This is an optimization exercise on Yosys and OpenROAD, whose aim is small area, a short achievable clock period and few clock cycles, not a production implementation. At most, simulation tests tie the RTL to the original design; equivalence was not proved. Some runs may be left out. An edit can pass the tests and still lose a function that they never use. The RTL of runs 1 to 3 was laid out without a check of its function.

run_1/top_view.png
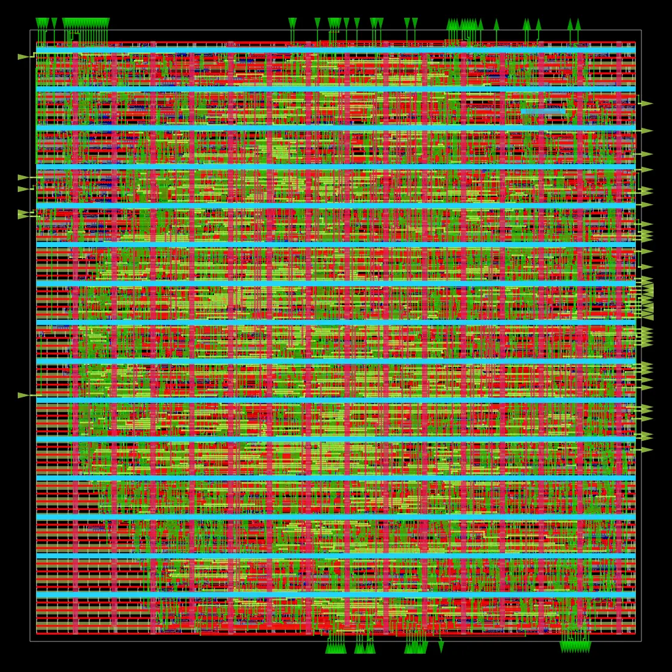
run_1/ff_map.png
Scale: 3 px per µm. Other sequential cells in the stronger gray, the rest of the logic in the fainter gray.
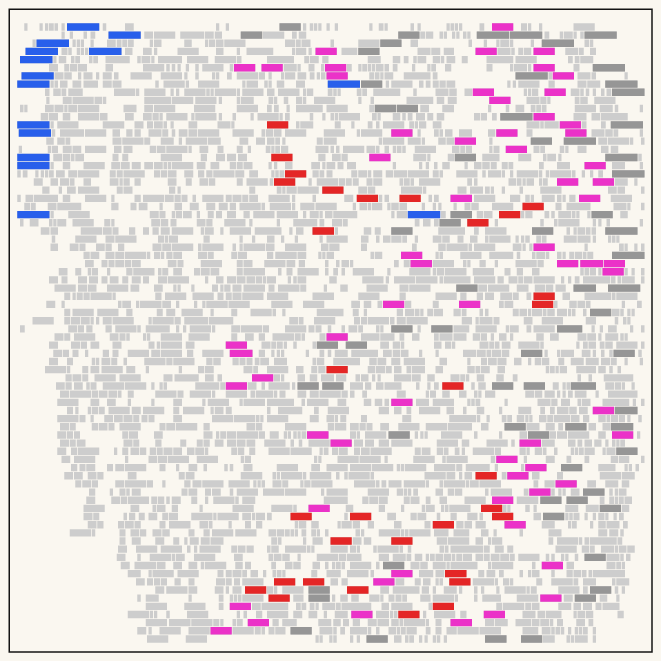
run_1/closeup.png
Window x 28 to 78, y 135 to 185 µm. Cells in gray, sequential cells in the stronger gray; small squares are vias.
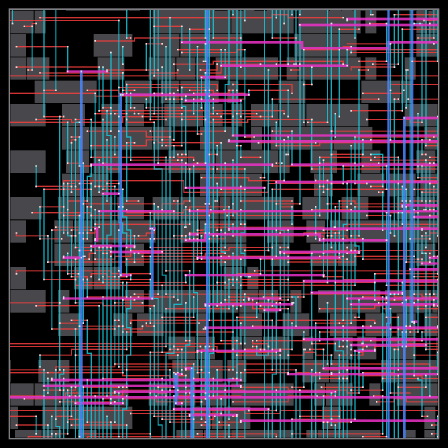
## flow/design.v in outline (module list and top-level ports)
// module seq_multi: 1165 lines
module seq_multi #(
    parameter WIDTH = 32
)
(
    input wire logic clk,
    input wire logic rst,
    input wire logic start,
    input wire logic [WIDTH - 1:0] multiplier,
    input wire logic [WIDTH - 1:0] multiplicand,
    output logic busy,
    output logic [(WIDTH * 2) - 1:0] product
);
  // ...
==> flow/flow/run.sh <==
#!/bin/bash
# The standard layout, with the port buffers made of buf_1 cells instead of the
# delay-buffer cells buffer_ports picks by default.
set -euo pipefail
export BUFFER_PORTS_ARGS="-buffer_cell sky130_fd_sc_hd__buf_1"
bash standard.sh finish > standard.log 2>&1
==> flow/standard.sh <==
#!/bin/bash
# synth_recipe.tcl (not shown) runs the flow's synth.tcl, then flattens the netlist and writes it again
# the make line also repeats each setting of config.mk as NAME=value (left out here)
make -C /OpenROAD-flow-scripts/flow DESIGN_CONFIG=/design/flow/config.mk WORK_HOME=/design/flow/orfs CLKGATE_MAP_FILE= SYNTH_SCRIPT=/design/flow/synth_recipe.tcl "${@:-finish}"
==> flow/config.mk <==
export PLATFORM = sky130hd
export DESIGN_NAME = seq_multi
export DESIGN_NICKNAME = seq_multi
export VERILOG_FILES = /design/flow/design.v
export SDC_FILE = /design/flow/constraint.sdc
export NUM_CORES = 4
export LEC_CHECK = 0
export CAP_MARGIN = 20
export CORE_MARGIN = 2
export CORE_UTILIZATION = 50
export SETUP_SLACK_MARGIN = 0.5
export SLEW_MARGIN = 20
==> flow/constraint.sdc <==
create_clock -name core_clock -period 5.0 [get_ports {clk}]
set_input_delay 1.0000 -clock core_clock [delete_from_list [all_inputs] [get_ports {clk}]]
set_output_delay 1.0000 -clock core_clock [all_outputs]
set_load 0.01 [all_outputs]
==> metrics.md, run 1 <==
| Metric | Value |
|---|---|
| Total setup buffers inserted after CTS | 11 |
| Final period util | 0.892 |
| # placed instances | 3,148 |
| GPL Wtd Cong | 1.00 |
| Max Cap Viol | 0 |
| Clock buf/inv share | 0.0237 |
| Area delta synth->final | 15.1% |
| Nonclk buf count | 298 |
| Ports | 132 |
| Fraction of area in multi-input gates | 0.651 |
| Core Area | 0.0433 mm² |
| Initial antenna violation count | 1 |
| Number of distinct library cells after synthesis | 68 |
| #FFs+latches synth | 180 |
| Post-synthesis mux area share | 0.0196 |
| NonClk Buf Share | 0.0907 |
| Hold Path Cell Cnt | 1 |
| Clock buffer depth | 2 |
| Area of the multi-input gates | 0.0165 mm² |
| Reg area | 0.00393 mm² |
| Finished Cell Area | 0.0253 mm² |
| Worst-path fanout max | 7 |
| YS warnings | 1 |
| Commonest non-fill, non-tap cell in the layout | inv_1 |
| Max Clock Freq | 224 MHz |
| Critical Path RT | 4.00 ns |
| Syn_nets | 2,938 |
| Final Hold Fails | 0 |
| Largest family of logic cells by synthesized area | adder cells |
| Clk_skew | 0.0179 ns |
| Final setup fails | 0 |
| Port buffer count | 131 |
| Synthesized-area fraction occupied by xor and xnor cells | 0.128 |
| Clock sinks | 180 |
| DRC Markers | 0 |
| Worst hold margin | 0.425 ns |
| Register area share after synthesis | 0.178 |
| Starting Density | 0.508 |
| Setup CP Type | register to output pin |
| Slew Limit Fails | 0 |
| Largest class | multi-input combinational cells |
| FF-to-FF path depth | 13 |
| Area of the die | 0.0457 mm² |
| Inverters | 339 |
| Worst reg2reg setup slack | 0.65 ns |
| Setup TNS | 0 ns |
| Crit end category | output pin |
| Async SR Flop Fraction | 0 |
| FFs & Latches | 180 |
| Post-DP HPWL | 65,800 µm |
| Total CTS buffers | 17 |
| CP arrival | 3.46 ns |
| Dominant cell type by area after synthesis | fa_1 |
| Tap Count | 585 |
| Min Tclk post-route | 4.46 ns |
| Initial DRC count | 2,811 |
| Depth of the CTS H-tree | 4 |
| Fin nets | 3,060 |
| First-pass DRT Iterations | 6 |
| Least-Margin Pin Slew | 0.957 ns |
| Synth top area share | 0.269 |
| # resized after CTS | 28 |
| Layout cells sized above 1 | 0.122 |
| Adder-cell share of the synthesized area | 0.317 |
| Critical Path Start Type | register |
| EDFF count, synth | 31 |
| # fillers | 3,903 |
| Routed WL per cell | 26.8 µm |
| Root buf cell | clkbuf_16 |
| Worst min path class | register to register |
| Worst-Skew Late Latency | 0.50 ns |
| Global route overflow | 0 |
| FP Rows | 76 |
| Status | complete, no violations |
| Vias | 19,800 |
| RSZ-0062 raised after global routing | yes |
| Commonest non-fill, non-tap cells in the layout | inv_1, fa_1, o22ai_1, xnor2_1, nand2_1 |
| Avg Inst Size Synth | 8.83 µm² |
| Clock-pin slew on the worst setup and hold paths | 0.08 ns |
| Syn Std Cell Area | 0.0220 mm² |
| Count leader, synth | inv_1 |
| Sequential cell area share | 0.155 |
| Largest net degree at the start of global routing | 76 |
| Post-synthesis compound-gate area fraction | 0.179 |
| Routed vias/inst | 6.17 |
| Gr usage total | 0.385 |
| Simple-Gate Fraction of Synth Area | 0.0841 |
| First-pass GRT wire length | 127,000 µm |
| # hold bufs at CTS | 0 |
| Synth Instances | 2,491 |
| Fin cells | 3,212 |
| CTS tree | yes |
| Post-synth top flop | dfxtp_1 |
| Number of clock-tree buffers in the layout | 18 |
| Synth area leaders | fa_1, dfxtp_1, xnor2_1 |
| Vias in the first global route | 19,200 |
| Slew HR | 0.362 |
| Post-route ant nets | 0 |
| Comb_multi_in | 1,777 |
| ANT cells | 1 |
| Area post-placement | 0.0241 mm² |
| Synth cell count leaders | inv_1, fa_1, o22ai_1 |
Notes on top_view.png above:
drt total wl: 86,200 µm
die height: 214 µm
die width: 214 µm

Notes on ff_map.png above:
- q: blue (flops 15)
- m: red (flops 32)
- c: magenta (flops 64)
- not colored: 69

Notes on closeup.png above:
- M1: red
- M4: blue
- M2: cyan
- M3: magenta
- cells with their middle in the window: 158
- most frequent: xnor2_1 (46), o22ai_1 (45), fa_1 (21)
- sequential cells in the window: 0

## run 1: routing by layer
metal | part of all wire | global-route usage
met4 | 0.047 | 0.170
met1 | 0.42 | 0.558
met5 | 0.00015 | 0
met2 | 0.41 | 0.531
met3 | 0.13 | 0.113
## run 1: kinds of logic (layout without fill, tap and decap cells)
| family | Yosys count | in the layout |
|---|---|---|
| xor+xnor | 322 | 322 |
| mux | 43 | 43 |
| fa+ha+maj | 380 | 380 |
| simple gates | 411 | 411 |
| other cells | 0 | 1 |
| flops | 180 | 180 |
| buf+inv | 534 | 669 |
| compound gates | 621 | 621 |
## run 1: metrics by stage
stage,worst slack [ns],util
after floorplan,0.506,-
after global placement,0.0217,0.556
after detailed placement,-0.0943,0.556
after CTS,0.450,0.576
after global routing,0.454,0.585
final,0.542,0.585
## run 1: worst max-delay path, stage by stage (launching register included)
cell and delay (ns):
dfxtp_1 0.34, ha_1 0.41, and4_1 0.29, and3_1 0.27, a221o_1 0.42, a41oi_4 0.32
o31ai_2 0.11, buf_4 0.18, a31oi_2 0.25, xnor2_2 0.17, buf_2 0.18
run_1/m1.png
Scale: 2 px per µm. Supply wires on this layer in gray.
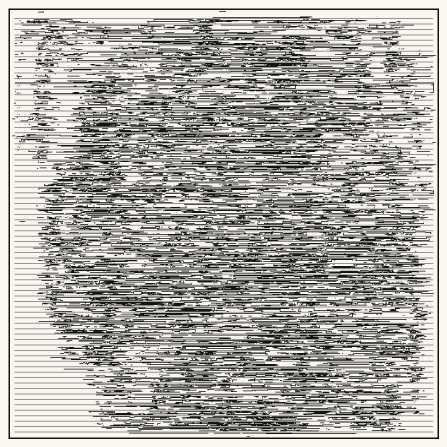

## Run 2: what changed since run 1
--- a/flow/config.mk
+++ b/flow/config.mk
@@ -8,5 +8,5 @@
 export CAP_MARGIN = 20
 export CORE_MARGIN = 2
 export CORE_UTILIZATION = 50
-export SETUP_SLACK_MARGIN = 0.5
+export SETUP_SLACK_MARGIN = 0.3
 export SLEW_MARGIN = 20
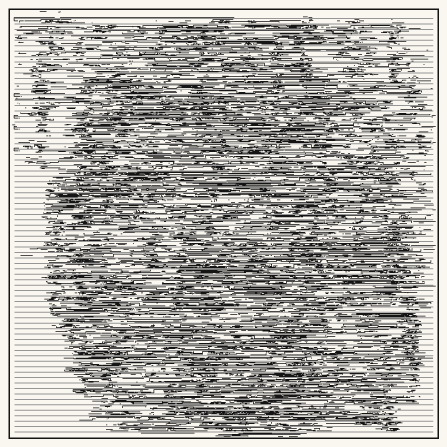
run_2/m1.png
Scale: 2 px per µm. Supply wires on this layer in gray.
- longest straight run: 92.0 µm
- main direction: horizontal
- wire length on this layer: 35.6 mm

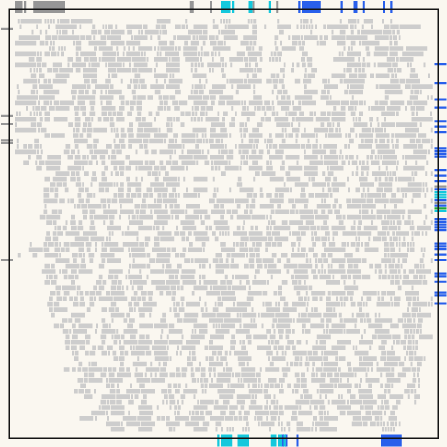
run_2/pinout.png
Scale: 2 px per µm. Pins as bars across the die edge, other pins in gray.
- busy: green (pins 1; direction output; edge right)
- product: blue (pins 64; direction output; edge 33 right, 17 top, 14 bottom)
- multiplicand: cyan (pins 32; direction input; edge 19 bottom, 9 top, 4 right)
- all pins by edge: 53 top, 40 right, 33 bottom, 6 left

==> run 2 against run 1 <==
  * Die area did not move
  * Critical path type unchanged
  * Maximum frequency fell by 3.7%
  * Highest routed layer is now met4
  * Utilization fell by 1.3 points
==> metrics.md, run 2 <==
| Metric | Value |
|---|---|
| Worst reg2reg setup slack | 0.46 ns (was 0.65 ns) |
| Hold Path Cell Cnt | 1 (unchanged) |
| Initial DRC count | 2,860 (was 2,811) |
| Final period util | 0.926 (was 0.892) |
| # hold bufs at CTS | 0 (unchanged) |
| FF-to-FF path depth | 13 (unchanged) |
| Layout cells sized above 1 | 0.0900 (was 0.122) |
| DRC Markers | 0 (unchanged) |
| Max Clock Freq | 216 MHz (was 224 MHz) |
| Syn_nets | 2,938 (unchanged) |
| YS warnings | 1 (unchanged) |
| DR top layer | met4 (was met5) |
| CP max stage cell | a221o_2 (was a221o_1) |
| CP arrival | 3.63 ns (was 3.46 ns) |
| Max Cap Viol | 0 (unchanged) |
| Met2 global-route usage | 0.537 (was 0.531) |
| Area of the die | 0.0457 mm² (unchanged) |
| Routed vias/inst | 6.13 (was 6.17) |
| Status | complete, no violations (unchanged) |
| Setup CP Type | register to output pin (unchanged) |
| Worst min path class | register to register (unchanged) |
| Post-synth top flop | dfxtp_1 (unchanged) |
| First-pass GRT wire length | 125,000 µm (was 127,000 µm) |
| Starting Density | 0.508 (unchanged) |
| GPL Wtd Cong | 0.997 (was 1.00) |
| Adder-cell share of the synthesized area | 0.317 (unchanged) |
| Count leader, synth | inv_1 (unchanged) |
| Final Hold Fails | 0 (unchanged) |
| Most used routing layer | met1 (unchanged) |
| Total CTS buffers | 17 (unchanged) |
| Vias | 19,600 (was 19,800) |
| Met1 wire length | 35,600 µm (was 35,800 µm) |
| Largest delay share family, worst path | compound AO/OA/AOI/OAI gates (unchanged) |
| Commonest non-fill, non-tap cells in the layout | inv_1, fa_1, o22ai_1, xnor2_1, nand2_1 (unchanged) |
| Largest net degree at the start of global routing | 80 (was 76) |
| Avg Inst Size Synth | 8.83 µm² (unchanged) |
| Global route overflow | 0 (unchanged) |
| Gr usage total | 0.377 (was 0.385) |
| Synth top area share | 0.269 (unchanged) |
| Largest family of logic cells by synthesized area | adder cells (unchanged) |
| Root buf cell | clkbuf_16 (unchanged) |
| EDFF count, synth | 31 (unchanged) |
| # fillers | 3,943 (was 3,903) |
| Dominant cell type by area after synthesis | fa_1 (unchanged) |
| Synth cell count leaders | inv_1, fa_1, o22ai_1 (unchanged) |
| DR WL met2 | 35,200 µm (was 35,400 µm) |
| Final setup fails | 0 (unchanged) |
| Number of distinct library cells after synthesis | 68 (unchanged) |
| Clock buffer depth | 2 (unchanged) |
| Setup WS pre-CTS | -0.0170 ns (was -0.0943 ns) |
| Register area share after synthesis | 0.178 (unchanged) |
| Area delta synth->final | 12.4% (was 15.1%) |
| Syn Std Cell Area | 0.0220 mm² (unchanged) |
| CTS tree | yes (unchanged) |
| Depth of the CTS H-tree | 4 (unchanged) |
| Min Tclk post-route | 4.63 ns (was 4.46 ns) |
| M3 GR Usage | 0.0967 (was 0.113) |
| Synth Instances | 2,491 (unchanged) |
| Met1 Use GR | 0.549 (was 0.558) |
| Worst-path fanout max | 6 (was 7) |
| Setup TNS | 0 ns (unchanged) |
| Drt total wl | 84,500 µm (was 86,200 µm) |
| Critical Path Stages | 10 (unchanged) |
| Commonest non-fill, non-tap cell in the layout | inv_1 (unchanged) |
| Die width | 214 µm (unchanged) |
| Routed WL per cell | 26.5 µm (was 26.8 µm) |
| Post-DP HPWL | 65,300 µm (was 65,800 µm) |
| Slew Limit Fails | 0 (unchanged) |
| Cell Chain, Critical Path | ha_1 -> a21oi_2 -> o21ai_0 -> a211o_1 -> a221o_2 -> a21boi_4 -> o21ai_4 -> a31o_1 -> xor2_1 -> buf_1 (was ha_1 -> and4_1 -> and3_1 -> a221o_1 -> a41oi_4 -> o31ai_2 -> buf_4 -> a31oi_2 -> xnor2_2 -> buf_2) |
| Fin worst setup slack | 0.370 ns (was 0.542 ns) |
| Critical Path Start Type | register (unchanged) |
| Core Area | 0.0433 mm² (unchanged) |
| Crit end category | output pin (unchanged) |
| Post-synthesis compound-gate area fraction | 0.179 (unchanged) |
| #FFs+latches synth | 180 (unchanged) |
| Post-route ant nets | 0 (unchanged) |
| Initial antenna violation count | 1 (unchanged) |
| Die height | 214 µm (unchanged) |
| First-pass DRT Iterations | 6 (unchanged) |
| Post-synthesis mux area share | 0.0196 (unchanged) |
| Vias in the first global route | 19,100 (was 19,200) |
| Worst path bufs/invs | 1 (was 2) |
| Slew HR | 0.311 (was 0.362) |
| Ports | 132 (unchanged) |
| Clock-pin slew on the worst setup and hold paths | 0.08 ns (about the same) |
| Synth area leaders | fa_1, dfxtp_1, xnor2_1 (unchanged) |
| Fin nets | 3,035 (was 3,060) |
| Delay of the slowest critical-path stage | 0.45 ns (was 0.42 ns) |
| Simple-Gate Fraction of Synth Area | 0.0841 (unchanged) |
| Metal3 WL | 10,200 µm (was 10,800 µm) |
| Critical Path RT | 4.00 ns (about the same) |
| Port buffer count | 131 (unchanged) |
| Least-Margin Pin Slew | 1.03 ns (was 0.957 ns) |
| FP Rows | 76 (unchanged) |
| RSZ-0062 raised after global routing | no (was yes) |
| Async SR Flop Fraction | 0 (unchanged) |
| Synthesized-area fraction occupied by xor and xnor cells | 0.128 (unchanged) |
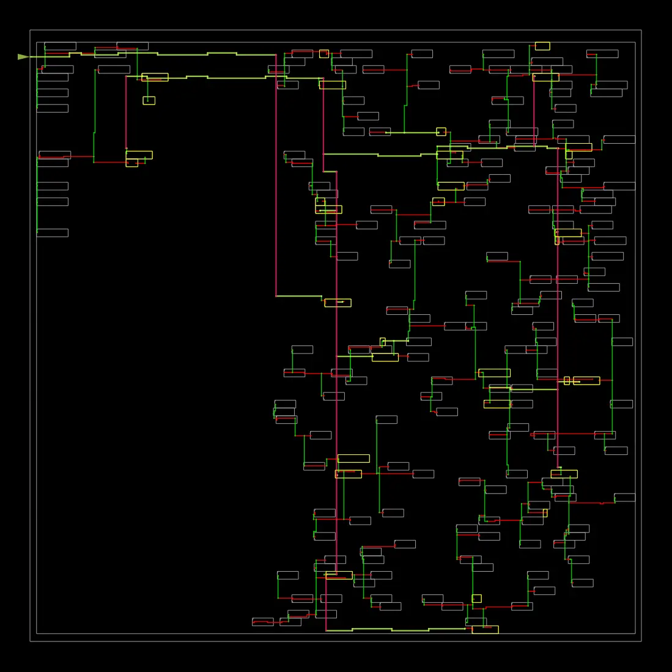
run_2/clock_nets.png
clk_skew: 0.0200 ns
Worst-Skew Late Latency: 0.50 ns
clock sinks: 180

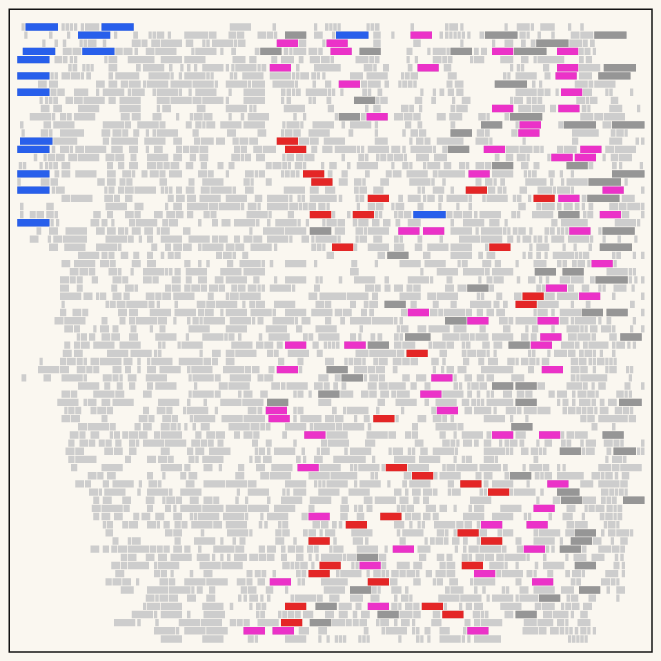
run_2/ff_map.png
Scale: 3 px per µm. Other sequential cells in the stronger gray, the rest of the logic in the fainter gray.
- q: blue (flops 15)
- m: red (flops 32)
- c: magenta (flops 64)
- not colored: 69

run 2: cell types whose count changed in the layout (fill, tap and decap cells not counted), sizes merged:
cell	delta
buf	-19
inv	-1
clkinvlp	-1
clkbuf	-4
run 2: cells by family after synthesis:
family | count (synthesis)
xor gates and xnor gates | 322
buffers and inverters | 534
adders and majority gates | 380
muxes | 43
DFF | 180
AOI/OAI and AO/OA | 621
and+or+nand+nor | 411
run 2: cell type report:
class,instances,area (µm²),area share
diodes,1,2.50,0.000101
clock buffers,20,447,0.0181
clock inverters,12,145,0.00587
inverters,339,1270,0.0515
multi-input cells,1777,16200,0.656
flip-flops and latches,180,3920,0.159
well taps,585,732,0.0296
repair buffers,273,1990,0.0804
run 2: stage by stage:
stage	instances	instance area, µm²	hold slack (ns)	utilization
floorplan	2491	22000	0.443	-
global placement	3141	24000	0.410	0.554
detailed placement	3141	24000	0.409	0.554
CTS	3177	24600	0.420	0.569
global route	3186	24700	0.458	0.571
finish	3187	24700	0.414	0.571
run 2: timing repair:
item / in CTS / in global routing
setup buffers: 4 / 9
setup endpoints to repair: 9 / 19
pin swaps: 4 / 7
gates resized for setup: 7 / 7
run_2/closeup.png
Window x 28 to 78, y 135 to 185 µm. Cells in gray, sequential cells in the stronger gray; small squares are vias.
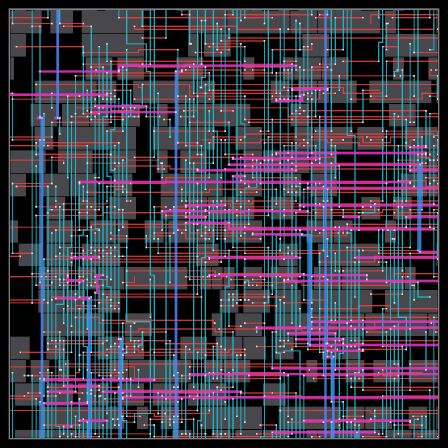

## Run 3: what changed since run 2
--- a/flow/config.mk
+++ b/flow/config.mk
@@ -8,5 +8,5 @@
 export CAP_MARGIN = 20
 export CORE_MARGIN = 2
 export CORE_UTILIZATION = 50
-export SETUP_SLACK_MARGIN = 0.3
+export SETUP_SLACK_MARGIN = 0.7
 export SLEW_MARGIN = 20
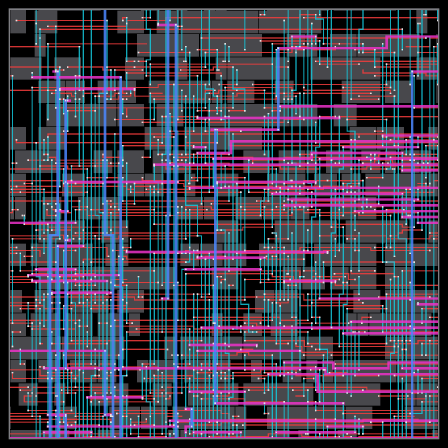
run_3/closeup.png
Window x 28 to 78, y 135 to 185 µm. Cells in gray, sequential cells in the stronger gray; small squares are vias.
- M4: blue
- M1: red
- M3: magenta
- M2: cyan
- cells with their middle in the window: 165
- most frequent: xnor2_1 (45), o22ai_1 (41)
- sequential cells in the window: 0

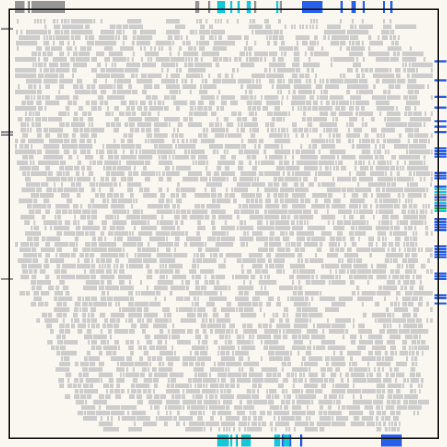
run_3/pinout.png
Scale: 2 px per µm. Pins as bars across the die edge, other pins in gray.
- product: blue (pins 64; direction output; edge 33 right, 17 top, 14 bottom)
- multiplicand: cyan (pins 32; direction input; edge 19 bottom, 9 top, 4 right)
- busy: green (pins 1; direction output; edge right)

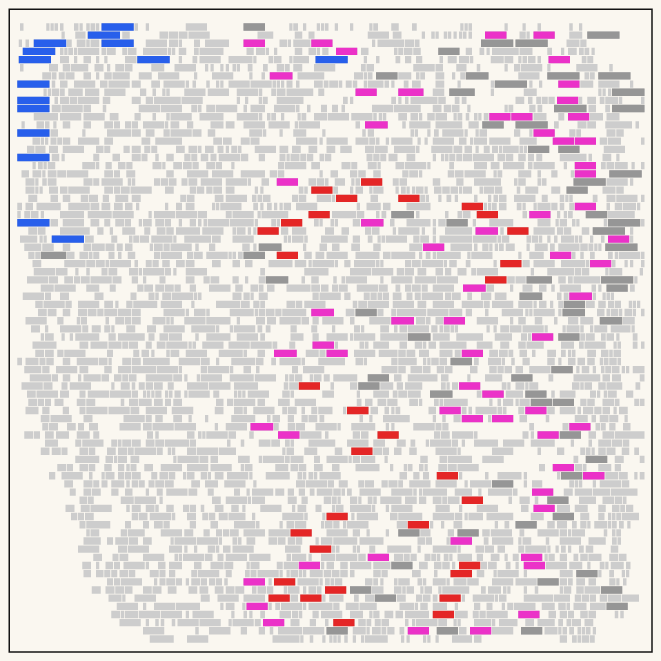
run_3/ff_map.png
Scale: 3 px per µm. Other sequential cells in the stronger gray, the rest of the logic in the fainter gray.
- q: blue (flops 15; where top left)
- m: red (flops 32)
- c: magenta (flops 64)

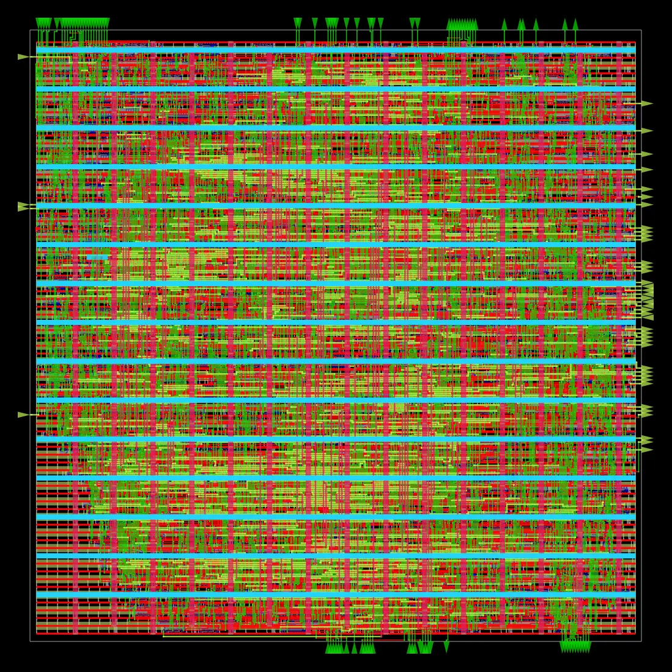
run_3/top_view.png
FP Rows: 76
fin cells: 3,352
Finished Cell Area: 0.0275 mm²
area of the die: 0.0457 mm²

==> run 3 against run 2 <==
  * Highest routed layer is now met5
  * Largest cell class unchanged
  * Via count is 5.4% higher
  * First-iteration DRC count grew 0.66%
  * Still clean on timing, DRC and antenna
  * Routed wire length increased by 9.3%
  * Count of clock-buffer cells in the layout stayed put
  * Sequential share of layout area decreased by 1.5 points
  * Synthesized area is the same
  * Clock skew down 0.0090 ns
  * Design area increased by 11%
  * Synthesized cell count did not move
  * Global-route usage rose by 2.0 points
==> metrics.md, run 3 <==
| Metric | Value |
|---|---|
| RSZ-0062 raised after global routing | yes (was no) |
| Async SR Flop Fraction | 0 (unchanged) |
| Delay of the slowest critical-path stage | 0.46 ns (was 0.45 ns) |
| Hold Path Cell Cnt | 1 (unchanged) |
| Clock-pin slew on the worst setup and hold paths | 0.07 ns (was 0.08 ns) |
| Initial DRC count | 2,879 (was 2,860) |
| Largest delay share family, worst path | compound AO/OA/AOI/OAI gates (unchanged) |
| Clk_skew | 0.0111 ns (was 0.0200 ns) |
| Layout cells sized above 1 | 0.231 (was 0.0900) |
| Global route overflow | 0 (unchanged) |
| Register area share after synthesis | 0.178 (unchanged) |
| Worst hold margin | 0.422 ns (was 0.414 ns) |
| Total setup buffers inserted after CTS | 33 (was 4) |
| Synth area leaders | fa_1, dfxtp_1, xnor2_1 (unchanged) |
| Area of the multi-input gates | 0.0173 mm² (was 0.0162 mm²) |
| Worst-Skew Late Latency | 0.51 ns (was 0.50 ns) |
| Final setup fails | 0 (unchanged) |
| Critical Path Start Type | register (unchanged) |
| Syn Std Cell Area | 0.0220 mm² (unchanged) |
| Syn_nets | 2,938 (unchanged) |
| Worst reg2reg setup slack | 0.71 ns (was 0.46 ns) |
| # hold bufs at CTS | 0 (unchanged) |
| #FFs+latches synth | 180 (unchanged) |
| Final Hold Fails | 0 (unchanged) |
| GPL Wtd Cong | 1.02 (was 0.997) |
| CTS tree | yes (unchanged) |
| Count leader, synth | inv_1 (unchanged) |
| Largest net degree at the start of global routing | 80 (unchanged) |
| Worst-path fanout max | 5 (was 6) |
| Max Cap Viol | 0 (unchanged) |
| Area post-placement | 0.0243 mm² (was 0.0240 mm²) |
| # resized after CTS | 90 (was 7) |
| Number of distinct library cells after synthesis | 68 (unchanged) |
| Final Util | 0.635 (was 0.571) |
| Critical Path Stages | 11 (was 10) |
| Setup CP Type | register to output pin (unchanged) |
| Worst path bufs/invs | 2 (was 1) |
| First-pass GRT wire length | 130,000 µm (was 125,000 µm) |
| Commonest non-fill, non-tap cells in the layout | inv_1, o22ai_1, xnor2_1, fa_1, buf_4 (was inv_1, fa_1, o22ai_1, xnor2_1, nand2_1) |
| Area delta synth->final | 24.9% (was 12.4%) |
| Critical Path RT | 4.00 ns (about the same) |
| Commonest non-fill, non-tap cell in the layout | inv_1 (unchanged) |
| Total CTS buffers | 17 (unchanged) |
| Routed vias/inst | 6.15 (was 6.13) |
| # fillers | 3,714 (was 3,943) |
| Min Tclk post-route | 4.46 ns (was 4.63 ns) |
| Die height | 214 µm (unchanged) |
| Avg Inst Size Synth | 8.83 µm² (unchanged) |
| Least-Margin Pin Slew | 1.06 ns (was 1.03 ns) |
| Slew Limit Fails | 0 (unchanged) |
| Worst min path class | register to register (unchanged) |
| Clock buffer depth | 2 (unchanged) |
| Root buf cell | clkbuf_16 (unchanged) |
| Synth Instances | 2,491 (unchanged) |
| YS warnings | 1 (unchanged) |
| Final period util | 0.892 (was 0.926) |
| Clock sinks | 180 (unchanged) |
| Vias in the first global route | 19,600 (was 19,100) |
| Fin worst setup slack | 0.542 ns (was 0.370 ns) |
| Crit end category | output pin (unchanged) |
| Depth of the CTS H-tree | 4 (unchanged) |
| Setup WS pre-CTS | 0.0697 ns (was -0.0170 ns) |
| Post-synth top flop | dfxtp_1 (unchanged) |
| Drt total wl | 92,300 µm (was 84,500 µm) |
| Slew HR | 0.294 (was 0.311) |
| Ports | 132 (unchanged) |
| Dominant cell type by area after synthesis | fa_1 (unchanged) |
| Synth cell count leaders | inv_1, fa_1, o22ai_1 (unchanged) |
| Status | complete, no violations (unchanged) |
| First-pass DRT Iterations | 7 (was 6) |
| CP arrival | 3.46 ns (was 3.63 ns) |
| Routed WL per cell | 27.5 µm (was 26.5 µm) |
| Max Clock Freq | 224 MHz (was 216 MHz) |
| FF-to-FF path depth | 13 (unchanged) |
| Die width | 214 µm (unchanged) |
| DRC Markers | 0 (unchanged) |
| Fin nets | 3,199 (was 3,035) |
| Vias | 20,600 (was 19,600) |
| Port buffer count | 131 (unchanged) |
| EDFF count, synth | 31 (unchanged) |
| CP max stage cell | a221o_2 (unchanged) |
| Initial antenna violation count | 3 (was 1) |
| Gr usage total | 0.397 (was 0.377) |
| # placed instances | 3,179 (was 3,141) |
| Reg area | 0.00395 mm² (was 0.00392 mm²) |
| Synth top area share | 0.269 (unchanged) |
| Cell Chain, Critical Path | ha_4 -> a21oi_4 -> o21ai_1 -> a211o_1 -> a221o_2 -> buf_6 -> a21boi_4 -> o211ai_1 -> a21oi_2 -> xnor2_1 -> buf_2 (was ha_1 -> a21oi_2 -> o21ai_0 -> a211o_1 -> a221o_2 -> a21boi_4 -> o21ai_4 -> a31o_1 -> xor2_1 -> buf_1) |
| Post-route ant nets | 0 (unchanged) |
| Post-DP HPWL | 68,800 µm (was 65,300 µm) |
| Setup TNS | 0 ns (unchanged) |
| Core Area | 0.0433 mm² (unchanged) |
| Starting Density | 0.508 (unchanged) |
-- run 3: cell type report --
class	instances	share of cell area
inverter	339	0.0463
multi-input combinational	1777	0.630
sequential	180	0.144
clock buffer	20	0.0167
tap	585	0.0267
timing repair buffer	437	0.132
antenna	2	0.000182
clock inverter	12	0.00437
-- run 3: per-layer routing --
layer  GRT usage  vias to the layer above  part of all wire
li1            -                     8791                 -
met5           0                        -          0.000054
met2       0.556                     1381              0.41
met1       0.575                    10200              0.41
met3       0.126                      230              0.14
met4       0.144                        2             0.048
-- run 3: logic make-up after synthesis --
logic type	count (synthesis)	share of synthesized area
AO/OA/AOI/OAI	621	0.179
buffers and inverters	534	0.0939
AND/OR/NAND/NOR	411	0.0841
adder cells (fa/ha/maj)	380	0.317
XOR/XNOR	322	0.128
flip-flops	180	0.178
multiplexers	43	0.0196
run_3/clock_nets.png
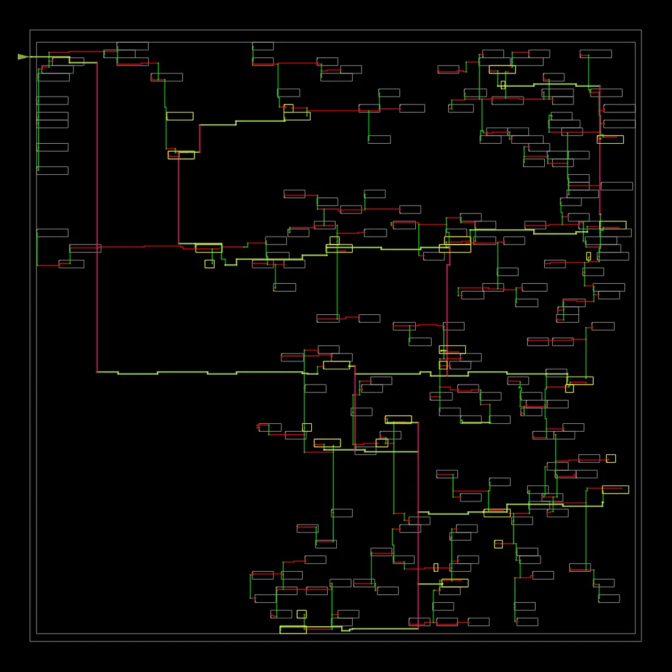

==> run 4: too many edits to list; what changed since run 3 <==
flow/design.v: 1165 -> 1278 lines; modules unchanged: 0
  seq_multi: edited, 1165 -> 1278 lines
--- a/flow/config.mk
+++ b/flow/config.mk
@@ -9,4 +9,4 @@
 export CORE_MARGIN = 2
 export CORE_UTILIZATION = 50
-export SETUP_SLACK_MARGIN = 0.7
+export SETUP_SLACK_MARGIN = 0.5
 export SLEW_MARGIN = 20
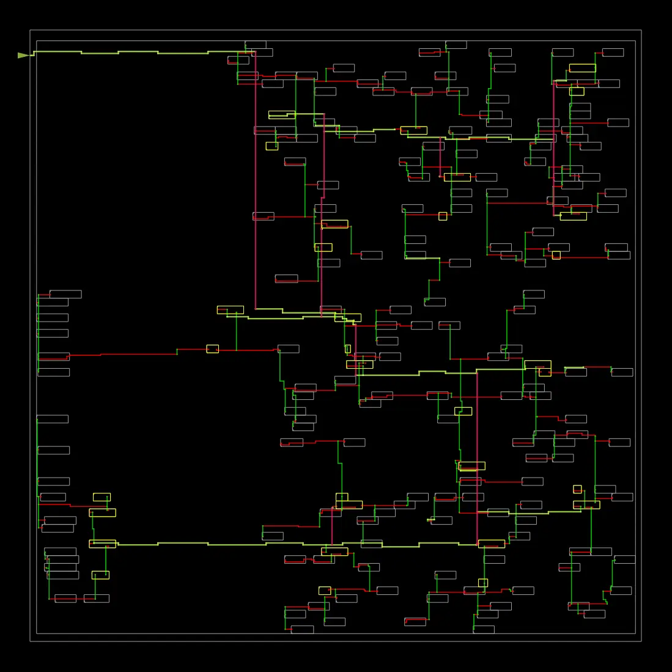
run_4/clock_nets.png
total CTS buffers: 17
number of clock-tree buffers in the layout: 18
Worst-Skew Late Latency: 0.51 ns

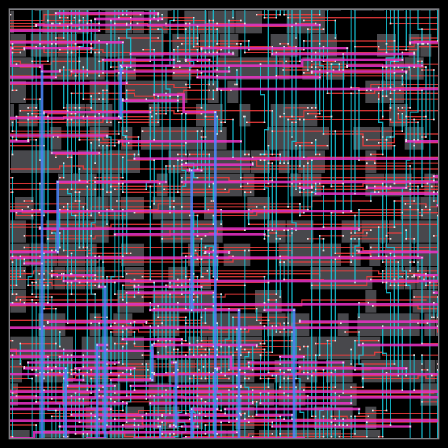
run_4/closeup.png
Window x 28 to 78, y 135 to 185 µm. Cells in gray, sequential cells in the stronger gray; small squares are vias.
- M4: blue
- M3: magenta
- M2: cyan
- M1: red
- most frequent: o22ai_1 (47), xnor2_1 (45), inv_1 (27)
- sequential cells in the window: 0
- cells with their middle in the window: 166

==> run 4 against run 3 <==
  * Still clean on timing, DRC and antenna
  * Non-clock buffer count down 116
  * Via count is 0.65% lower
  * Synthesized area is 0.49% lower
  * Maximum frequency decreased by 1.5%
  * First-iteration DRC count is 6.5% higher
  * Clock skew increased by 0.0085 ns
  * Worst hold slack worse by 0.0052 ns
==> metrics.md, run 4 <==
| Metric | Value |
|---|---|
| Setup WS pre-CTS | -0.0439 ns (was 0.0697 ns) |
| Critical Path Start Type | register (unchanged) |
| Area delta synth->final | 18.2% (was 24.9%) |
| Final Hold Fails | 0 (unchanged) |
| Syn_nets | 2,974 (was 2,938) |
| Worst min path class | register to register (unchanged) |
| Finished Cell Area | 0.0259 mm² (was 0.0275 mm²) |
| CP arrival | 3.53 ns (was 3.46 ns) |
| Count leader, synth | inv_1 (unchanged) |
| Die width | 213 µm (was 214 µm) |
| Core Area | 0.0432 mm² (was 0.0433 mm²) |
| Worst hold margin | 0.417 ns (was 0.422 ns) |
| Clock-pin slew on the worst setup and hold paths | 0.09 ns (was 0.07 ns) |
| # placed instances | 3,209 (was 3,179) |
| First-pass DRT Iterations | 6 (was 7) |
| Critical Path RT | 4.00 ns (about the same) |
| YS warnings | 1 (unchanged) |
| Die height | 213 µm (was 214 µm) |
| RSZ-0062 raised after global routing | yes (unchanged) |
| CP max stage cell | a311o_2 (was a221o_2) |
| Vias in the first global route | 19,800 (was 19,600) |
| Synthesized-area fraction occupied by xor and xnor cells | 0.132 (was 0.128) |
| Root buf cell | clkbuf_16 (unchanged) |
| Commonest non-fill, non-tap cells in the layout | inv_1, fa_1, o22ai_1, xnor2_1, nand2_1 (was inv_1, o22ai_1, xnor2_1, fa_1, buf_4) |
| Depth of the CTS H-tree | 4 (unchanged) |
| Synth area leaders | fa_1, dfxtp_1, xnor2_1 (unchanged) |
| Worst path bufs/invs | 1 (was 2) |
| Status | complete, no violations (unchanged) |
| Fin worst setup slack | 0.473 ns (was 0.542 ns) |
| Layout cells sized above 1 | 0.142 (was 0.231) |
| Largest net degree at the start of global routing | 56 (was 80) |
| Delay of the slowest critical-path stage | 0.43 ns (was 0.46 ns) |
| FP Rows | 76 (unchanged) |
| Initial antenna violation count | 0 (was 3) |
| Fin nets | 3,136 (was 3,199) |
| Post-synthesis mux area share | 0.0211 (was 0.0196) |
| Setup TNS | 0 ns (unchanged) |
| Synth Instances | 2,531 (was 2,491) |
| Post-route ant nets | 0 (unchanged) |
| Initial DRC count | 3,066 (was 2,879) |
| Fin cells | 3,293 (was 3,352) |
| Clock buffer depth | 2 (unchanged) |
| EDFF count, synth | 15 (was 31) |
| Area post-placement | 0.0242 mm² (was 0.0243 mm²) |
| FF-to-FF path depth | 14 (was 13) |
| Ports | 132 (unchanged) |
| Routed WL per cell | 28.0 µm (was 27.5 µm) |
| Adder-cell share of the synthesized area | 0.315 (was 0.317) |
| Synth cell count leaders | inv_1, fa_1, o22ai_1 (unchanged) |
| Async SR Flop Fraction | 0 (unchanged) |
| # hold bufs at CTS | 0 (unchanged) |
| CTS tree | yes (unchanged) |
| Post-synth top flop | dfxtp_1 (unchanged) |
| Simple-Gate Fraction of Synth Area | 0.0940 (was 0.0841) |
| Post-DP HPWL | 69,300 µm (was 68,800 µm) |
| Clk_skew | 0.0196 ns (was 0.0111 ns) |
| Slew Limit Fails | 0 (unchanged) |
| Routed vias/inst | 6.22 (was 6.15) |
| Port buffer count | 131 (unchanged) |
| First-pass GRT wire length | 133,000 µm (was 130,000 µm) |
| Area of the die | 0.0455 mm² (was 0.0457 mm²) |
| Clock sinks | 180 (unchanged) |
| Max Clock Freq | 221 MHz (was 224 MHz) |
| Worst-path fanout max | 4 (was 5) |
| Commonest non-fill, non-tap cell in the layout | inv_1 (unchanged) |
| Avg Inst Size Synth | 8.65 µm² (was 8.83 µm²) |
| Hold Path Cell Cnt | 1 (unchanged) |
| Number of distinct library cells after synthesis | 63 (was 68) |
| Register area share after synthesis | 0.172 (was 0.178) |
| Post-synthesis compound-gate area fraction | 0.176 (was 0.179) |
| Critical Path Stages | 11 (unchanged) |
| Crit end category | output pin (unchanged) |
| Max Cap Viol | 0 (unchanged) |
| Worst reg2reg setup slack | 0.57 ns (was 0.71 ns) |
| Starting Density | 0.507 (was 0.508) |
| Cell Chain, Critical Path | ha_4 -> and4_4 -> nor2b_4 -> a221o_1 -> a311o_2 -> a31o_4 -> a31oi_4 -> o21ai_4 -> a41oi_2 -> xnor2_2 -> buf_2 (was ha_4 -> a21oi_4 -> o21ai_1 -> a211o_1 -> a221o_2 -> buf_6 -> a21boi_4 -> o211ai_1 -> a21oi_2 -> xnor2_1 -> buf_2) |
| #FFs+latches synth | 180 (unchanged) |
| Final Util | 0.599 (was 0.635) |
| Min Tclk post-route | 4.53 ns (was 4.46 ns) |
| Setup CP Type | register to output pin (unchanged) |
| Global route overflow | 0 (unchanged) |
| GPL Wtd Cong | 1.02 (about the same) |
| Slew HR | 0.297 (was 0.294) |
| Largest delay share family, worst path | compound AO/OA/AOI/OAI gates (unchanged) |
| Synth top area share | 0.266 (was 0.269) |
| DRC Markers | 0 (unchanged) |
| Final setup fails | 0 (unchanged) |
Testbench counts for the RTL of run 4, summed over its fixed seeds: cycles 907.
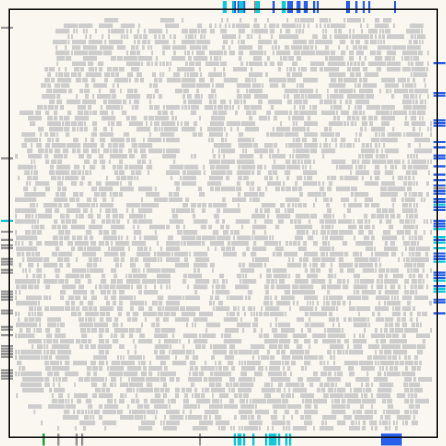
run_4/pinout.png
Scale: 2 px per µm. Pins as bars across the die edge, other pins in gray.
- busy: green (pins 1; direction output; edge bottom)
- product: blue (pins 64; direction output; edge 34 right, 19 top, 11 bottom)
- multiplicand: cyan (pins 32; direction input; edge 13 bottom, 9 right, 9 top, 1 left)

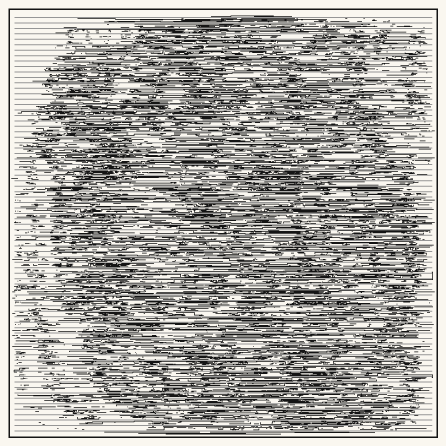
run_4/m1.png
Scale: 2 px per µm. Supply wires on this layer in gray.
met1 Use GR: 0.585
Vias: 20,500
drt total wl: 92,300 µm

-- run 4: cell count changes in the layout (fill, tap and decap cells not counted), sizes merged, moves of 6 or more --
cell,change
inv,+20
nor2b,+6
dfxtp,+16
nor3,+7
a21o,-8
a211oi,-6
a21oi,+25
buf,-114
nor2,+15
edfxtp,-16
-- run 4: layer usage --
layer  global-route usage  vias to the layer above  share of wire
met5                    0                        -              0
met4                0.133                        0          0.040
met3                0.142                      211           0.15
met2                0.577                     1479           0.41
met1                0.585                    10100           0.41
li1                     -                     8727              -
-- run 4: area by class of cell --
class / count / area, µm²
Tap cell: 585 / 732
Antenna cell: 2 / 5.00
Timing Repair Buffer: 321 / 2600
Clock buffer: 18 / 439
Fill cell: 3935 / 17300
Clock inverter: 14 / 158
Inverter: 352 / 1330
Sequential cell: 180 / 3780
Multi-Input combinational cell: 1821 / 16800
-- run 4: cell families after synthesis --
family                     Yosys count
buffers and inverters              530
adders and majority gates          376
muxes                               46
and+or+nand+nor                    448
AOI/OAI and AO/OA                  622
xor gates and xnor gates           329
DFF                                180
-- run 4: timing repair --
action / in CTS / in global routing
cloned: 1 / 2
resized for setup: 74 / 74
endpoints found under the setup margin: 44 / 73
setup buffers: 20 / 27
pin swaps: 28 / 23
run_4/top_view.png
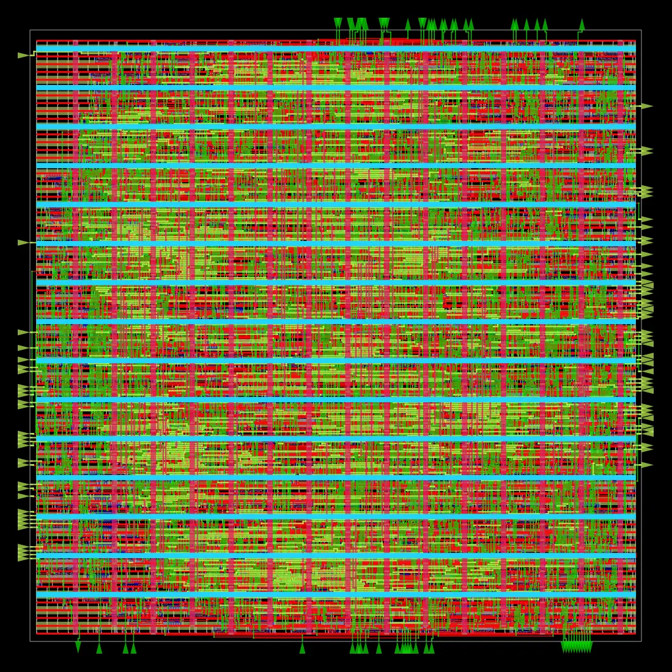

## Run 5: what changed since run 4
--- a/flow/config.mk
+++ b/flow/config.mk
@@ -7,6 +7,7 @@
 export LEC_CHECK = 0
 export CAP_MARGIN = 20
 export CORE_MARGIN = 2
-export CORE_UTILIZATION = 50
+export CORE_UTILIZATION = 55
 export SETUP_SLACK_MARGIN = 0.5
 export SLEW_MARGIN = 20
+export TNS_END_PERCENT = 20
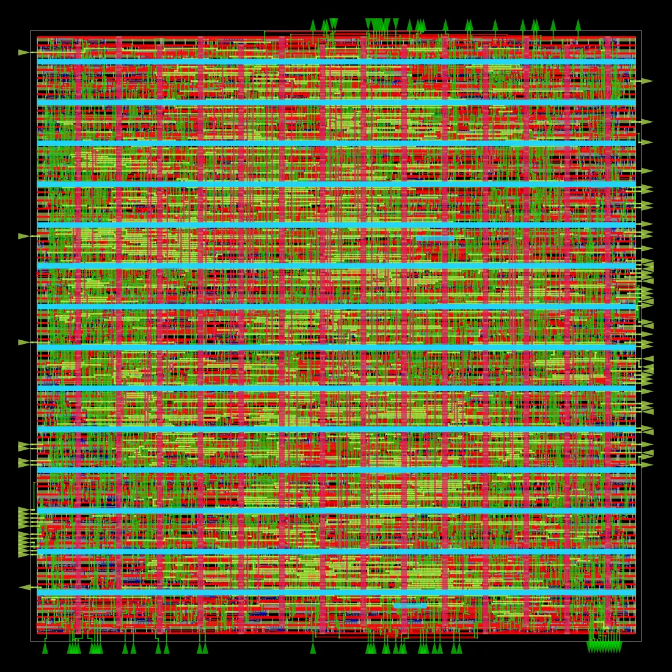
run_5/top_view.png
die height: 203 µm
FP Rows: 73

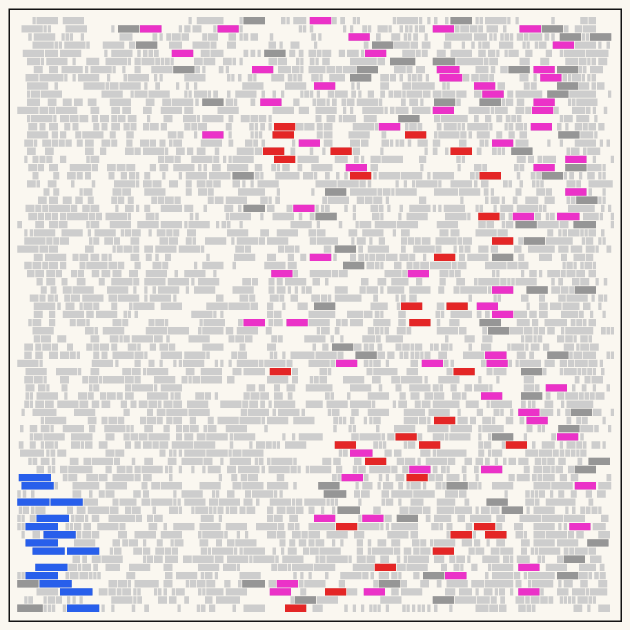
run_5/ff_map.png
Scale: 3 px per µm. Other sequential cells in the stronger gray, the rest of the logic in the fainter gray.
Reg area: 0.00377 mm²
sequential cell area share: 0.148

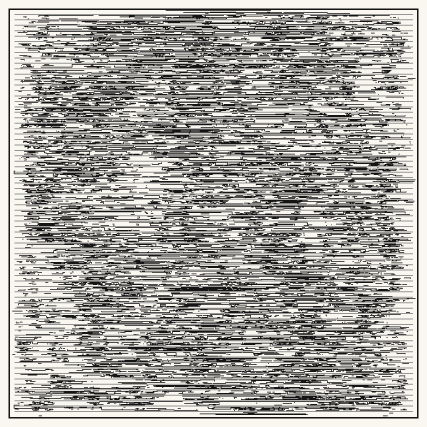
run_5/m1.png
Scale: 2 px per µm. Supply wires on this layer in gray.
- longest straight run: 75.4 µm
- wire length on this layer: 35.9 mm

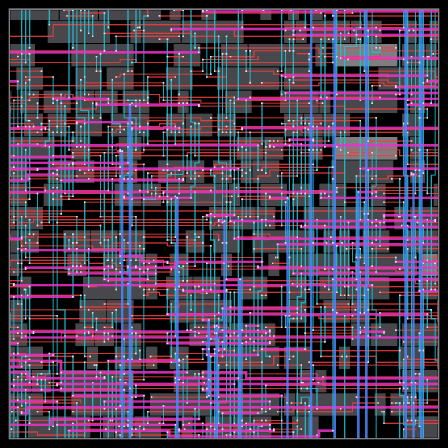
run_5/closeup.png
Window x 26 to 76, y 128 to 178 µm. Cells in gray, sequential cells in the stronger gray; small squares are vias.
- M3: magenta
- M1: red
- M4: blue
- M2: cyan
- cells with their middle in the window: 172
- sequential cells in the window: 2
- most frequent: xnor2_1 (48), o22ai_1 (45), inv_1 (30)

==> run 5 against run 4 <==
  * Global-route usage up 1.6 points
  * Maximum frequency shrank 1.9%
  * Cell count is 2.6% lower
  * Worst hold slack improved by 0.00081 ns
  * Critical endpoint is now product[40]
  * Count of clock-buffer cells in the layout is 1 lower
  * Design area shrank 1.7%
  * First-iteration DRC count decreased by 7.4%
  * Routed wire length down 5.6%
  * Register-to-register slack got worse by 0.18 ns
  * Clock skew fell by 0.0077 ns
==> metrics.md, run 5 <==
| Metric | Value |
|---|---|
| Post-synthesis mux area share | 0.0211 (unchanged) |
| Adder-cell share of the synthesized area | 0.315 (unchanged) |
| Synth top area share | 0.266 (unchanged) |
| Final Util | 0.643 (was 0.599) |
| Status | complete, no violations (unchanged) |
| Gr usage total | 0.426 (was 0.410) |
| Area post-placement | 0.0240 mm² (was 0.0242 mm²) |
| Worst min path class | register to register (unchanged) |
| Final Hold Fails | 0 (unchanged) |
| Count leader, synth | inv_1 (unchanged) |
| Worst-path fanout max | 5 (was 4) |
| Fin cells | 3,206 (was 3,293) |
| Root buf cell | clkbuf_16 (unchanged) |
| Post-synth top flop | dfxtp_1 (unchanged) |
| Layout cells sized above 1 | 0.129 (was 0.142) |
| Vias in the first global route | 19,500 (was 19,800) |
| Fin worst setup slack | 0.388 ns (was 0.473 ns) |
| Avg Inst Size Synth | 8.65 µm² (unchanged) |
| Min Tclk post-route | 4.61 ns (was 4.53 ns) |
| #FFs+latches synth | 180 (unchanged) |
| First-pass GRT wire length | 128,000 µm (was 133,000 µm) |
| Vias | 20,300 (was 20,500) |
| Crit end category | output pin (unchanged) |
| Setup WS pre-CTS | -0.0632 ns (was -0.0439 ns) |
| Clock buffer depth | 2 (unchanged) |
| Starting Density | 0.553 (was 0.507) |
| Area of the die | 0.0414 mm² (was 0.0455 mm²) |
| Largest net degree at the start of global routing | 63 (was 56) |
| Syn Std Cell Area | 0.0219 mm² (unchanged) |
| Worst reg2reg setup slack | 0.39 ns (was 0.57 ns) |
| Setup TNS | 0 ns (unchanged) |
| Total CTS buffers | 17 (unchanged) |
| GPL Wtd Cong | 1.02 (about the same) |
| Synth area leaders | fa_1, dfxtp_1, xnor2_1 (unchanged) |
| RSZ-0062 raised after global routing | yes (unchanged) |
| Hold Path Cell Cnt | 1 (unchanged) |
| Depth of the CTS H-tree | 4 (unchanged) |
| Post-synthesis compound-gate area fraction | 0.176 (unchanged) |
| Synth Instances | 2,531 (unchanged) |
| Critical Path Start Type | register (unchanged) |
| Largest family of logic cells by synthesized area | adder cells (unchanged) |
| Max Clock Freq | 217 MHz (was 221 MHz) |
| Syn_nets | 2,974 (unchanged) |
| # placed instances | 3,138 (was 3,209) |
| Clock-pin slew on the worst setup and hold paths | 0.08 ns (was 0.09 ns) |
| Clk_skew | 0.0119 ns (was 0.0196 ns) |
| Commonest non-fill, non-tap cells in the layout | inv_1, fa_1, o22ai_1, xnor2_1, nand2_1 (unchanged) |
| Fin nets | 3,111 (was 3,136) |
| Final setup fails | 0 (unchanged) |
| Die width | 203 µm (was 213 µm) |
| Synthesized-area fraction occupied by xor and xnor cells | 0.132 (unchanged) |
| CP arrival | 3.61 ns (was 3.53 ns) |
| Synth cell count leaders | inv_1, fa_1, o22ai_1 (unchanged) |
| Global route overflow | 0 (unchanged) |
| Least-Margin Pin Slew | 1.08 ns (was 1.05 ns) |
| Register area share after synthesis | 0.172 (unchanged) |
| Max Cap Viol | 0 (unchanged) |
| Async SR Flop Fraction | 0 (unchanged) |
| Worst-Skew Late Latency | 0.51 ns (about the same) |
| Clock sinks | 180 (unchanged) |
| Area delta synth->final | 16.2% (was 18.2%) |
| Port buffer count | 131 (unchanged) |
| Number of distinct library cells after synthesis | 63 (unchanged) |
| Setup CP Type | register to output pin (unchanged) |
| Initial DRC count | 2,840 (was 3,066) |
| Critical Path RT | 4.00 ns (about the same) |
| Slew Limit Fails | 0 (unchanged) |
| Routed vias/inst | 6.33 (was 6.22) |
| Final period util | 0.922 (was 0.905) |
| DRC Markers | 0 (unchanged) |
| Post-DP HPWL | 65,900 µm (was 69,300 µm) |
| First-pass DRT Iterations | 5 (was 6) |
| Simple-Gate Fraction of Synth Area | 0.0940 (unchanged) |
| Finished Cell Area | 0.0254 mm² (was 0.0259 mm²) |
| EDFF count, synth | 15 (unchanged) |
| Ports | 132 (unchanged) |
| Routed WL per cell | 27.2 µm (was 28.0 µm) |
| Worst hold margin | 0.418 ns (was 0.417 ns) |
| YS warnings | 1 (unchanged) |
| Dominant cell type by area after synthesis | fa_1 (unchanged) |
| Post-route ant nets | 0 (unchanged) |
| Initial antenna violation count | 4 (was 0) |
| Slew HR | 0.279 (was 0.297) |
| FF-to-FF path depth | 14 (unchanged) |
| CTS tree | yes (unchanged) |
| ANT cells | 0 (was 2) |
| Core Area | 0.0395 mm² (was 0.0432 mm²) |
| Drt total wl | 87,100 µm (was 92,300 µm) |
| Commonest non-fill, non-tap cell in the layout | inv_1 (unchanged) |
-- run 5: cell counts after synthesis --
Identical to the previous run, type by type.
-- run 5: routing by layer --
metal / vias to the layer above / global-route usage / wire length (µm)
met5: - / 0 / 20
met1: 9922 / 0.627 / 35900
met2: 1490 / 0.585 / 35100
met4: 4 / 0.170 / 3950
li1: 8688 / - / -
met3: 203 / 0.122 / 12100
-- run 5: layout make-up --
cell class,count,area (µm²)
Multi-Input combinational cell,1821,16800
Fill cell,3421,14100
Sequential cell,180,3770
Timing Repair Buffer,296,2300
Inverter,352,1330
Tap cell,525,657
Clock buffer,17,425
Clock inverter,15,171
-- run 5: critical path, stage by stage (launching register included) --
cell and delay (ns):
dfxtp_2 0.32, ha_2 0.16, inv_2 0.03, fa_2 0.33, nand2b_4 0.15, a21o_1 0.21
a31oi_4 0.17, a311o_1 0.31, a31o_4 0.28, inv_8 0.06, o21ai_4 0.22, a21oi_4 0.10
buf_12 0.16, xnor2_2 0.37, buf_1 0.23
-- run 5: what timing repair did --
item | CTS | global route
gates cloned | 0 | 1
resized for setup | 64 | 71
pin swaps | 21 | 27
hold buffers | 0 | 0
setup buffers | 18 | 17
endpoints found under the hold margin | 0 | 0
setup endpoints to repair | 45 | 92
run_5/clock_nets.png
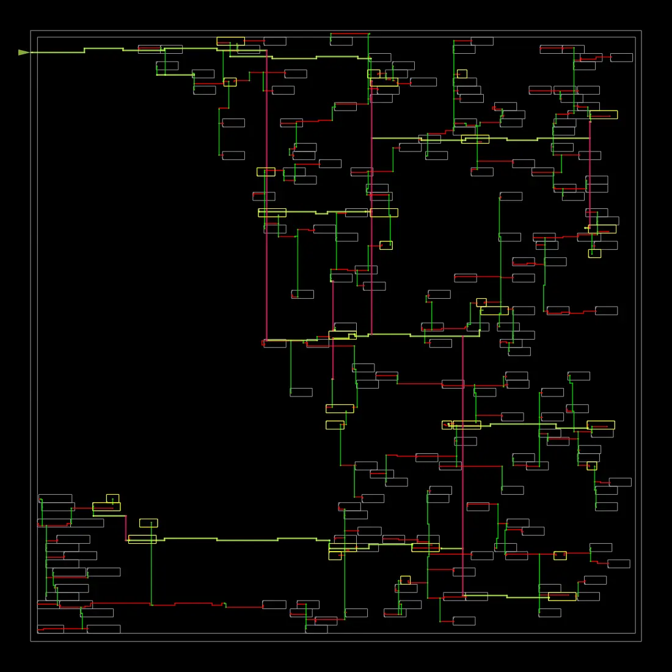

## Run 6: what changed since run 5
==> flow/config.mk (replaced) <==
export PLATFORM = sky130hd
export DESIGN_NAME = seq_multi
export DESIGN_NICKNAME = seq_multi
export VERILOG_FILES = /design/flow/design.v
export SDC_FILE = /design/flow/constraint.sdc
export NUM_CORES = 4
export LEC_CHECK = 0
export CAP_MARGIN = 5
export CORE_MARGIN = 2
export CORE_UTILIZATION = 55
export SETUP_SLACK_MARGIN = 0.5
export SLEW_MARGIN = 5
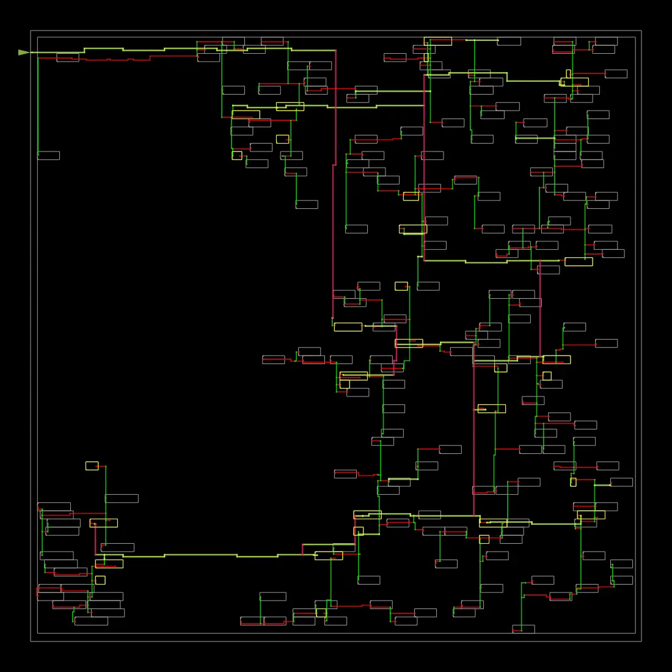
run_6/clock_nets.png
FFs & Latches: 180

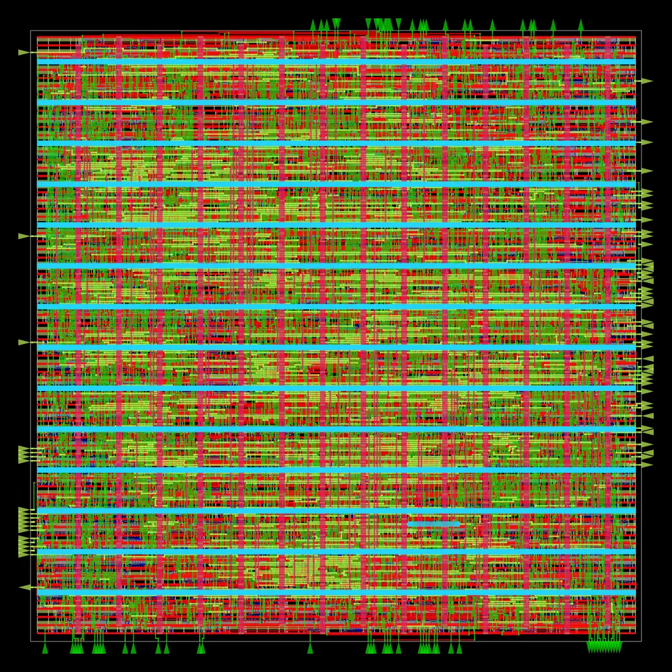
run_6/top_view.png
die width: 203 µm
drt total wl: 87,700 µm
area of the die: 0.0414 mm²

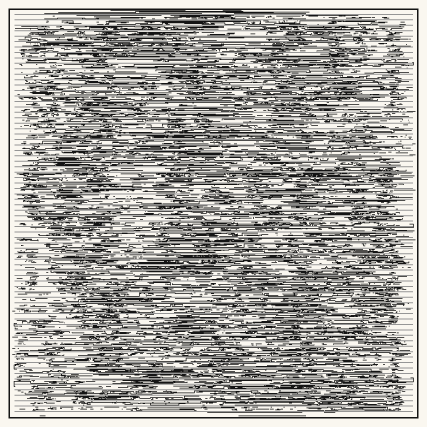
run_6/m1.png
Scale: 2 px per µm. Supply wires on this layer in gray.
- wire length on this layer: 35.3 mm
- main direction: horizontal

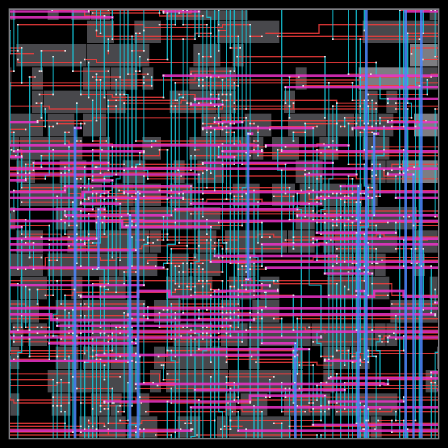
run_6/closeup.png
Window x 26 to 76, y 128 to 178 µm. Cells in gray, sequential cells in the stronger gray; small squares are vias.
- M2: cyan
- M1: red
- M3: magenta
- M4: blue
- cells with their middle in the window: 155
- most frequent: xnor2_1 (39), o22ai_1 (33), inv_1 (31)
- sequential cells in the window: 2

==> run 6 against run 5 <==
  * Critical endpoint is now product[50]
  * Critical path depth down 1
  * Non-clock buffer count up 22
  * Cell count is 0.72% higher
  * Still clean
  * Utilization increased by 0.69 points
  * First-iteration DRC count is 8.6% lower
==> metrics.md, run 6 <==
| Metric | Value |
|---|---|
| Register area share after synthesis | 0.172 (unchanged) |
| Layout cells sized above 1 | 0.150 (was 0.129) |
| # fillers | 3,386 (was 3,421) |
| Commonest non-fill, non-tap cell in the layout | inv_1 (unchanged) |
| Critical Path Start Type | register (unchanged) |
| Vias | 20,300 (about the same) |
| Crit end category | output pin (unchanged) |
| Slew Limit Fails | 0 (unchanged) |
| Vias in the first global route | 19,800 (was 19,500) |
| Worst reg2reg setup slack | 0.65 ns (was 0.39 ns) |
| Area post-placement | 0.0241 mm² (was 0.0240 mm²) |
| Worst min path class | register to register (unchanged) |
| Synth Instances | 2,531 (unchanged) |
| Synthesized-area fraction occupied by xor and xnor cells | 0.132 (unchanged) |
| Post-synthesis compound-gate area fraction | 0.176 (unchanged) |
| Final period util | 0.901 (was 0.922) |
| FF-to-FF path depth | 15 (was 14) |
| Root buf cell | clkbuf_16 (unchanged) |
| Worst path bufs/invs | 2 (was 4) |
| Post-synthesis mux area share | 0.0211 (unchanged) |
| Core Area | 0.0395 mm² (unchanged) |
| Starting Density | 0.553 (unchanged) |
| GPL Wtd Cong | 1.01 (was 1.02) |
| Post-route ant nets | 0 (unchanged) |
| Syn Std Cell Area | 0.0219 mm² (unchanged) |
| Met1 Use GR | 0.608 (was 0.627) |
| Finished Cell Area | 0.0257 mm² (was 0.0254 mm²) |
| Clock sinks | 180 (unchanged) |
| Slew HR | 0.243 (was 0.279) |
| M3 GR Usage | 0.158 (was 0.122) |
| Port buffer count | 131 (unchanged) |
| Hold Path Cell Cnt | 1 (unchanged) |
| Least-Margin Pin Slew | 1.13 ns (was 1.08 ns) |
| Final Hold Fails | 0 (unchanged) |
| #FFs+latches synth | 180 (unchanged) |
| Most used routing layer | met1 (unchanged) |
| Gr usage total | 0.430 (was 0.426) |
| Clock-pin slew on the worst setup and hold paths | 0.08 ns (about the same) |
| Initial DRC count | 2,595 (was 2,840) |
| EDFF count, synth | 15 (unchanged) |
| Worst-path fanout max | 4 (was 5) |
| Total CTS buffers | 17 (unchanged) |
| FP Rows | 73 (unchanged) |
| Async SR Flop Fraction | 0 (unchanged) |
| DR WL met2 | 36,200 µm (was 35,100 µm) |
| Routed vias/inst | 6.28 (was 6.33) |
| Status | complete, no violations (unchanged) |
| Final setup fails | 0 (unchanged) |
| Largest family of logic cells by synthesized area | adder cells (unchanged) |
| Synth cell count leaders | inv_1, fa_1, o22ai_1 (unchanged) |
| Worst-Skew Late Latency | 0.50 ns (was 0.51 ns) |
| Max Clock Freq | 222 MHz (was 217 MHz) |
| Number of distinct library cells after synthesis | 63 (unchanged) |
| First-pass DRT Iterations | 6 (was 5) |
| Area delta synth->final | 17.4% (was 16.2%) |
| Clk_skew | 0.0174 ns (was 0.0119 ns) |
| Avg Inst Size Synth | 8.65 µm² (unchanged) |
| Fin nets | 3,133 (was 3,111) |
| Adder-cell share of the synthesized area | 0.315 (unchanged) |
| Met2 global-route usage | 0.598 (was 0.585) |
| Synth top area share | 0.266 (unchanged) |
| Critical Path Stages | 13 (was 14) |
| Clock buffer depth | 2 (unchanged) |
| Metal3 WL | 12,700 µm (was 12,100 µm) |
| Count leader, synth | inv_1 (unchanged) |
| CP arrival | 3.50 ns (was 3.61 ns) |
| Min Tclk post-route | 4.50 ns (was 4.61 ns) |
| Cell Chain, Critical Path | ha_4 -> and4_4 -> nor2b_4 -> a221o_1 -> a311o_1 -> a31o_4 -> a31oi_4 -> buf_6 -> nor2b_1 -> o21a_2 -> nor2_2 -> xnor2_1 -> buf_2 (was ha_2 -> inv_2 -> fa_2 -> nand2b_4 -> a21o_1 -> a31oi_4 -> a311o_1 -> a31o_4 -> inv_8 -> o21ai_4 -> a21oi_4 -> buf_12 -> xnor2_2 -> buf_1) |
| Delay of the slowest critical-path stage | 0.39 ns (was 0.37 ns) |
| Setup CP Type | register to output pin (unchanged) |
| Largest delay share family, worst path | compound AO/OA/AOI/OAI gates (unchanged) |
| RSZ-0062 raised after global routing | yes (unchanged) |
| Syn_nets | 2,974 (unchanged) |
| # hold bufs at CTS | 0 (unchanged) |
| Critical Path RT | 4.00 ns (about the same) |
| Max Cap Viol | 0 (unchanged) |
| Depth of the CTS H-tree | 4 (unchanged) |
| Simple-Gate Fraction of Synth Area | 0.0940 (unchanged) |
| CP max stage cell | a311o_1 (was xnor2_2) |
| Synth area leaders | fa_1, dfxtp_1, xnor2_1 (unchanged) |
| Post-DP HPWL | 66,300 µm (was 65,900 µm) |
| Dominant cell type by area after synthesis | fa_1 (unchanged) |
| Commonest non-fill, non-tap cells in the layout | inv_1, fa_1, o22ai_1, xnor2_1, nand2_1 (unchanged) |
| YS warnings | 1 (unchanged) |
| Post-synth top flop | dfxtp_1 (unchanged) |
| Routed WL per cell | 27.2 µm (about the same) |
| DR top layer | met5 (unchanged) |
| Global route overflow | 0 (unchanged) |
| Initial antenna violation count | 2 (was 4) |
| Met1 wire length | 35,300 µm (was 35,900 µm) |
| Largest net degree at the start of global routing | 70 (was 63) |
| CTS tree | yes (unchanged) |
| Ports | 132 (unchanged) |
| First-pass GRT wire length | 129,000 µm (was 128,000 µm) |
| DRC Markers | 0 (unchanged) |
## run 6: cell counts after synthesis
No cell type changed its count.
## run 6: cells by family after synthesis
kind of cell | Yosys count
xor gates and xnor gates | 329
and+or+nand+nor | 448
DFF | 180
buffers and inverters | 530
muxes | 46
adders and majority gates | 376
AOI/OAI and AO/OA | 622
## run 6: metrics by stage
stage	setup TNS [ns]	worst slack, ns	hold WS [ns]	util	cells
floorplan	0	0.494	0.443	-	2531
CTS	0	0.418	0.426	0.637	3197
global route	0	0.378	0.439	0.650	3229
finish	0	0.497	0.428	0.650	3229
detailed placement	-0.165	-0.0472	0.411	0.609	3148
global placement	-0.149	-0.0407	0.399	0.609	3148
## run 6: cell type report
class,instances,area (µm²),share of cell area
Inverter,352,1330,0.0518
Timing Repair Buffer,318,2480,0.0965
Tap cell,525,657,0.0256
Multi-Input combinational cell,1821,16900,0.657
Sequential cell,180,3770,0.147
Antenna cell,1,2.50,0.0000974
Clock inverter,12,110,0.00428
Clock buffer,20,447,0.0174
## run 6: what timing repair did
item | CTS | global route
gates resized for setup | 85 | 78
setup buffers | 17 | 31
endpoints found under the setup margin | 56 | 110
cloned | 0 | 0
pin swaps | 35 | 40
run_6/pinout.png
Scale: 2 px per µm. Pins as bars across the die edge, other pins in gray.
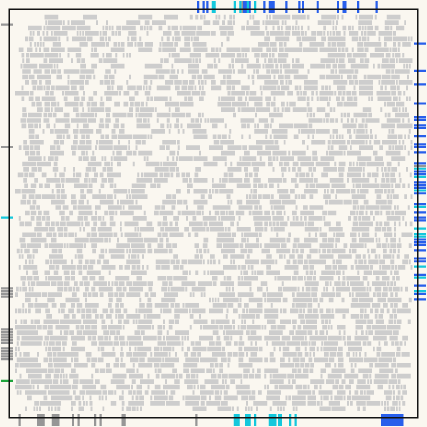

## Run 7: what changed since run 6
==> flow/config.mk (replaced) <==
export PLATFORM = sky130hd
export DESIGN_NAME = seq_multi
export DESIGN_NICKNAME = seq_multi
export VERILOG_FILES = /design/flow/design.v
export SDC_FILE = /design/flow/constraint.sdc
export NUM_CORES = 4
export LEC_CHECK = 0
export CAP_MARGIN = 20
export CORE_MARGIN = 2
export CORE_UTILIZATION = 65
export SETUP_SLACK_MARGIN = 0.5
export SLEW_MARGIN = 20
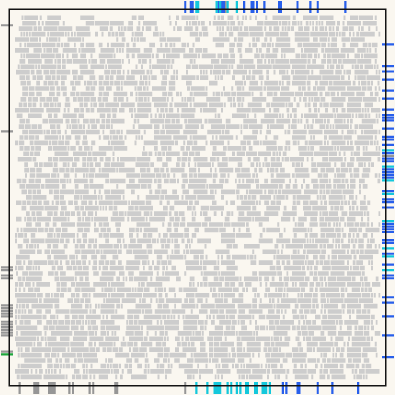
run_7/pinout.png
Scale: 2 px per µm. Pins as bars across the die edge, other pins in gray.
- busy: green (pins 1; direction output; edge left)
- multiplicand: cyan (pins 32; direction input; edge 18 bottom, 8 right, 6 top)
- product: blue (pins 64; direction output; edge 40 right, 17 top, 7 bottom)
- all pins by edge: 49 right, 40 bottom, 24 top, 19 left

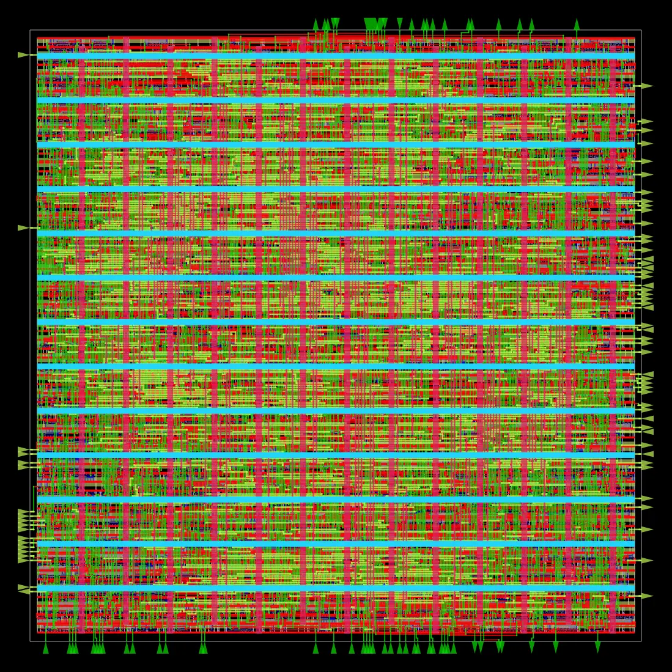
run_7/top_view.png
Ports: 132
fin cells: 3,139

==> run 7 against run 6 <==
  * Utilization is 11 points higher
  * Critical endpoint is now product[53]
  * First-iteration DRC count is 14% higher
  * Setup slack worse by 0.067 ns
==> metrics.md, run 7 <==
| Metric | Value |
|---|---|
| Status | complete, no violations (unchanged) |
| Setup CP Type | register to output pin (unchanged) |
| RSZ-0062 raised after global routing | yes (unchanged) |
| Largest delay share family, worst path | compound AO/OA/AOI/OAI gates (unchanged) |
| Area delta synth->final | 16.0% (was 17.4%) |
| Dominant cell type by area after synthesis | fa_1 (unchanged) |
| Starting Density | 0.656 (was 0.553) |
| Register area share after synthesis | 0.172 (unchanged) |
| Fin nets | 3,119 (was 3,133) |
| Critical Path RT | 4.00 ns (about the same) |
| Worst reg2reg setup slack | 0.52 ns (was 0.65 ns) |
| Worst-Skew Late Latency | 0.46 ns (was 0.50 ns) |
| Area post-placement | 0.0238 mm² (was 0.0241 mm²) |
| Commonest non-fill, non-tap cells in the layout | inv_1, fa_1, o22ai_1, xnor2_1, nand2_1 (unchanged) |
| CTS tree | yes (unchanged) |
| Synthesized-area fraction occupied by xor and xnor cells | 0.132 (unchanged) |
| Slew HR | 0.220 (was 0.243) |
| Least-Margin Pin Slew | 1.17 ns (was 1.13 ns) |
| Adder-cell share of the synthesized area | 0.315 (unchanged) |
| Largest net degree at the start of global routing | 65 (was 70) |
| CP arrival | 3.57 ns (was 3.50 ns) |
| Vias in the first global route | 20,400 (was 19,800) |
| Clk_skew | 0.0184 ns (was 0.0174 ns) |
| Clock sinks | 180 (unchanged) |
| Synth area leaders | fa_1, dfxtp_1, xnor2_1 (unchanged) |
| Worst hold margin | 0.424 ns (was 0.428 ns) |
| Delay of the slowest critical-path stage | 0.35 ns (was 0.39 ns) |
| Clock buffer depth | 2 (unchanged) |
| Avg Inst Size Synth | 8.65 µm² (unchanged) |
| Routed vias/inst | 6.65 (was 6.28) |
| FF-to-FF path depth | 10 (was 15) |
| Post-synthesis compound-gate area fraction | 0.176 (unchanged) |
| Synth cell count leaders | inv_1, fa_1, o22ai_1 (unchanged) |
| FP Rows | 67 (was 73) |
| Global route overflow | 0 (unchanged) |
| Cell Chain, Critical Path | ha_4 -> inv_2 -> fa_2 -> nand2b_4 -> a21o_1 -> a31oi_4 -> a311o_1 -> a31o_4 -> a31oi_4 -> o21ai_4 -> buf_4 -> a21oi_4 -> xnor2_2 -> buf_2 (was ha_4 -> and4_4 -> nor2b_4 -> a221o_1 -> a311o_1 -> a31o_4 -> a31oi_4 -> buf_6 -> nor2b_1 -> o21a_2 -> nor2_2 -> xnor2_1 -> buf_2) |
| EDFF count, synth | 15 (unchanged) |
| Depth of the CTS H-tree | 4 (unchanged) |
| Largest family of logic cells by synthesized area | adder cells (unchanged) |
| Die height | 187 µm (was 203 µm) |
| Post-route ant nets | 0 (unchanged) |
| #FFs+latches synth | 180 (unchanged) |
| Count leader, synth | inv_1 (unchanged) |
| Critical Path Start Type | register (unchanged) |
| Layout cells sized above 1 | 0.136 (was 0.150) |
| CP max stage cell | dfxtp_2 (was a311o_1) |
| Finished Cell Area | 0.0254 mm² (was 0.0257 mm²) |
| Number of distinct library cells after synthesis | 63 (unchanged) |
| Initial DRC count | 2,968 (was 2,595) |
| Critical Path Stages | 14 (was 13) |
| Syn_nets | 2,974 (unchanged) |
| Port buffer count | 131 (unchanged) |
| First-pass GRT wire length | 126,000 µm (was 129,000 µm) |
| Max Cap Viol | 0 (unchanged) |
| Post-DP HPWL | 63,600 µm (was 66,300 µm) |
| GPL Wtd Cong | 1.07 (was 1.01) |
| Final Hold Fails | 0 (unchanged) |
| Gr usage total | 0.481 (was 0.430) |
| Most used cell along the critical path | a31oi_4 |
| First-pass DRT Iterations | 8 (was 6) |
| Slew Limit Fails | 0 (unchanged) |
| Worst-path fanout max | 4 (unchanged) |
| DRC Markers | 0 (unchanged) |
| Initial antenna violation count | 2 (unchanged) |
| Total CTS buffers | 17 (unchanged) |
| Clock-pin slew on the worst setup and hold paths | 0.08 ns (about the same) |
| Core Area | 0.0334 mm² (was 0.0395 mm²) |
| Final Util | 0.761 (was 0.650) |
| Final period util | 0.914 (was 0.901) |
| Crit end category | output pin (unchanged) |
| YS warnings | 1 (unchanged) |
| Syn Std Cell Area | 0.0219 mm² (unchanged) |
| Area of the die | 0.0352 mm² (was 0.0414 mm²) |
| Worst min path class | register to register (unchanged) |
| Synth Instances | 2,531 (unchanged) |
| Post-synthesis mux area share | 0.0211 (unchanged) |
| Worst path bufs/invs | 3 (was 2) |
| Hold Path Cell Cnt | 1 (unchanged) |
| Final setup fails | 0 (unchanged) |
| Commonest non-fill, non-tap cell in the layout | inv_1 (unchanged) |
| Post-synth top flop | dfxtp_1 (unchanged) |
| Root buf cell | clkbuf_16 (unchanged) |
| Die width | 187 µm (was 203 µm) |
| Max Clock Freq | 219 MHz (was 222 MHz) |
| Async SR Flop Fraction | 0 (unchanged) |
| Simple-Gate Fraction of Synth Area | 0.0940 (unchanged) |
| Min Tclk post-route | 4.57 ns (was 4.50 ns) |
| Routed WL per cell | 27.1 µm (was 27.2 µm) |
| Synth top area share | 0.266 (unchanged) |
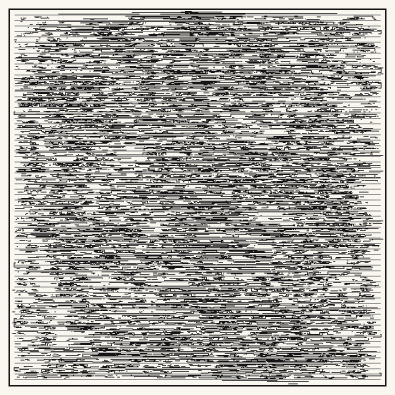
run_7/m1.png
Scale: 2 px per µm. Supply wires on this layer in gray.
Vias: 20,900
met1 Use GR: 0.661
drt total wl: 85,100 µm

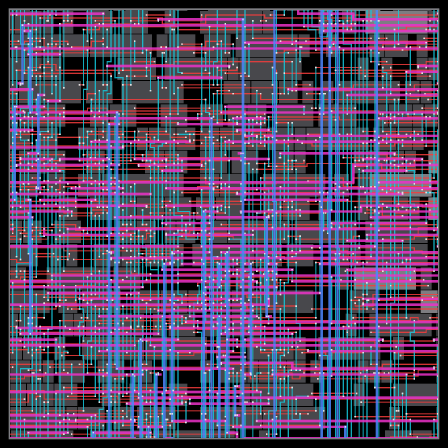
run_7/closeup.png
Window x 22 to 72, y 116 to 166 µm. Cells in gray, sequential cells in the stronger gray; small squares are vias.
- M1: red
- M4: blue
- M2: cyan
- M3: magenta
- sequential cells in the window: 3
- most frequent: o22ai_1 (50), xnor2_1 (50), inv_1 (47)
- cells with their middle in the window: 215

run 7: final cells by class:
type | count | area, µm²
fill | 2457 | 7990
sequential | 180 | 3780
antenna | 2 | 5.00
multi-input combinational | 1821 | 16800
clock buffer | 18 | 429
clock inverter | 14 | 159
tap | 448 | 561
inverter | 352 | 1330
timing repair buffer | 304 | 2320
run 7: through the flow:
stage,instances,setup slack [ns],TNS [ns]
finish,3139,0.430,0
global route,3137,0.370,0
CTS,3105,0.464,0
detailed placement,3065,-0.0536,-0.115
global placement,3065,0.00787,0
floorplan,2531,0.494,0
run 7: routing by layer:
layer  global-route usage  part of all wire
met1                0.661              0.37
met2                0.672              0.40
met3                0.192              0.17
met4                0.208             0.058
met5                    0                 0
run 7: timing repair:
action,4_1_cts,5_1_grt
pin swaps,13,42
endpoints found under the setup margin,61,87
hold endpoints to repair,0,0
setup buffers,8,31
gates cloned,0,1
hold buffers,0,0
gates resized for setup,57,98
run_7/clock_nets.png
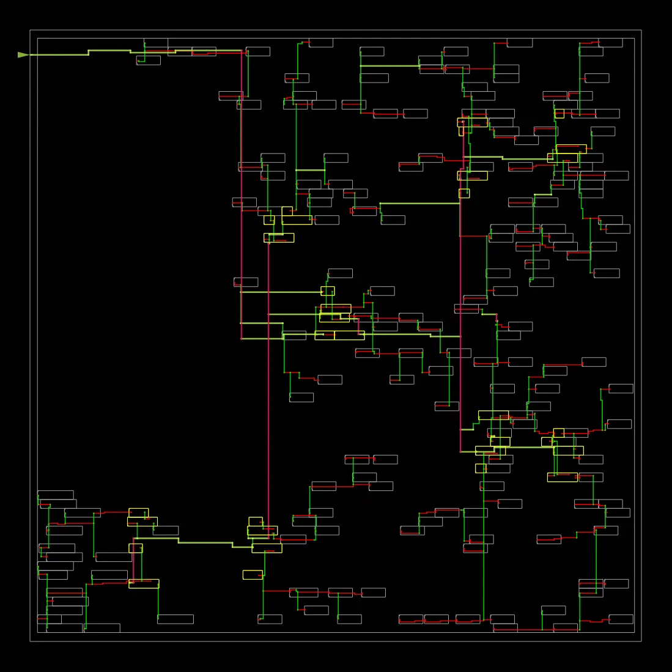

## Run 8: what changed since run 7
--- a/flow/config.mk
+++ b/flow/config.mk
@@ -7,6 +7,7 @@
 export LEC_CHECK = 0
 export CAP_MARGIN = 20
 export CORE_MARGIN = 2
-export CORE_UTILIZATION = 65
+export CORE_UTILIZATION = 55
+export GPL_TIMING_DRIVEN = 0
 export SETUP_SLACK_MARGIN = 0.5
 export SLEW_MARGIN = 20
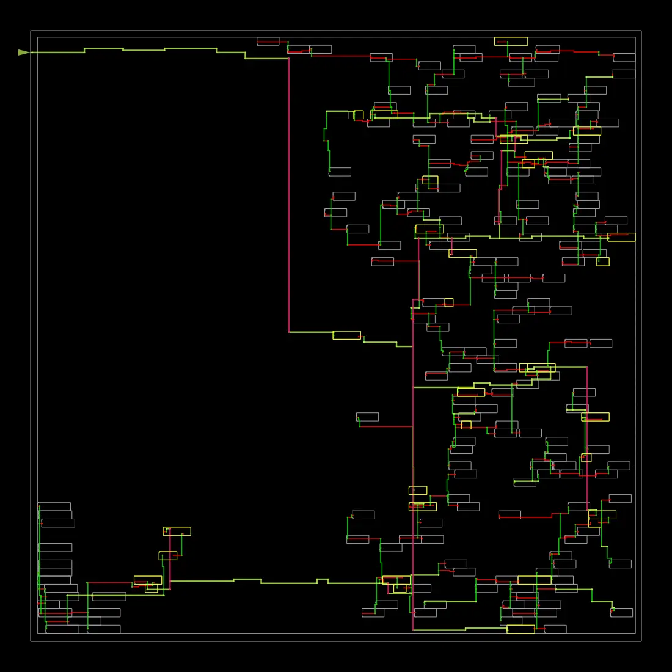
run_8/clock_nets.png
clk_skew: 0.0182 ns

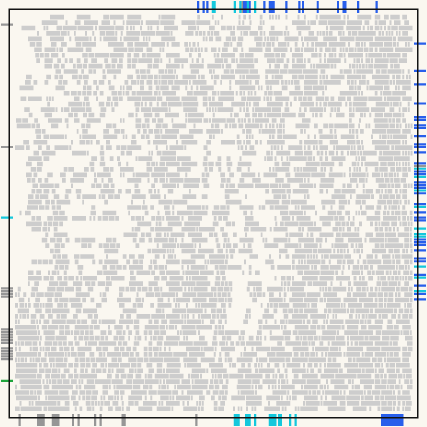
run_8/pinout.png
Scale: 2 px per µm. Pins as bars across the die edge, other pins in gray.
- busy: green (pins 1; direction output; edge left)
- multiplicand: cyan (pins 32; direction input; edge 15 bottom, 10 right, 6 top, 1 left)
- product: blue (pins 64; direction output; edge 33 right, 19 top, 12 bottom)
- all pins by edge: 44 right, 43 bottom, 26 top, 19 left

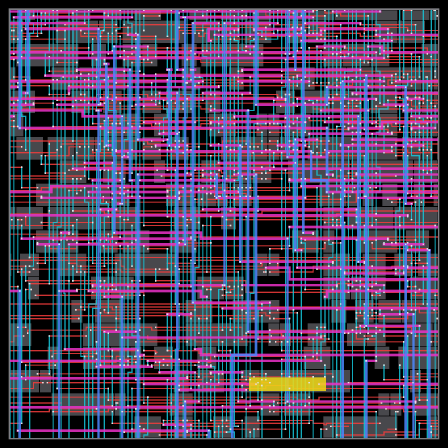
run_8/closeup.png
Window x 26 to 76, y 128 to 178 µm. Cells in gray, sequential cells in the stronger gray; small squares are vias.
- M2: cyan
- M3: magenta
- M4: blue
- M5: yellow
- M1: red
- cells with their middle in the window: 177
- sequential cells in the window: 0
- most frequent: o22ai_1 (54), xnor2_1 (46), inv_1 (23)

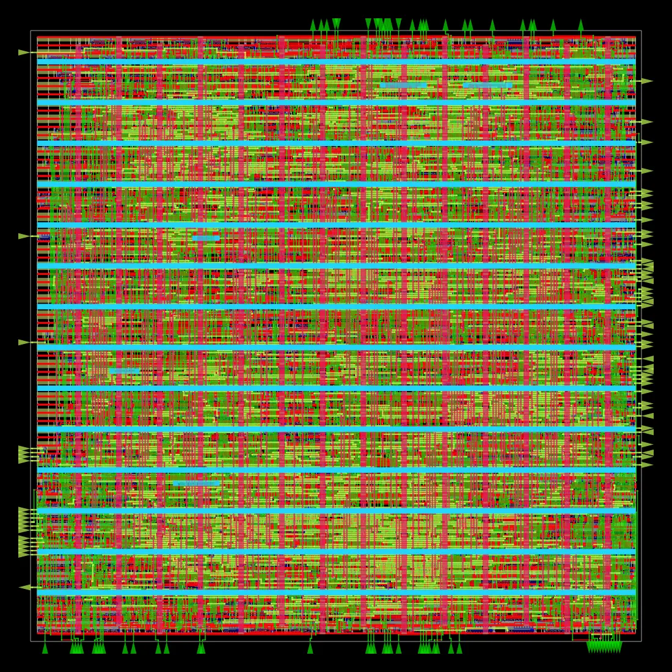
run_8/top_view.png
drt total wl: 108,000 µm
Finished Cell Area: 0.0271 mm²
Final Util: 0.686
fin cells: 3,385

==> run 8 against run 7 <==
  * Maximum frequency is 1.3% lower
  * Largest cell class unchanged
  * Sequential share of layout area is 1.0 points lower
  * Synthesized area unchanged
  * Routed wire length rose by 27%
  * Via count up 8.6%
  * Design area up 6.9%
  * Non-clock buffer count rose by 171
==> metrics.md, run 8 <==
| Metric | Value |
|---|---|
| Status | complete, no violations (unchanged) |
| Die width | 203 µm (was 187 µm) |
| #FFs+latches synth | 180 (unchanged) |
| Syn Std Cell Area | 0.0219 mm² (unchanged) |
| First-pass DRT Iterations | 8 (unchanged) |
| Fin nets | 3,290 (was 3,119) |
| Delay of the slowest critical-path stage | 0.36 ns (was 0.35 ns) |
| Clock sinks | 180 (unchanged) |
| Clock-pin slew on the worst setup and hold paths | 0.07 ns (was 0.08 ns) |
| NonClk Buf Share | 0.121 (was 0.0914) |
| Post-synthesis compound-gate area fraction | 0.176 (unchanged) |
| CTS tree | yes (unchanged) |
| # fillers | 3,156 (was 2,457) |
| Gr usage total | 0.513 (was 0.481) |
| Fraction of area in multi-input gates | 0.643 (was 0.662) |
| Count leader, synth | inv_1 (unchanged) |
| Worst-Skew Late Latency | 0.51 ns (was 0.46 ns) |
| Ports | 132 (unchanged) |
| Nonclk buf count | 475 (was 304) |
| CP arrival | 3.63 ns (was 3.57 ns) |
| Synthesized-area fraction occupied by xor and xnor cells | 0.132 (unchanged) |
| Post-route ant nets | 0 (unchanged) |
| Worst reg2reg setup slack | 0.45 ns (was 0.52 ns) |
| # resized after CTS | 383 (was 57) |
| Final Hold Fails | 0 (unchanged) |
| Post-synth top flop | dfxtp_1 (unchanged) |
| Synth area leaders | fa_1, dfxtp_1, xnor2_1 (unchanged) |
| Area delta synth->final | 24.0% (was 16.0%) |
| Layout cells sized above 1 | 0.200 (was 0.136) |
| Async SR Flop Fraction | 0 (unchanged) |
| Slew Limit Fails | 0 (unchanged) |
| Min Tclk post-route | 4.63 ns (was 4.57 ns) |
| Hold Path Cell Cnt | 1 (unchanged) |
| Core Area | 0.0395 mm² (was 0.0334 mm²) |
| Post-synthesis mux area share | 0.0211 (unchanged) |
| DRC Markers | 0 (unchanged) |
| Post-DP HPWL | 82,000 µm (was 63,600 µm) |
| GPL Wtd Cong | 1.07 (about the same) |
| Largest class | multi-input combinational cells (unchanged) |
| Inverters | 352 (unchanged) |
| RSZ-0062 raised after global routing | yes (unchanged) |
| Initial antenna violation count | 5 (was 2) |
| Clock buf/inv share | 0.0232 (about the same) |
| Critical Path Start Type | register (unchanged) |
| Simple-Gate Fraction of Synth Area | 0.0940 (unchanged) |
| Syn_nets | 2,974 (unchanged) |
| Root buf cell | clkbuf_16 (unchanged) |
| Comb_multi_in | 1,821 (unchanged) |
| Register area share after synthesis | 0.172 (unchanged) |
| Fin worst setup slack | 0.370 ns (was 0.430 ns) |
| EDFF count, synth | 15 (unchanged) |
| Sequential cell area share | 0.139 (was 0.149) |
| Number of clock-tree buffers in the layout | 18 (unchanged) |
| FP Rows | 73 (was 67) |
| Total setup buffers inserted after CTS | 103 (was 8) |
| Crit end category | output pin (unchanged) |
| Die height | 203 µm (was 187 µm) |
| Critical Path Stages | 15 (was 14) |
| Least-Margin Pin Slew | 1.16 ns (was 1.17 ns) |
| Area of the die | 0.0414 mm² (was 0.0352 mm²) |
| Initial DRC count | 3,829 (was 2,968) |
| Setup CP Type | register to output pin (unchanged) |
| FF-to-FF path depth | 12 (was 10) |
| Vias | 22,700 (was 20,900) |
| # hold bufs at CTS | 0 (unchanged) |
| Max Cap Viol | 0 (unchanged) |
| Synth cell count leaders | inv_1, fa_1, o22ai_1 (unchanged) |
| Final setup fails | 0 (unchanged) |
| Adder-cell share of the synthesized area | 0.315 (unchanged) |
| Largest net degree at the start of global routing | 19 (was 65) |
| Slew HR | 0.226 (was 0.220) |
| Routed WL per cell | 31.9 µm (was 27.1 µm) |
| Largest delay share family, worst path | compound AO/OA/AOI/OAI gates (unchanged) |
| Largest family of logic cells by synthesized area | adder cells (unchanged) |
| Depth of the CTS H-tree | 4 (unchanged) |
| Total CTS buffers | 17 (unchanged) |
| Dominant cell type by area after synthesis | fa_1 (unchanged) |
| CP max stage cell | a311o_1 (was dfxtp_2) |
| Area of the multi-input gates | 0.0175 mm² (was 0.0168 mm²) |
| ANT cells | 0 (was 2) |
| Synth top area share | 0.266 (unchanged) |
| Reg area | 0.00377 mm² (was 0.00378 mm²) |
| Tap Count | 525 (was 448) |
| First-pass GRT wire length | 150,000 µm (was 126,000 µm) |
| Avg Inst Size Synth | 8.65 µm² (unchanged) |
| YS warnings | 1 (unchanged) |
| Synth Instances | 2,531 (unchanged) |
-- run 8: cell counts after synthesis --
Identical to the previous run, type by type.
-- run 8: layer usage --
layer,up-vias,part of all wire,wire (µm),global-route usage
li1,9068,-,-,-
met1,10900,0.36,38400,0.656
met2,2170,0.40,43700,0.736
met3,576,0.15,16500,0.188
met4,10,0.087,9400,0.324
met5,-,0.00053,57,0
-- run 8: through the flow --
stage	cell area, µm²	std cells	setup TNS (ns)	hold slack, ns
6_report	27100	3385	0	0.434
5_1_grt	27100	3385	0	0.453
4_1_cts	26000	3321	0	0.431
3_5_place_dp	23100	3185	-81.55	0.414
3_3_place_gp	23100	3185	-90.86	0.401
2_1_floorplan	21900	2531	0	0.443
run_8/ff_map.png
Scale: 3 px per µm. Other sequential cells in the stronger gray, the rest of the logic in the fainter gray.
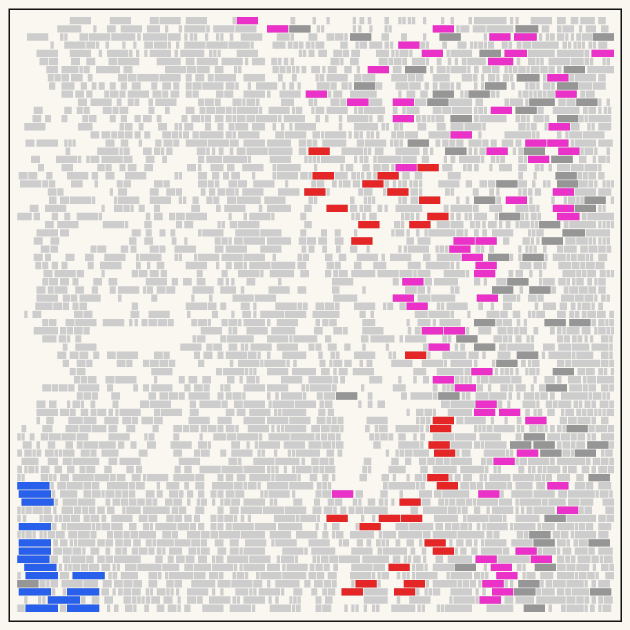

## Run 9: what changed since run 8
--- a/flow/config.mk
+++ b/flow/config.mk
@@ -8,6 +8,6 @@
 export CAP_MARGIN = 20
 export CORE_MARGIN = 2
 export CORE_UTILIZATION = 55
-export GPL_TIMING_DRIVEN = 0
+export PLACE_DENSITY = 0.68
 export SETUP_SLACK_MARGIN = 0.5
 export SLEW_MARGIN = 20
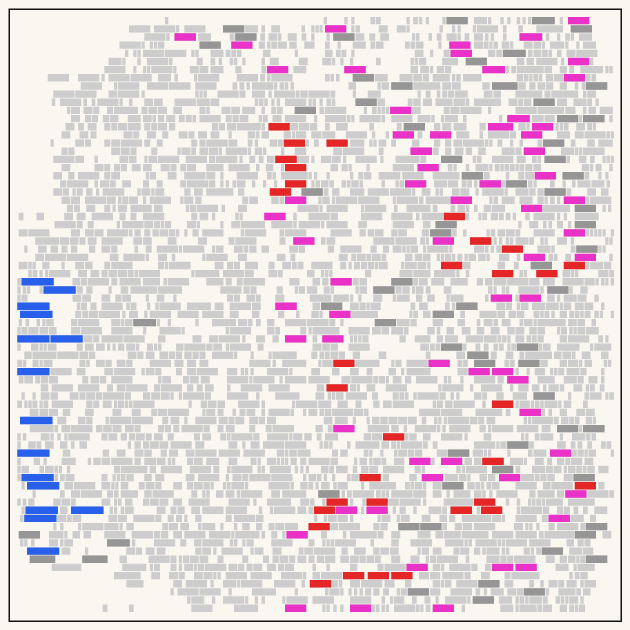
run_9/ff_map.png
Scale: 3 px per µm. Other sequential cells in the stronger gray, the rest of the logic in the fainter gray.
- c: magenta (flops 64)
- m: red (flops 32)
- q: blue (flops 15)
- not colored: 69

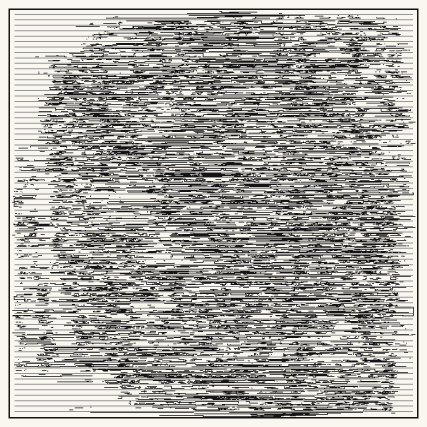
run_9/m1.png
Scale: 2 px per µm. Supply wires on this layer in gray.
- nets with wire on the layer: 2,874
- share of all routed wire: 40%
- longest straight run: 69.9 µm

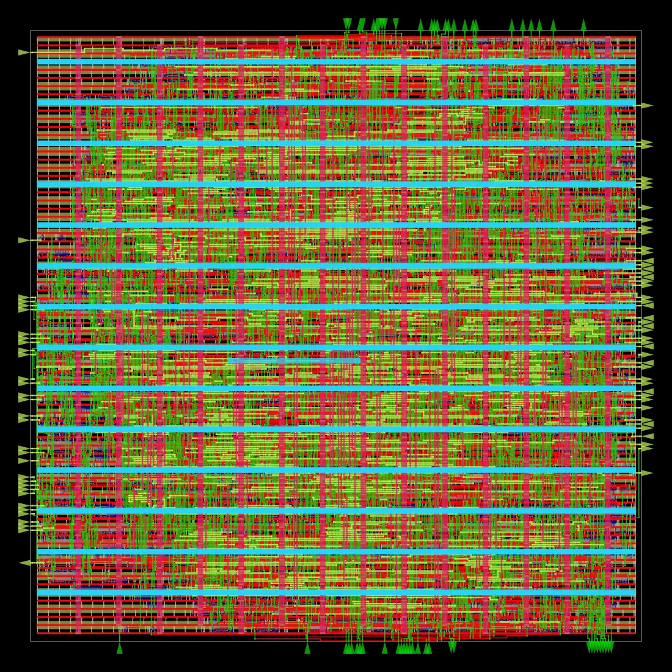
run_9/top_view.png
fin cells: 3,226
Finished Cell Area: 0.0255 mm²
Final Util: 0.644
drt total wl: 85,700 µm

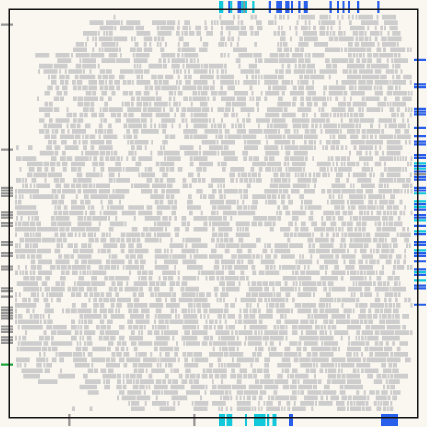
run_9/pinout.png
Scale: 2 px per µm. Pins as bars across the die edge, other pins in gray.
- product: blue (pins 64; direction output; edge 34 right, 19 top, 11 bottom)
- busy: green (pins 1; direction output; edge left)
- multiplicand: cyan (pins 32; direction input; edge 16 bottom, 10 right, 6 top)
- all pins by edge: 45 right, 32 left, 29 bottom, 26 top

==> run 9 against run 8 <==
  * Clock skew fell by 0.0017 ns
  * Setup slack improved by 0.010 ns
  * Cell count fell by 4.7%
  * Worst hold slack got worse by 0.018 ns
==> metrics.md, run 9 <==
| Metric | Value |
|---|---|
| Status | complete, no violations (unchanged) |
| First-pass DRT Iterations | 6 (was 8) |
| Synth cell count leaders | inv_1, fa_1, o22ai_1 (unchanged) |
| Final setup fails | 0 (unchanged) |
| DR WL met2 | 34,900 µm (was 43,700 µm) |
| First-pass GRT wire length | 128,000 µm (was 150,000 µm) |
| Async SR Flop Fraction | 0 (unchanged) |
| Gr usage total | 0.421 (was 0.513) |
| #FFs+latches synth | 180 (unchanged) |
| Vias | 20,500 (was 22,700) |
| Worst-path fanout max | 5 (unchanged) |
| Cell Chain, Critical Path | ha_1 -> inv_1 -> fa_2 -> nand2b_4 -> a21o_1 -> a31oi_4 -> a311o_1 -> a31o_4 -> inv_8 -> o21ai_4 -> a21oi_2 -> o21ai_2 -> xor2_1 -> buf_2 (was ha_4 -> inv_2 -> fa_2 -> nand2b_4 -> a21o_1 -> a31oi_4 -> a311o_1 -> a31o_4 -> inv_8 -> o22ai_4 -> o221ai_4 -> o21ai_2 -> nor2_1 -> xnor2_1 -> buf_2) |
| Count leader, synth | inv_1 (unchanged) |
| Clock sinks | 180 (unchanged) |
| Routed vias/inst | 6.36 (was 6.70) |
| Clock buf/inv share | 0.0233 (was 0.0232) |
| Tap Count | 525 (unchanged) |
| Slew HR | 0.303 (was 0.226) |
| Die width | 203 µm (unchanged) |
| Port buffer count | 131 (was 129) |
| Synth Instances | 2,531 (unchanged) |
| Setup TNS | 0 ns (unchanged) |
| DRC Markers | 0 (unchanged) |
| Total CTS buffers | 17 (unchanged) |
| Clock buffer depth | 2 (unchanged) |
| Critical Path RT | 4.00 ns (about the same) |
| Setup WS pre-CTS | -0.0845 ns (was -1.08 ns) |
| Avg Inst Size Synth | 8.65 µm² (unchanged) |
| Least-Margin Pin Slew | 1.04 ns (was 1.16 ns) |
| Max Clock Freq | 216 MHz (about the same) |
| # hold bufs at CTS | 0 (unchanged) |
| FF-to-FF path depth | 11 (was 12) |
| Inverters | 352 (unchanged) |
| CP max stage cell | fa_2 (was a311o_1) |
| Ports | 132 (unchanged) |
| Fin nets | 3,131 (was 3,290) |
| Slew Limit Fails | 0 (unchanged) |
| Core Area | 0.0395 mm² (unchanged) |
| Number of distinct library cells after synthesis | 63 (unchanged) |
| Met1 wire length | 34,200 µm (was 38,400 µm) |
| Max Cap Viol | 0 (unchanged) |
| Worst min path class | register to register (unchanged) |
| Post-route ant nets | 0 (unchanged) |
| Register area share after synthesis | 0.172 (unchanged) |
| Delay of the slowest critical-path stage | 0.35 ns (was 0.36 ns) |
| Synth area leaders | fa_1, dfxtp_1, xnor2_1 (unchanged) |
| DR top layer | met5 (unchanged) |
| Area post-placement | 0.0238 mm² (was 0.0231 mm²) |
| FP Rows | 73 (unchanged) |
| Initial antenna violation count | 0 (was 5) |
| Adder-cell share of the synthesized area | 0.315 (unchanged) |
| Min Tclk post-route | 4.62 ns (was 4.63 ns) |
| Clk_skew | 0.0165 ns (was 0.0182 ns) |
| CP arrival | 3.62 ns (was 3.63 ns) |
| Hold Path Cell Cnt | 1 (unchanged) |
| Crit end category | output pin (unchanged) |
| Area of the die | 0.0414 mm² (unchanged) |
| Final Hold Fails | 0 (unchanged) |
| Synth top area share | 0.266 (unchanged) |
| Worst reg2reg setup slack | 0.61 ns (was 0.45 ns) |
| ANT cells | 0 (unchanged) |
| Commonest non-fill, non-tap cells in the layout | inv_1, fa_1, o22ai_1, xnor2_1, nand2_1 (unchanged) |
| Syn Std Cell Area | 0.0219 mm² (unchanged) |
| Largest family of logic cells by synthesized area | adder cells (unchanged) |
| GPL Wtd Cong | 1.06 (was 1.07) |
| Post-synthesis mux area share | 0.0211 (unchanged) |
| Routed WL per cell | 26.6 µm (was 31.9 µm) |
| Dominant cell type by area after synthesis | fa_1 (unchanged) |
| Commonest non-fill, non-tap cell in the layout | inv_1 (unchanged) |
| Layout cells sized above 1 | 0.144 (was 0.200) |
| Nonclk buf count | 316 (was 475) |
| Post-synthesis compound-gate area fraction | 0.176 (unchanged) |
| Global route overflow | 0 (unchanged) |
| Reg area | 0.00378 mm² (was 0.00377 mm²) |
| Clock-pin slew on the worst setup and hold paths | 0.08 ns (was 0.07 ns) |
| # resized after CTS | 66 (was 383) |
| Number of clock-tree buffers in the layout | 18 (unchanged) |
| Setup CP Type | register to output pin (unchanged) |
| Fraction of area in multi-input gates | 0.660 (was 0.643) |
| EDFF count, synth | 15 (unchanged) |
| Critical Path Start Type | register (unchanged) |
| Simple-Gate Fraction of Synth Area | 0.0940 (unchanged) |
| Depth of the CTS H-tree | 4 (unchanged) |
| Fin worst setup slack | 0.380 ns (was 0.370 ns) |
| Vias in the first global route | 20,200 (was 21,700) |
| Post-DP HPWL | 64,700 µm (was 82,000 µm) |
| Root buf cell | clkbuf_16 (unchanged) |
| Die height | 203 µm (unchanged) |
| Comb_multi_in | 1,821 (unchanged) |
| RSZ-0062 raised after global routing | yes (unchanged) |
-- run 9: cell counts after synthesis --
Identical to the previous run, type by type.
-- run 9: worst max-delay path, delay by kind of cell, from the launching register on --
| kind | cells | cell delay [ns] |
|---|---|---|
| buffers and inverters | 3 | 0.29 |
| flip-flops | 1 | 0.32 |
| XOR/XNOR | 1 | 0.23 |
| adder cells (fa/ha/maj) | 2 | 0.49 |
| AND/OR/NAND/NOR | 1 | 0.15 |
| AO/OA/AOI/OAI | 7 | 1.61 |
-- run 9: kinds of logic after synthesis --
| family | after synthesis |
|---|---|
| buffers and inverters | 530 |
| AOI/OAI and AO/OA | 622 |
| and+or+nand+nor | 448 |
| muxes | 46 |
| DFF | 180 |
| adders and majority gates | 376 |
| xor gates and xnor gates | 329 |
-- run 9: per-stage QoR --
stage / instances / hold slack (ns)
after floorplan: 2531 / 0.443
after global placement: 3142 / 0.398
after detailed placement: 3142 / 0.404
after CTS: 3194 / 0.420
after global routing: 3226 / 0.447
final: 3226 / 0.416
-- run 9: routing by layer --
metal / global-route usage / vias up
met2: 0.587 / 1608
met4: 0.191 / 2
li1: - / 8726
met3: 0.132 / 242
met1: 0.595 / 9946
met5: 0 / -
run_9/closeup.png
Window x 26 to 76, y 128 to 178 µm. Cells in gray, sequential cells in the stronger gray; small squares are vias.
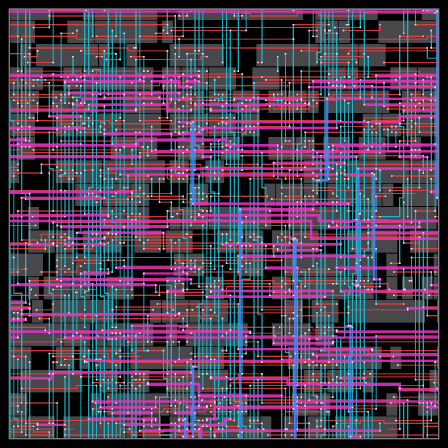

## Run 10: what changed since run 9
--- a/flow/config.mk
+++ b/flow/config.mk
@@ -5,9 +5,9 @@
 export SDC_FILE = /design/flow/constraint.sdc
 export NUM_CORES = 4
 export LEC_CHECK = 0
+export ABC_AREA = 1
 export CAP_MARGIN = 20
 export CORE_MARGIN = 2
 export CORE_UTILIZATION = 55
-export PLACE_DENSITY = 0.68
 export SETUP_SLACK_MARGIN = 0.5
 export SLEW_MARGIN = 20
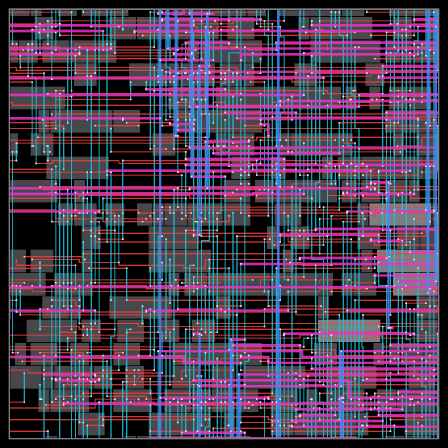
run_10/closeup.png
Window x 28 to 78, y 133 to 183 µm. Cells in gray, sequential cells in the stronger gray; small squares are vias.
- M1: red
- M2: cyan
- M4: blue
- M3: magenta
- cells with their middle in the window: 152
- sequential cells in the window: 4
- most frequent: inv_1 (28), fa_1 (22), xor2_1 (20)

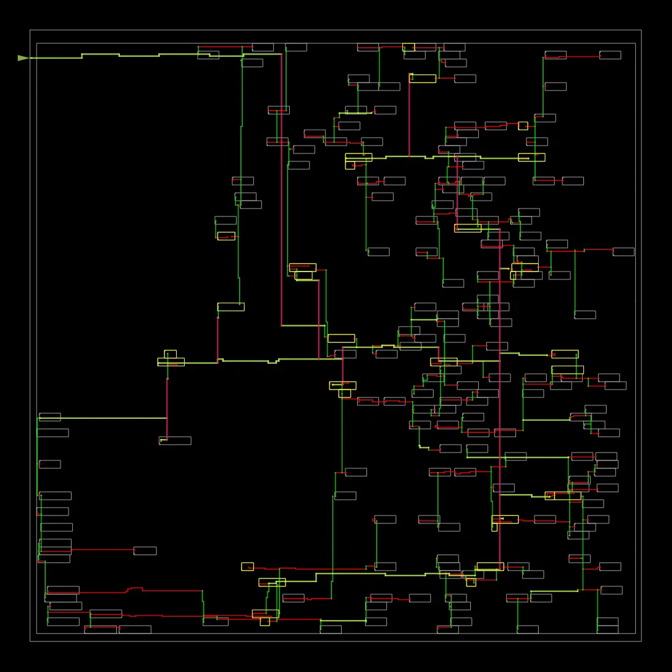
run_10/clock_nets.png
clk_skew: 0.0217 ns

==> run 10 against run 9 <==
  * Worst hold slack better by 0.030 ns
  * Global-route usage up 1.2 points
  * Register-to-register slack worse by 0.09 ns
  * Largest cell class unchanged
==> metrics.md, run 10 <==
| Metric | Value |
|---|---|
| Ports | 132 (unchanged) |
| EDFF count, synth | 15 (unchanged) |
| Initial antenna violation count | 0 (unchanged) |
| Die width | 211 µm (was 203 µm) |
| Max Cap Viol | 0 (unchanged) |
| Met1 wire length | 38,600 µm (was 34,200 µm) |
| Count leader, synth | inv_1 (unchanged) |
| Area delta synth->final | 12.8% (was 16.4%) |
| Post-route ant nets | 0 (unchanged) |
| Synth area leaders | fa_1, dfxtp_1, xor2_1 (was fa_1, dfxtp_1, xnor2_1) |
| Synth top area share | 0.246 (was 0.266) |
| DR WL met2 | 38,300 µm (was 34,900 µm) |
| Register area share after synthesis | 0.159 (was 0.172) |
| Synth Instances | 3,039 (was 2,531) |
| Worst min path class | register to register (unchanged) |
| #FFs+latches synth | 180 (unchanged) |
| Adder-cell share of the synthesized area | 0.291 (was 0.315) |
| Metal3 WL | 14,800 µm (was 12,200 µm) |
| Min Tclk post-route | 4.49 ns (was 4.62 ns) |
| YS warnings | 1 (unchanged) |
| Area post-placement | 0.0256 mm² (was 0.0238 mm²) |
| Met2 global-route usage | 0.587 (about the same) |
| Syn Std Cell Area | 0.0236 mm² (was 0.0219 mm²) |
| Post-synthesis compound-gate area fraction | 0.165 (was 0.176) |
| Gr usage total | 0.433 (was 0.421) |
| Commonest non-fill, non-tap cell in the layout | nand2_1 (was inv_1) |
| Synthesized-area fraction occupied by xor and xnor cells | 0.0956 (was 0.132) |
| Die height | 211 µm (was 203 µm) |
| Fin nets | 3,635 (was 3,131) |
| Worst-Skew Late Latency | 0.50 ns (was 0.51 ns) |
| Clock sinks | 180 (unchanged) |
| Setup WS pre-CTS | -0.193 ns (was -0.0845 ns) |
| Dominant cell type by area after synthesis | fa_1 (unchanged) |
| Synth cell count leaders | inv_1, nand2_1, fa_1 (was inv_1, fa_1, o22ai_1) |
| Number of distinct library cells after synthesis | 54 (was 63) |
| # placed instances | 3,697 (was 3,142) |
| Port buffer count | 131 (unchanged) |
| M3 GR Usage | 0.167 (was 0.132) |
| Max Clock Freq | 223 MHz (was 216 MHz) |
| Routed vias/inst | 6.11 (was 6.36) |
| Hold Path Cell Cnt | 1 (unchanged) |
| Vias | 22,900 (was 20,500) |
| Post-synthesis mux area share | 0 (was 0.0211) |
| Async SR Flop Fraction | 0 (unchanged) |
| Clock buffer depth | 2 (unchanged) |
| Delay of the slowest critical-path stage | 0.63 ns (was 0.35 ns) |
| Starting Density | 0.560 (was 0.553) |
| Cell Chain, Critical Path | buf_1 -> inv_2 -> nor4_2 -> buf_4 -> nor4_4 -> buf_4 -> clkbuf_16 -> o22ai_2 -> xor2_1 -> fa_1 -> fa_1 -> inv_1 -> fa_1 -> fa_2 -> o22ai_1 (was ha_1 -> inv_1 -> fa_2 -> nand2b_4 -> a21o_1 -> a31oi_4 -> a311o_1 -> a31o_4 -> inv_8 -> o21ai_4 -> a21oi_2 -> o21ai_2 -> xor2_1 -> buf_2) |
| Fin cells | 3,743 (was 3,226) |
| Avg Inst Size Synth | 7.78 µm² (was 8.65 µm²) |
| Post-synth top flop | dfxtp_1 (unchanged) |
| Global route overflow | 0 (unchanged) |
| Routed WL per cell | 25.9 µm (was 26.6 µm) |
| Worst reg2reg setup slack | 0.52 ns (was 0.61 ns) |
| Initial DRC count | 3,290 (was 3,085) |
| CP max stage cell | fa_2 (unchanged) |
| CP arrival | 4.80 ns (was 3.62 ns) |
| Worst hold margin | 0.446 ns (was 0.416 ns) |
| Worst path bufs/invs | 6 (was 3) |
| Largest family of logic cells by synthesized area | adder cells (unchanged) |
| Final setup fails | 0 (unchanged) |
| DRC Markers | 0 (unchanged) |
| First-pass DRT Iterations | 6 (unchanged) |
| Crit end category | register (was output pin) |
| Root buf cell | clkbuf_16 (unchanged) |
| Core Area | 0.0422 mm² (was 0.0395 mm²) |
| Syn_nets | 3,482 (was 2,974) |
| Final period util | 0.897 (was 0.924) |
| Vias in the first global route | 21,800 (was 20,200) |
| Fin worst setup slack | 0.513 ns (was 0.380 ns) |
| Critical Path RT | 5.32 ns (was 4.00 ns) |
| Critical Path Stages | 15 (was 14) |
| GPL Wtd Cong | 1.07 (was 1.06) |
| FF-to-FF path depth | 12 (was 11) |
| Post-DP HPWL | 76,100 µm (was 64,700 µm) |
| Worst-path fanout max | 16 (was 5) |
| Largest delay share family, worst path | adder cells (was compound AO/OA/AOI/OAI gates) |
| Met1 Use GR | 0.607 (was 0.595) |
| Drt total wl | 96,900 µm (was 85,700 µm) |
| DR top layer | met4 (was met5) |
| Slew Limit Fails | 0 (unchanged) |
| Status | complete, no violations (unchanged) |
| First-pass GRT wire length | 140,000 µm (was 128,000 µm) |
| Setup TNS | 0 ns (unchanged) |
| Commonest non-fill, non-tap cells in the layout | nand2_1, inv_1, fa_1, xor2_1, o22ai_1 (was inv_1, fa_1, o22ai_1, xnor2_1, nand2_1) |
| Final Hold Fails | 0 (unchanged) |
| Depth of the CTS H-tree | 4 (unchanged) |
| Layout cells sized above 1 | 0.116 (was 0.144) |
| Most used routing layer | met1 (unchanged) |
| Clock-pin slew on the worst setup and hold paths | 0.08 ns (about the same) |
| RSZ-0062 raised after global routing | yes (unchanged) |
| CTS tree | yes (unchanged) |
| Largest net degree at the start of global routing | 59 (was 65) |
| Most used cell along the critical path | fa_1 |
| Total CTS buffers | 17 (unchanged) |
| Critical Path Start Type | input port (was register) |
| Least-Margin Pin Slew | 1.03 ns (was 1.04 ns) |
| ANT cells | 0 (unchanged) |
| Simple-Gate Fraction of Synth Area | 0.156 (was 0.0940) |
| Slew HR | 0.310 (was 0.303) |
| Setup CP Type | input port to register (was register to output pin) |
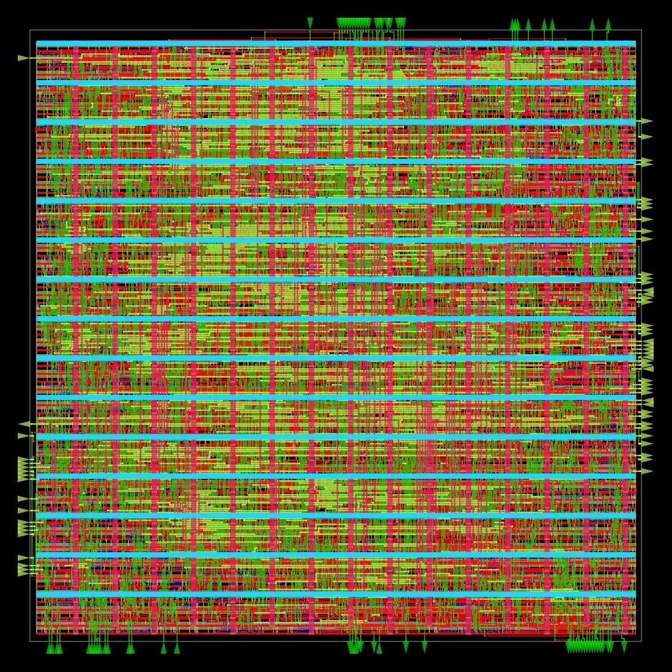
run_10/top_view.png
Final Util: 0.631
FP Rows: 75
area of the die: 0.0447 mm²
Finished Cell Area: 0.0267 mm²

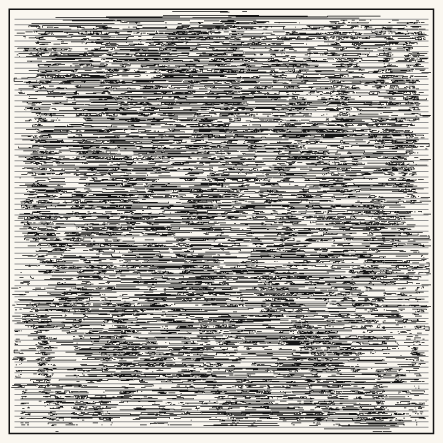
run_10/m1.png
Scale: 2 px per µm. Supply wires on this layer in gray.
- longest straight run: 125 µm
- share of all routed wire: 40%
- main direction: horizontal

-- run 10: changes by cell type in the layout (fill, tap and decap cells not counted), moves of 25 or more --
cell,delta
nand2_1,+380
xnor2_1,-251
inv_1,+222
xor2_1,+188
nand3_1,+79
o21ai_0,-59
mux2i_1,-35
o22ai_1,-34
o22ai_2,+29
buf_1,+25
-- run 10: final cells by class --
cell class	count	area (µm²)
fill	3851	15600
inverter	593	2260
clock inverter	14	161
sequential	180	3760
timing repair buffer	313	2380
tap	539	674
multi-input combinational	2087	17000
clock buffer	17	425
-- run 10: repair_timing --
action                                  4_1_cts  5_1_grt
pin swaps                                     0       13
gates resized for setup                      14       53
cloned                                        0        5
setup buffers                                 2        8
endpoints found under the setup margin       38       89
hold buffers                                  0        0
run_10/ff_map.png
Scale: 3 px per µm. Other sequential cells in the stronger gray, the rest of the logic in the fainter gray.
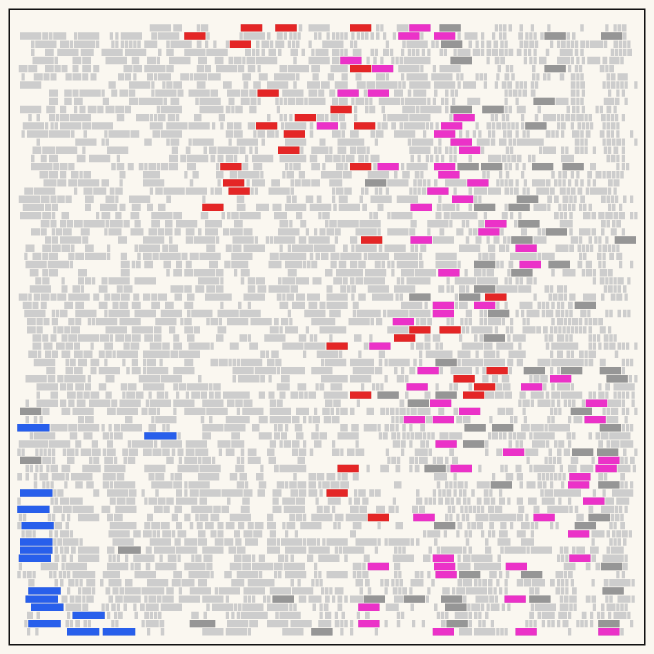

## Run 11: what changed since run 10
--- a/flow/config.mk
+++ b/flow/config.mk
@@ -5,7 +5,6 @@
 export SDC_FILE = /design/flow/constraint.sdc
 export NUM_CORES = 4
 export LEC_CHECK = 0
-export ABC_AREA = 1
 export CAP_MARGIN = 20
 export CORE_MARGIN = 2
 export CORE_UTILIZATION = 55
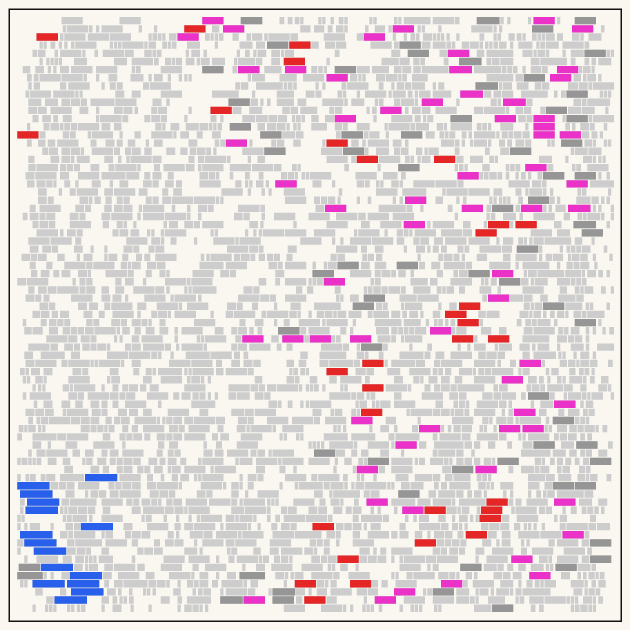
run_11/ff_map.png
Scale: 3 px per µm. Other sequential cells in the stronger gray, the rest of the logic in the fainter gray.
- m: red (flops 32)
- q: blue (flops 15; where bottom left)
- c: magenta (flops 64)
- not colored: 69

==> run 11 against run 10 <==
  * Highest routed layer is now met5
  * Register-to-register slack better by 0.13 ns
  * Sequential share of layout area rose by 0.59 points
  * Count of clock-buffer cells in the layout up 3
==> metrics.md, run 11 <==
| Metric | Value |
|---|---|
| Status | complete, no violations (unchanged) |
| Most used routing layer | met1 (unchanged) |
| Worst hold margin | 0.428 ns (was 0.446 ns) |
| Setup CP Type | register to output pin (was input port to register) |
| Least-Margin Pin Slew | 1.13 ns (was 1.03 ns) |
| Root buf cell | clkbuf_16 (unchanged) |
| Die height | 203 µm (was 211 µm) |
| # fillers | 3,386 (was 3,851) |
| M3 GR Usage | 0.158 (was 0.167) |
| #FFs+latches synth | 180 (unchanged) |
| CTS tree | yes (unchanged) |
| Worst-Skew Late Latency | 0.50 ns (about the same) |
| Slew HR | 0.243 (was 0.310) |
| Area delta synth->final | 17.4% (was 12.8%) |
| Depth of the CTS H-tree | 4 (unchanged) |
| First-pass GRT wire length | 129,000 µm (was 140,000 µm) |
| Post-synth top flop | dfxtp_1 (unchanged) |
| DRC Markers | 0 (unchanged) |
| First-pass DRT Iterations | 6 (unchanged) |
| RSZ-0062 raised after global routing | yes (unchanged) |
| Fin cells | 3,229 (was 3,743) |
| Async SR Flop Fraction | 0 (unchanged) |
| Metal3 WL | 12,700 µm (was 14,800 µm) |
| Critical Path Stages | 13 (was 15) |
| Area post-placement | 0.0241 mm² (was 0.0256 mm²) |
| Total setup buffers inserted after CTS | 17 (was 2) |
| Clk_skew | 0.0174 ns (was 0.0217 ns) |
| Critical Path RT | 4.00 ns (was 5.32 ns) |
| EDFF count, synth | 15 (unchanged) |
| # resized after CTS | 85 (was 14) |
| Hold Path Cell Cnt | 1 (unchanged) |
| Largest delay share family, worst path | compound AO/OA/AOI/OAI gates (was adder cells) |
| Largest net degree at the start of global routing | 70 (was 59) |
| Routed vias/inst | 6.28 (was 6.11) |
| Final setup fails | 0 (unchanged) |
| Synth cell count leaders | inv_1, fa_1, o22ai_1 (was inv_1, nand2_1, fa_1) |
| Met1 Use GR | 0.608 (was 0.607) |
| Initial DRC count | 2,595 (was 3,290) |
| Final Hold Fails | 0 (unchanged) |
| Max Cap Viol | 0 (unchanged) |
| Count leader, synth | inv_1 (unchanged) |
| Post-DP HPWL | 66,300 µm (was 76,100 µm) |
| Starting Density | 0.553 (was 0.560) |
| Synth top area share | 0.266 (was 0.246) |
| Number of distinct library cells after synthesis | 63 (was 54) |
| Initial antenna violation count | 2 (was 0) |
| Area of the die | 0.0414 mm² (was 0.0447 mm²) |
| Worst path bufs/invs | 2 (was 6) |
| DR WL met2 | 36,200 µm (was 38,300 µm) |
| Crit end category | output pin (was register) |
| FP Rows | 73 (was 75) |
| Synth Instances | 2,531 (was 3,039) |
| Worst-path fanout max | 4 (was 16) |
| Total CTS buffers | 17 (unchanged) |
| Dominant cell type by area after synthesis | fa_1 (unchanged) |
| Die width | 203 µm (was 211 µm) |
| Vias | 20,300 (was 22,900) |
| DR top layer | met5 (was met4) |
| Commonest non-fill, non-tap cell in the layout | inv_1 (was nand2_1) |
| Fin nets | 3,133 (was 3,635) |
| Global route overflow | 0 (unchanged) |
| Delay of the slowest critical-path stage | 0.39 ns (was 0.63 ns) |
| Ports | 132 (unchanged) |
| Core Area | 0.0395 mm² (was 0.0422 mm²) |
| Clock-pin slew on the worst setup and hold paths | 0.08 ns (about the same) |
| Clock buffer depth | 2 (unchanged) |
| Slew Limit Fails | 0 (unchanged) |
| Final period util | 0.901 (was 0.897) |
| Finished Cell Area | 0.0257 mm² (was 0.0267 mm²) |
| Max Clock Freq | 222 MHz (was 223 MHz) |
| Syn_nets | 2,974 (was 3,482) |
| Syn Std Cell Area | 0.0219 mm² (was 0.0236 mm²) |
| Layout cells sized above 1 | 0.150 (was 0.116) |
| GPL Wtd Cong | 1.01 (was 1.07) |
[run 11: through the flow]
stage / worst slack (ns) / util
2_1_floorplan: 0.494 / -
3_3_place_gp: -0.0407 / 0.609
3_5_place_dp: -0.0472 / 0.609
4_1_cts: 0.418 / 0.637
5_1_grt: 0.378 / 0.650
6_report: 0.497 / 0.650
[run 11: cell families after synthesis]
kind of cell,count (synthesis),synth area share
compound gates,622,0.176
xor+xnor,329,0.132
fa+ha+maj,376,0.315
buf+inv,530,0.0909
flops,180,0.172
mux,46,0.0211
simple gates,448,0.0940
[run 11: cell type report]
class | instances | area, µm² | share of cell area
clock buffers | 20 | 447 | 0.0174
clock inverters | 12 | 110 | 0.00428
diodes | 1 | 2.50 | 0.0000974
repair buffers | 318 | 2480 | 0.0965
inverters | 352 | 1330 | 0.0518
multi-input cells | 1821 | 16900 | 0.657
flip-flops and latches | 180 | 3770 | 0.147
well taps | 525 | 657 | 0.0256

what the ideal ports hide:
How much do the figures lean on ideal ports? The routed layouts below were timed once more, with nothing changed but the port constraints.
Step 1: set_driving_cell puts a clkbuf_16 on clk and a buf_2 on each other input, an assumption about the parent block.
Step 2 adds t to the input delays and takes it off the output delays; t is the mean of the earliest and latest rising clock arrival at the registers after step 1. Input paths then give back, and output paths get back, about the clock's delay inside the block.
Three values: no drivers, after step 1, after step 2; two values: the first two.
run | t (ns) | slack for setup (ns) | worst slew at a driven data input, ns
run 1 | 0.556 | 0.542 / 0.482 / 0.097 | 0.05
run 2 | 0.549 | 0.370 / 0.310 / -0.059 | 0.06
run 3 | 0.572 | 0.542 / 0.479 / 0.225 | 0.06
run 4 | 0.556 | 0.473 / 0.415 / 0.019 | 0.06
run 5 | 0.562 | 0.388 / 0.329 / -0.030 | 0.05
run 6 | 0.551 | 0.497 / 0.437 / 0.104 | 0.05
run 7 | 0.513 | 0.430 / 0.372 / 0.068 | 0.06
run 8 | 0.559 | 0.370 / 0.310 / -0.043 | 0.05
run 9 | 0.560 | 0.380 / 0.322 / 0.072 | 0.06
run 10 | 0.546 | 0.513 / 0.516 / 0.007 | 0.05
run 11 | 0.551 | 0.497 / 0.437 / 0.104 | 0.05
Met with ideal ports but missed after step 2: setup timing in run 2, run 5 and run 8. For run 10, which loses most, drivers alone change the setup slack by +0.003 ns; drivers and shift together by -0.506 ns.
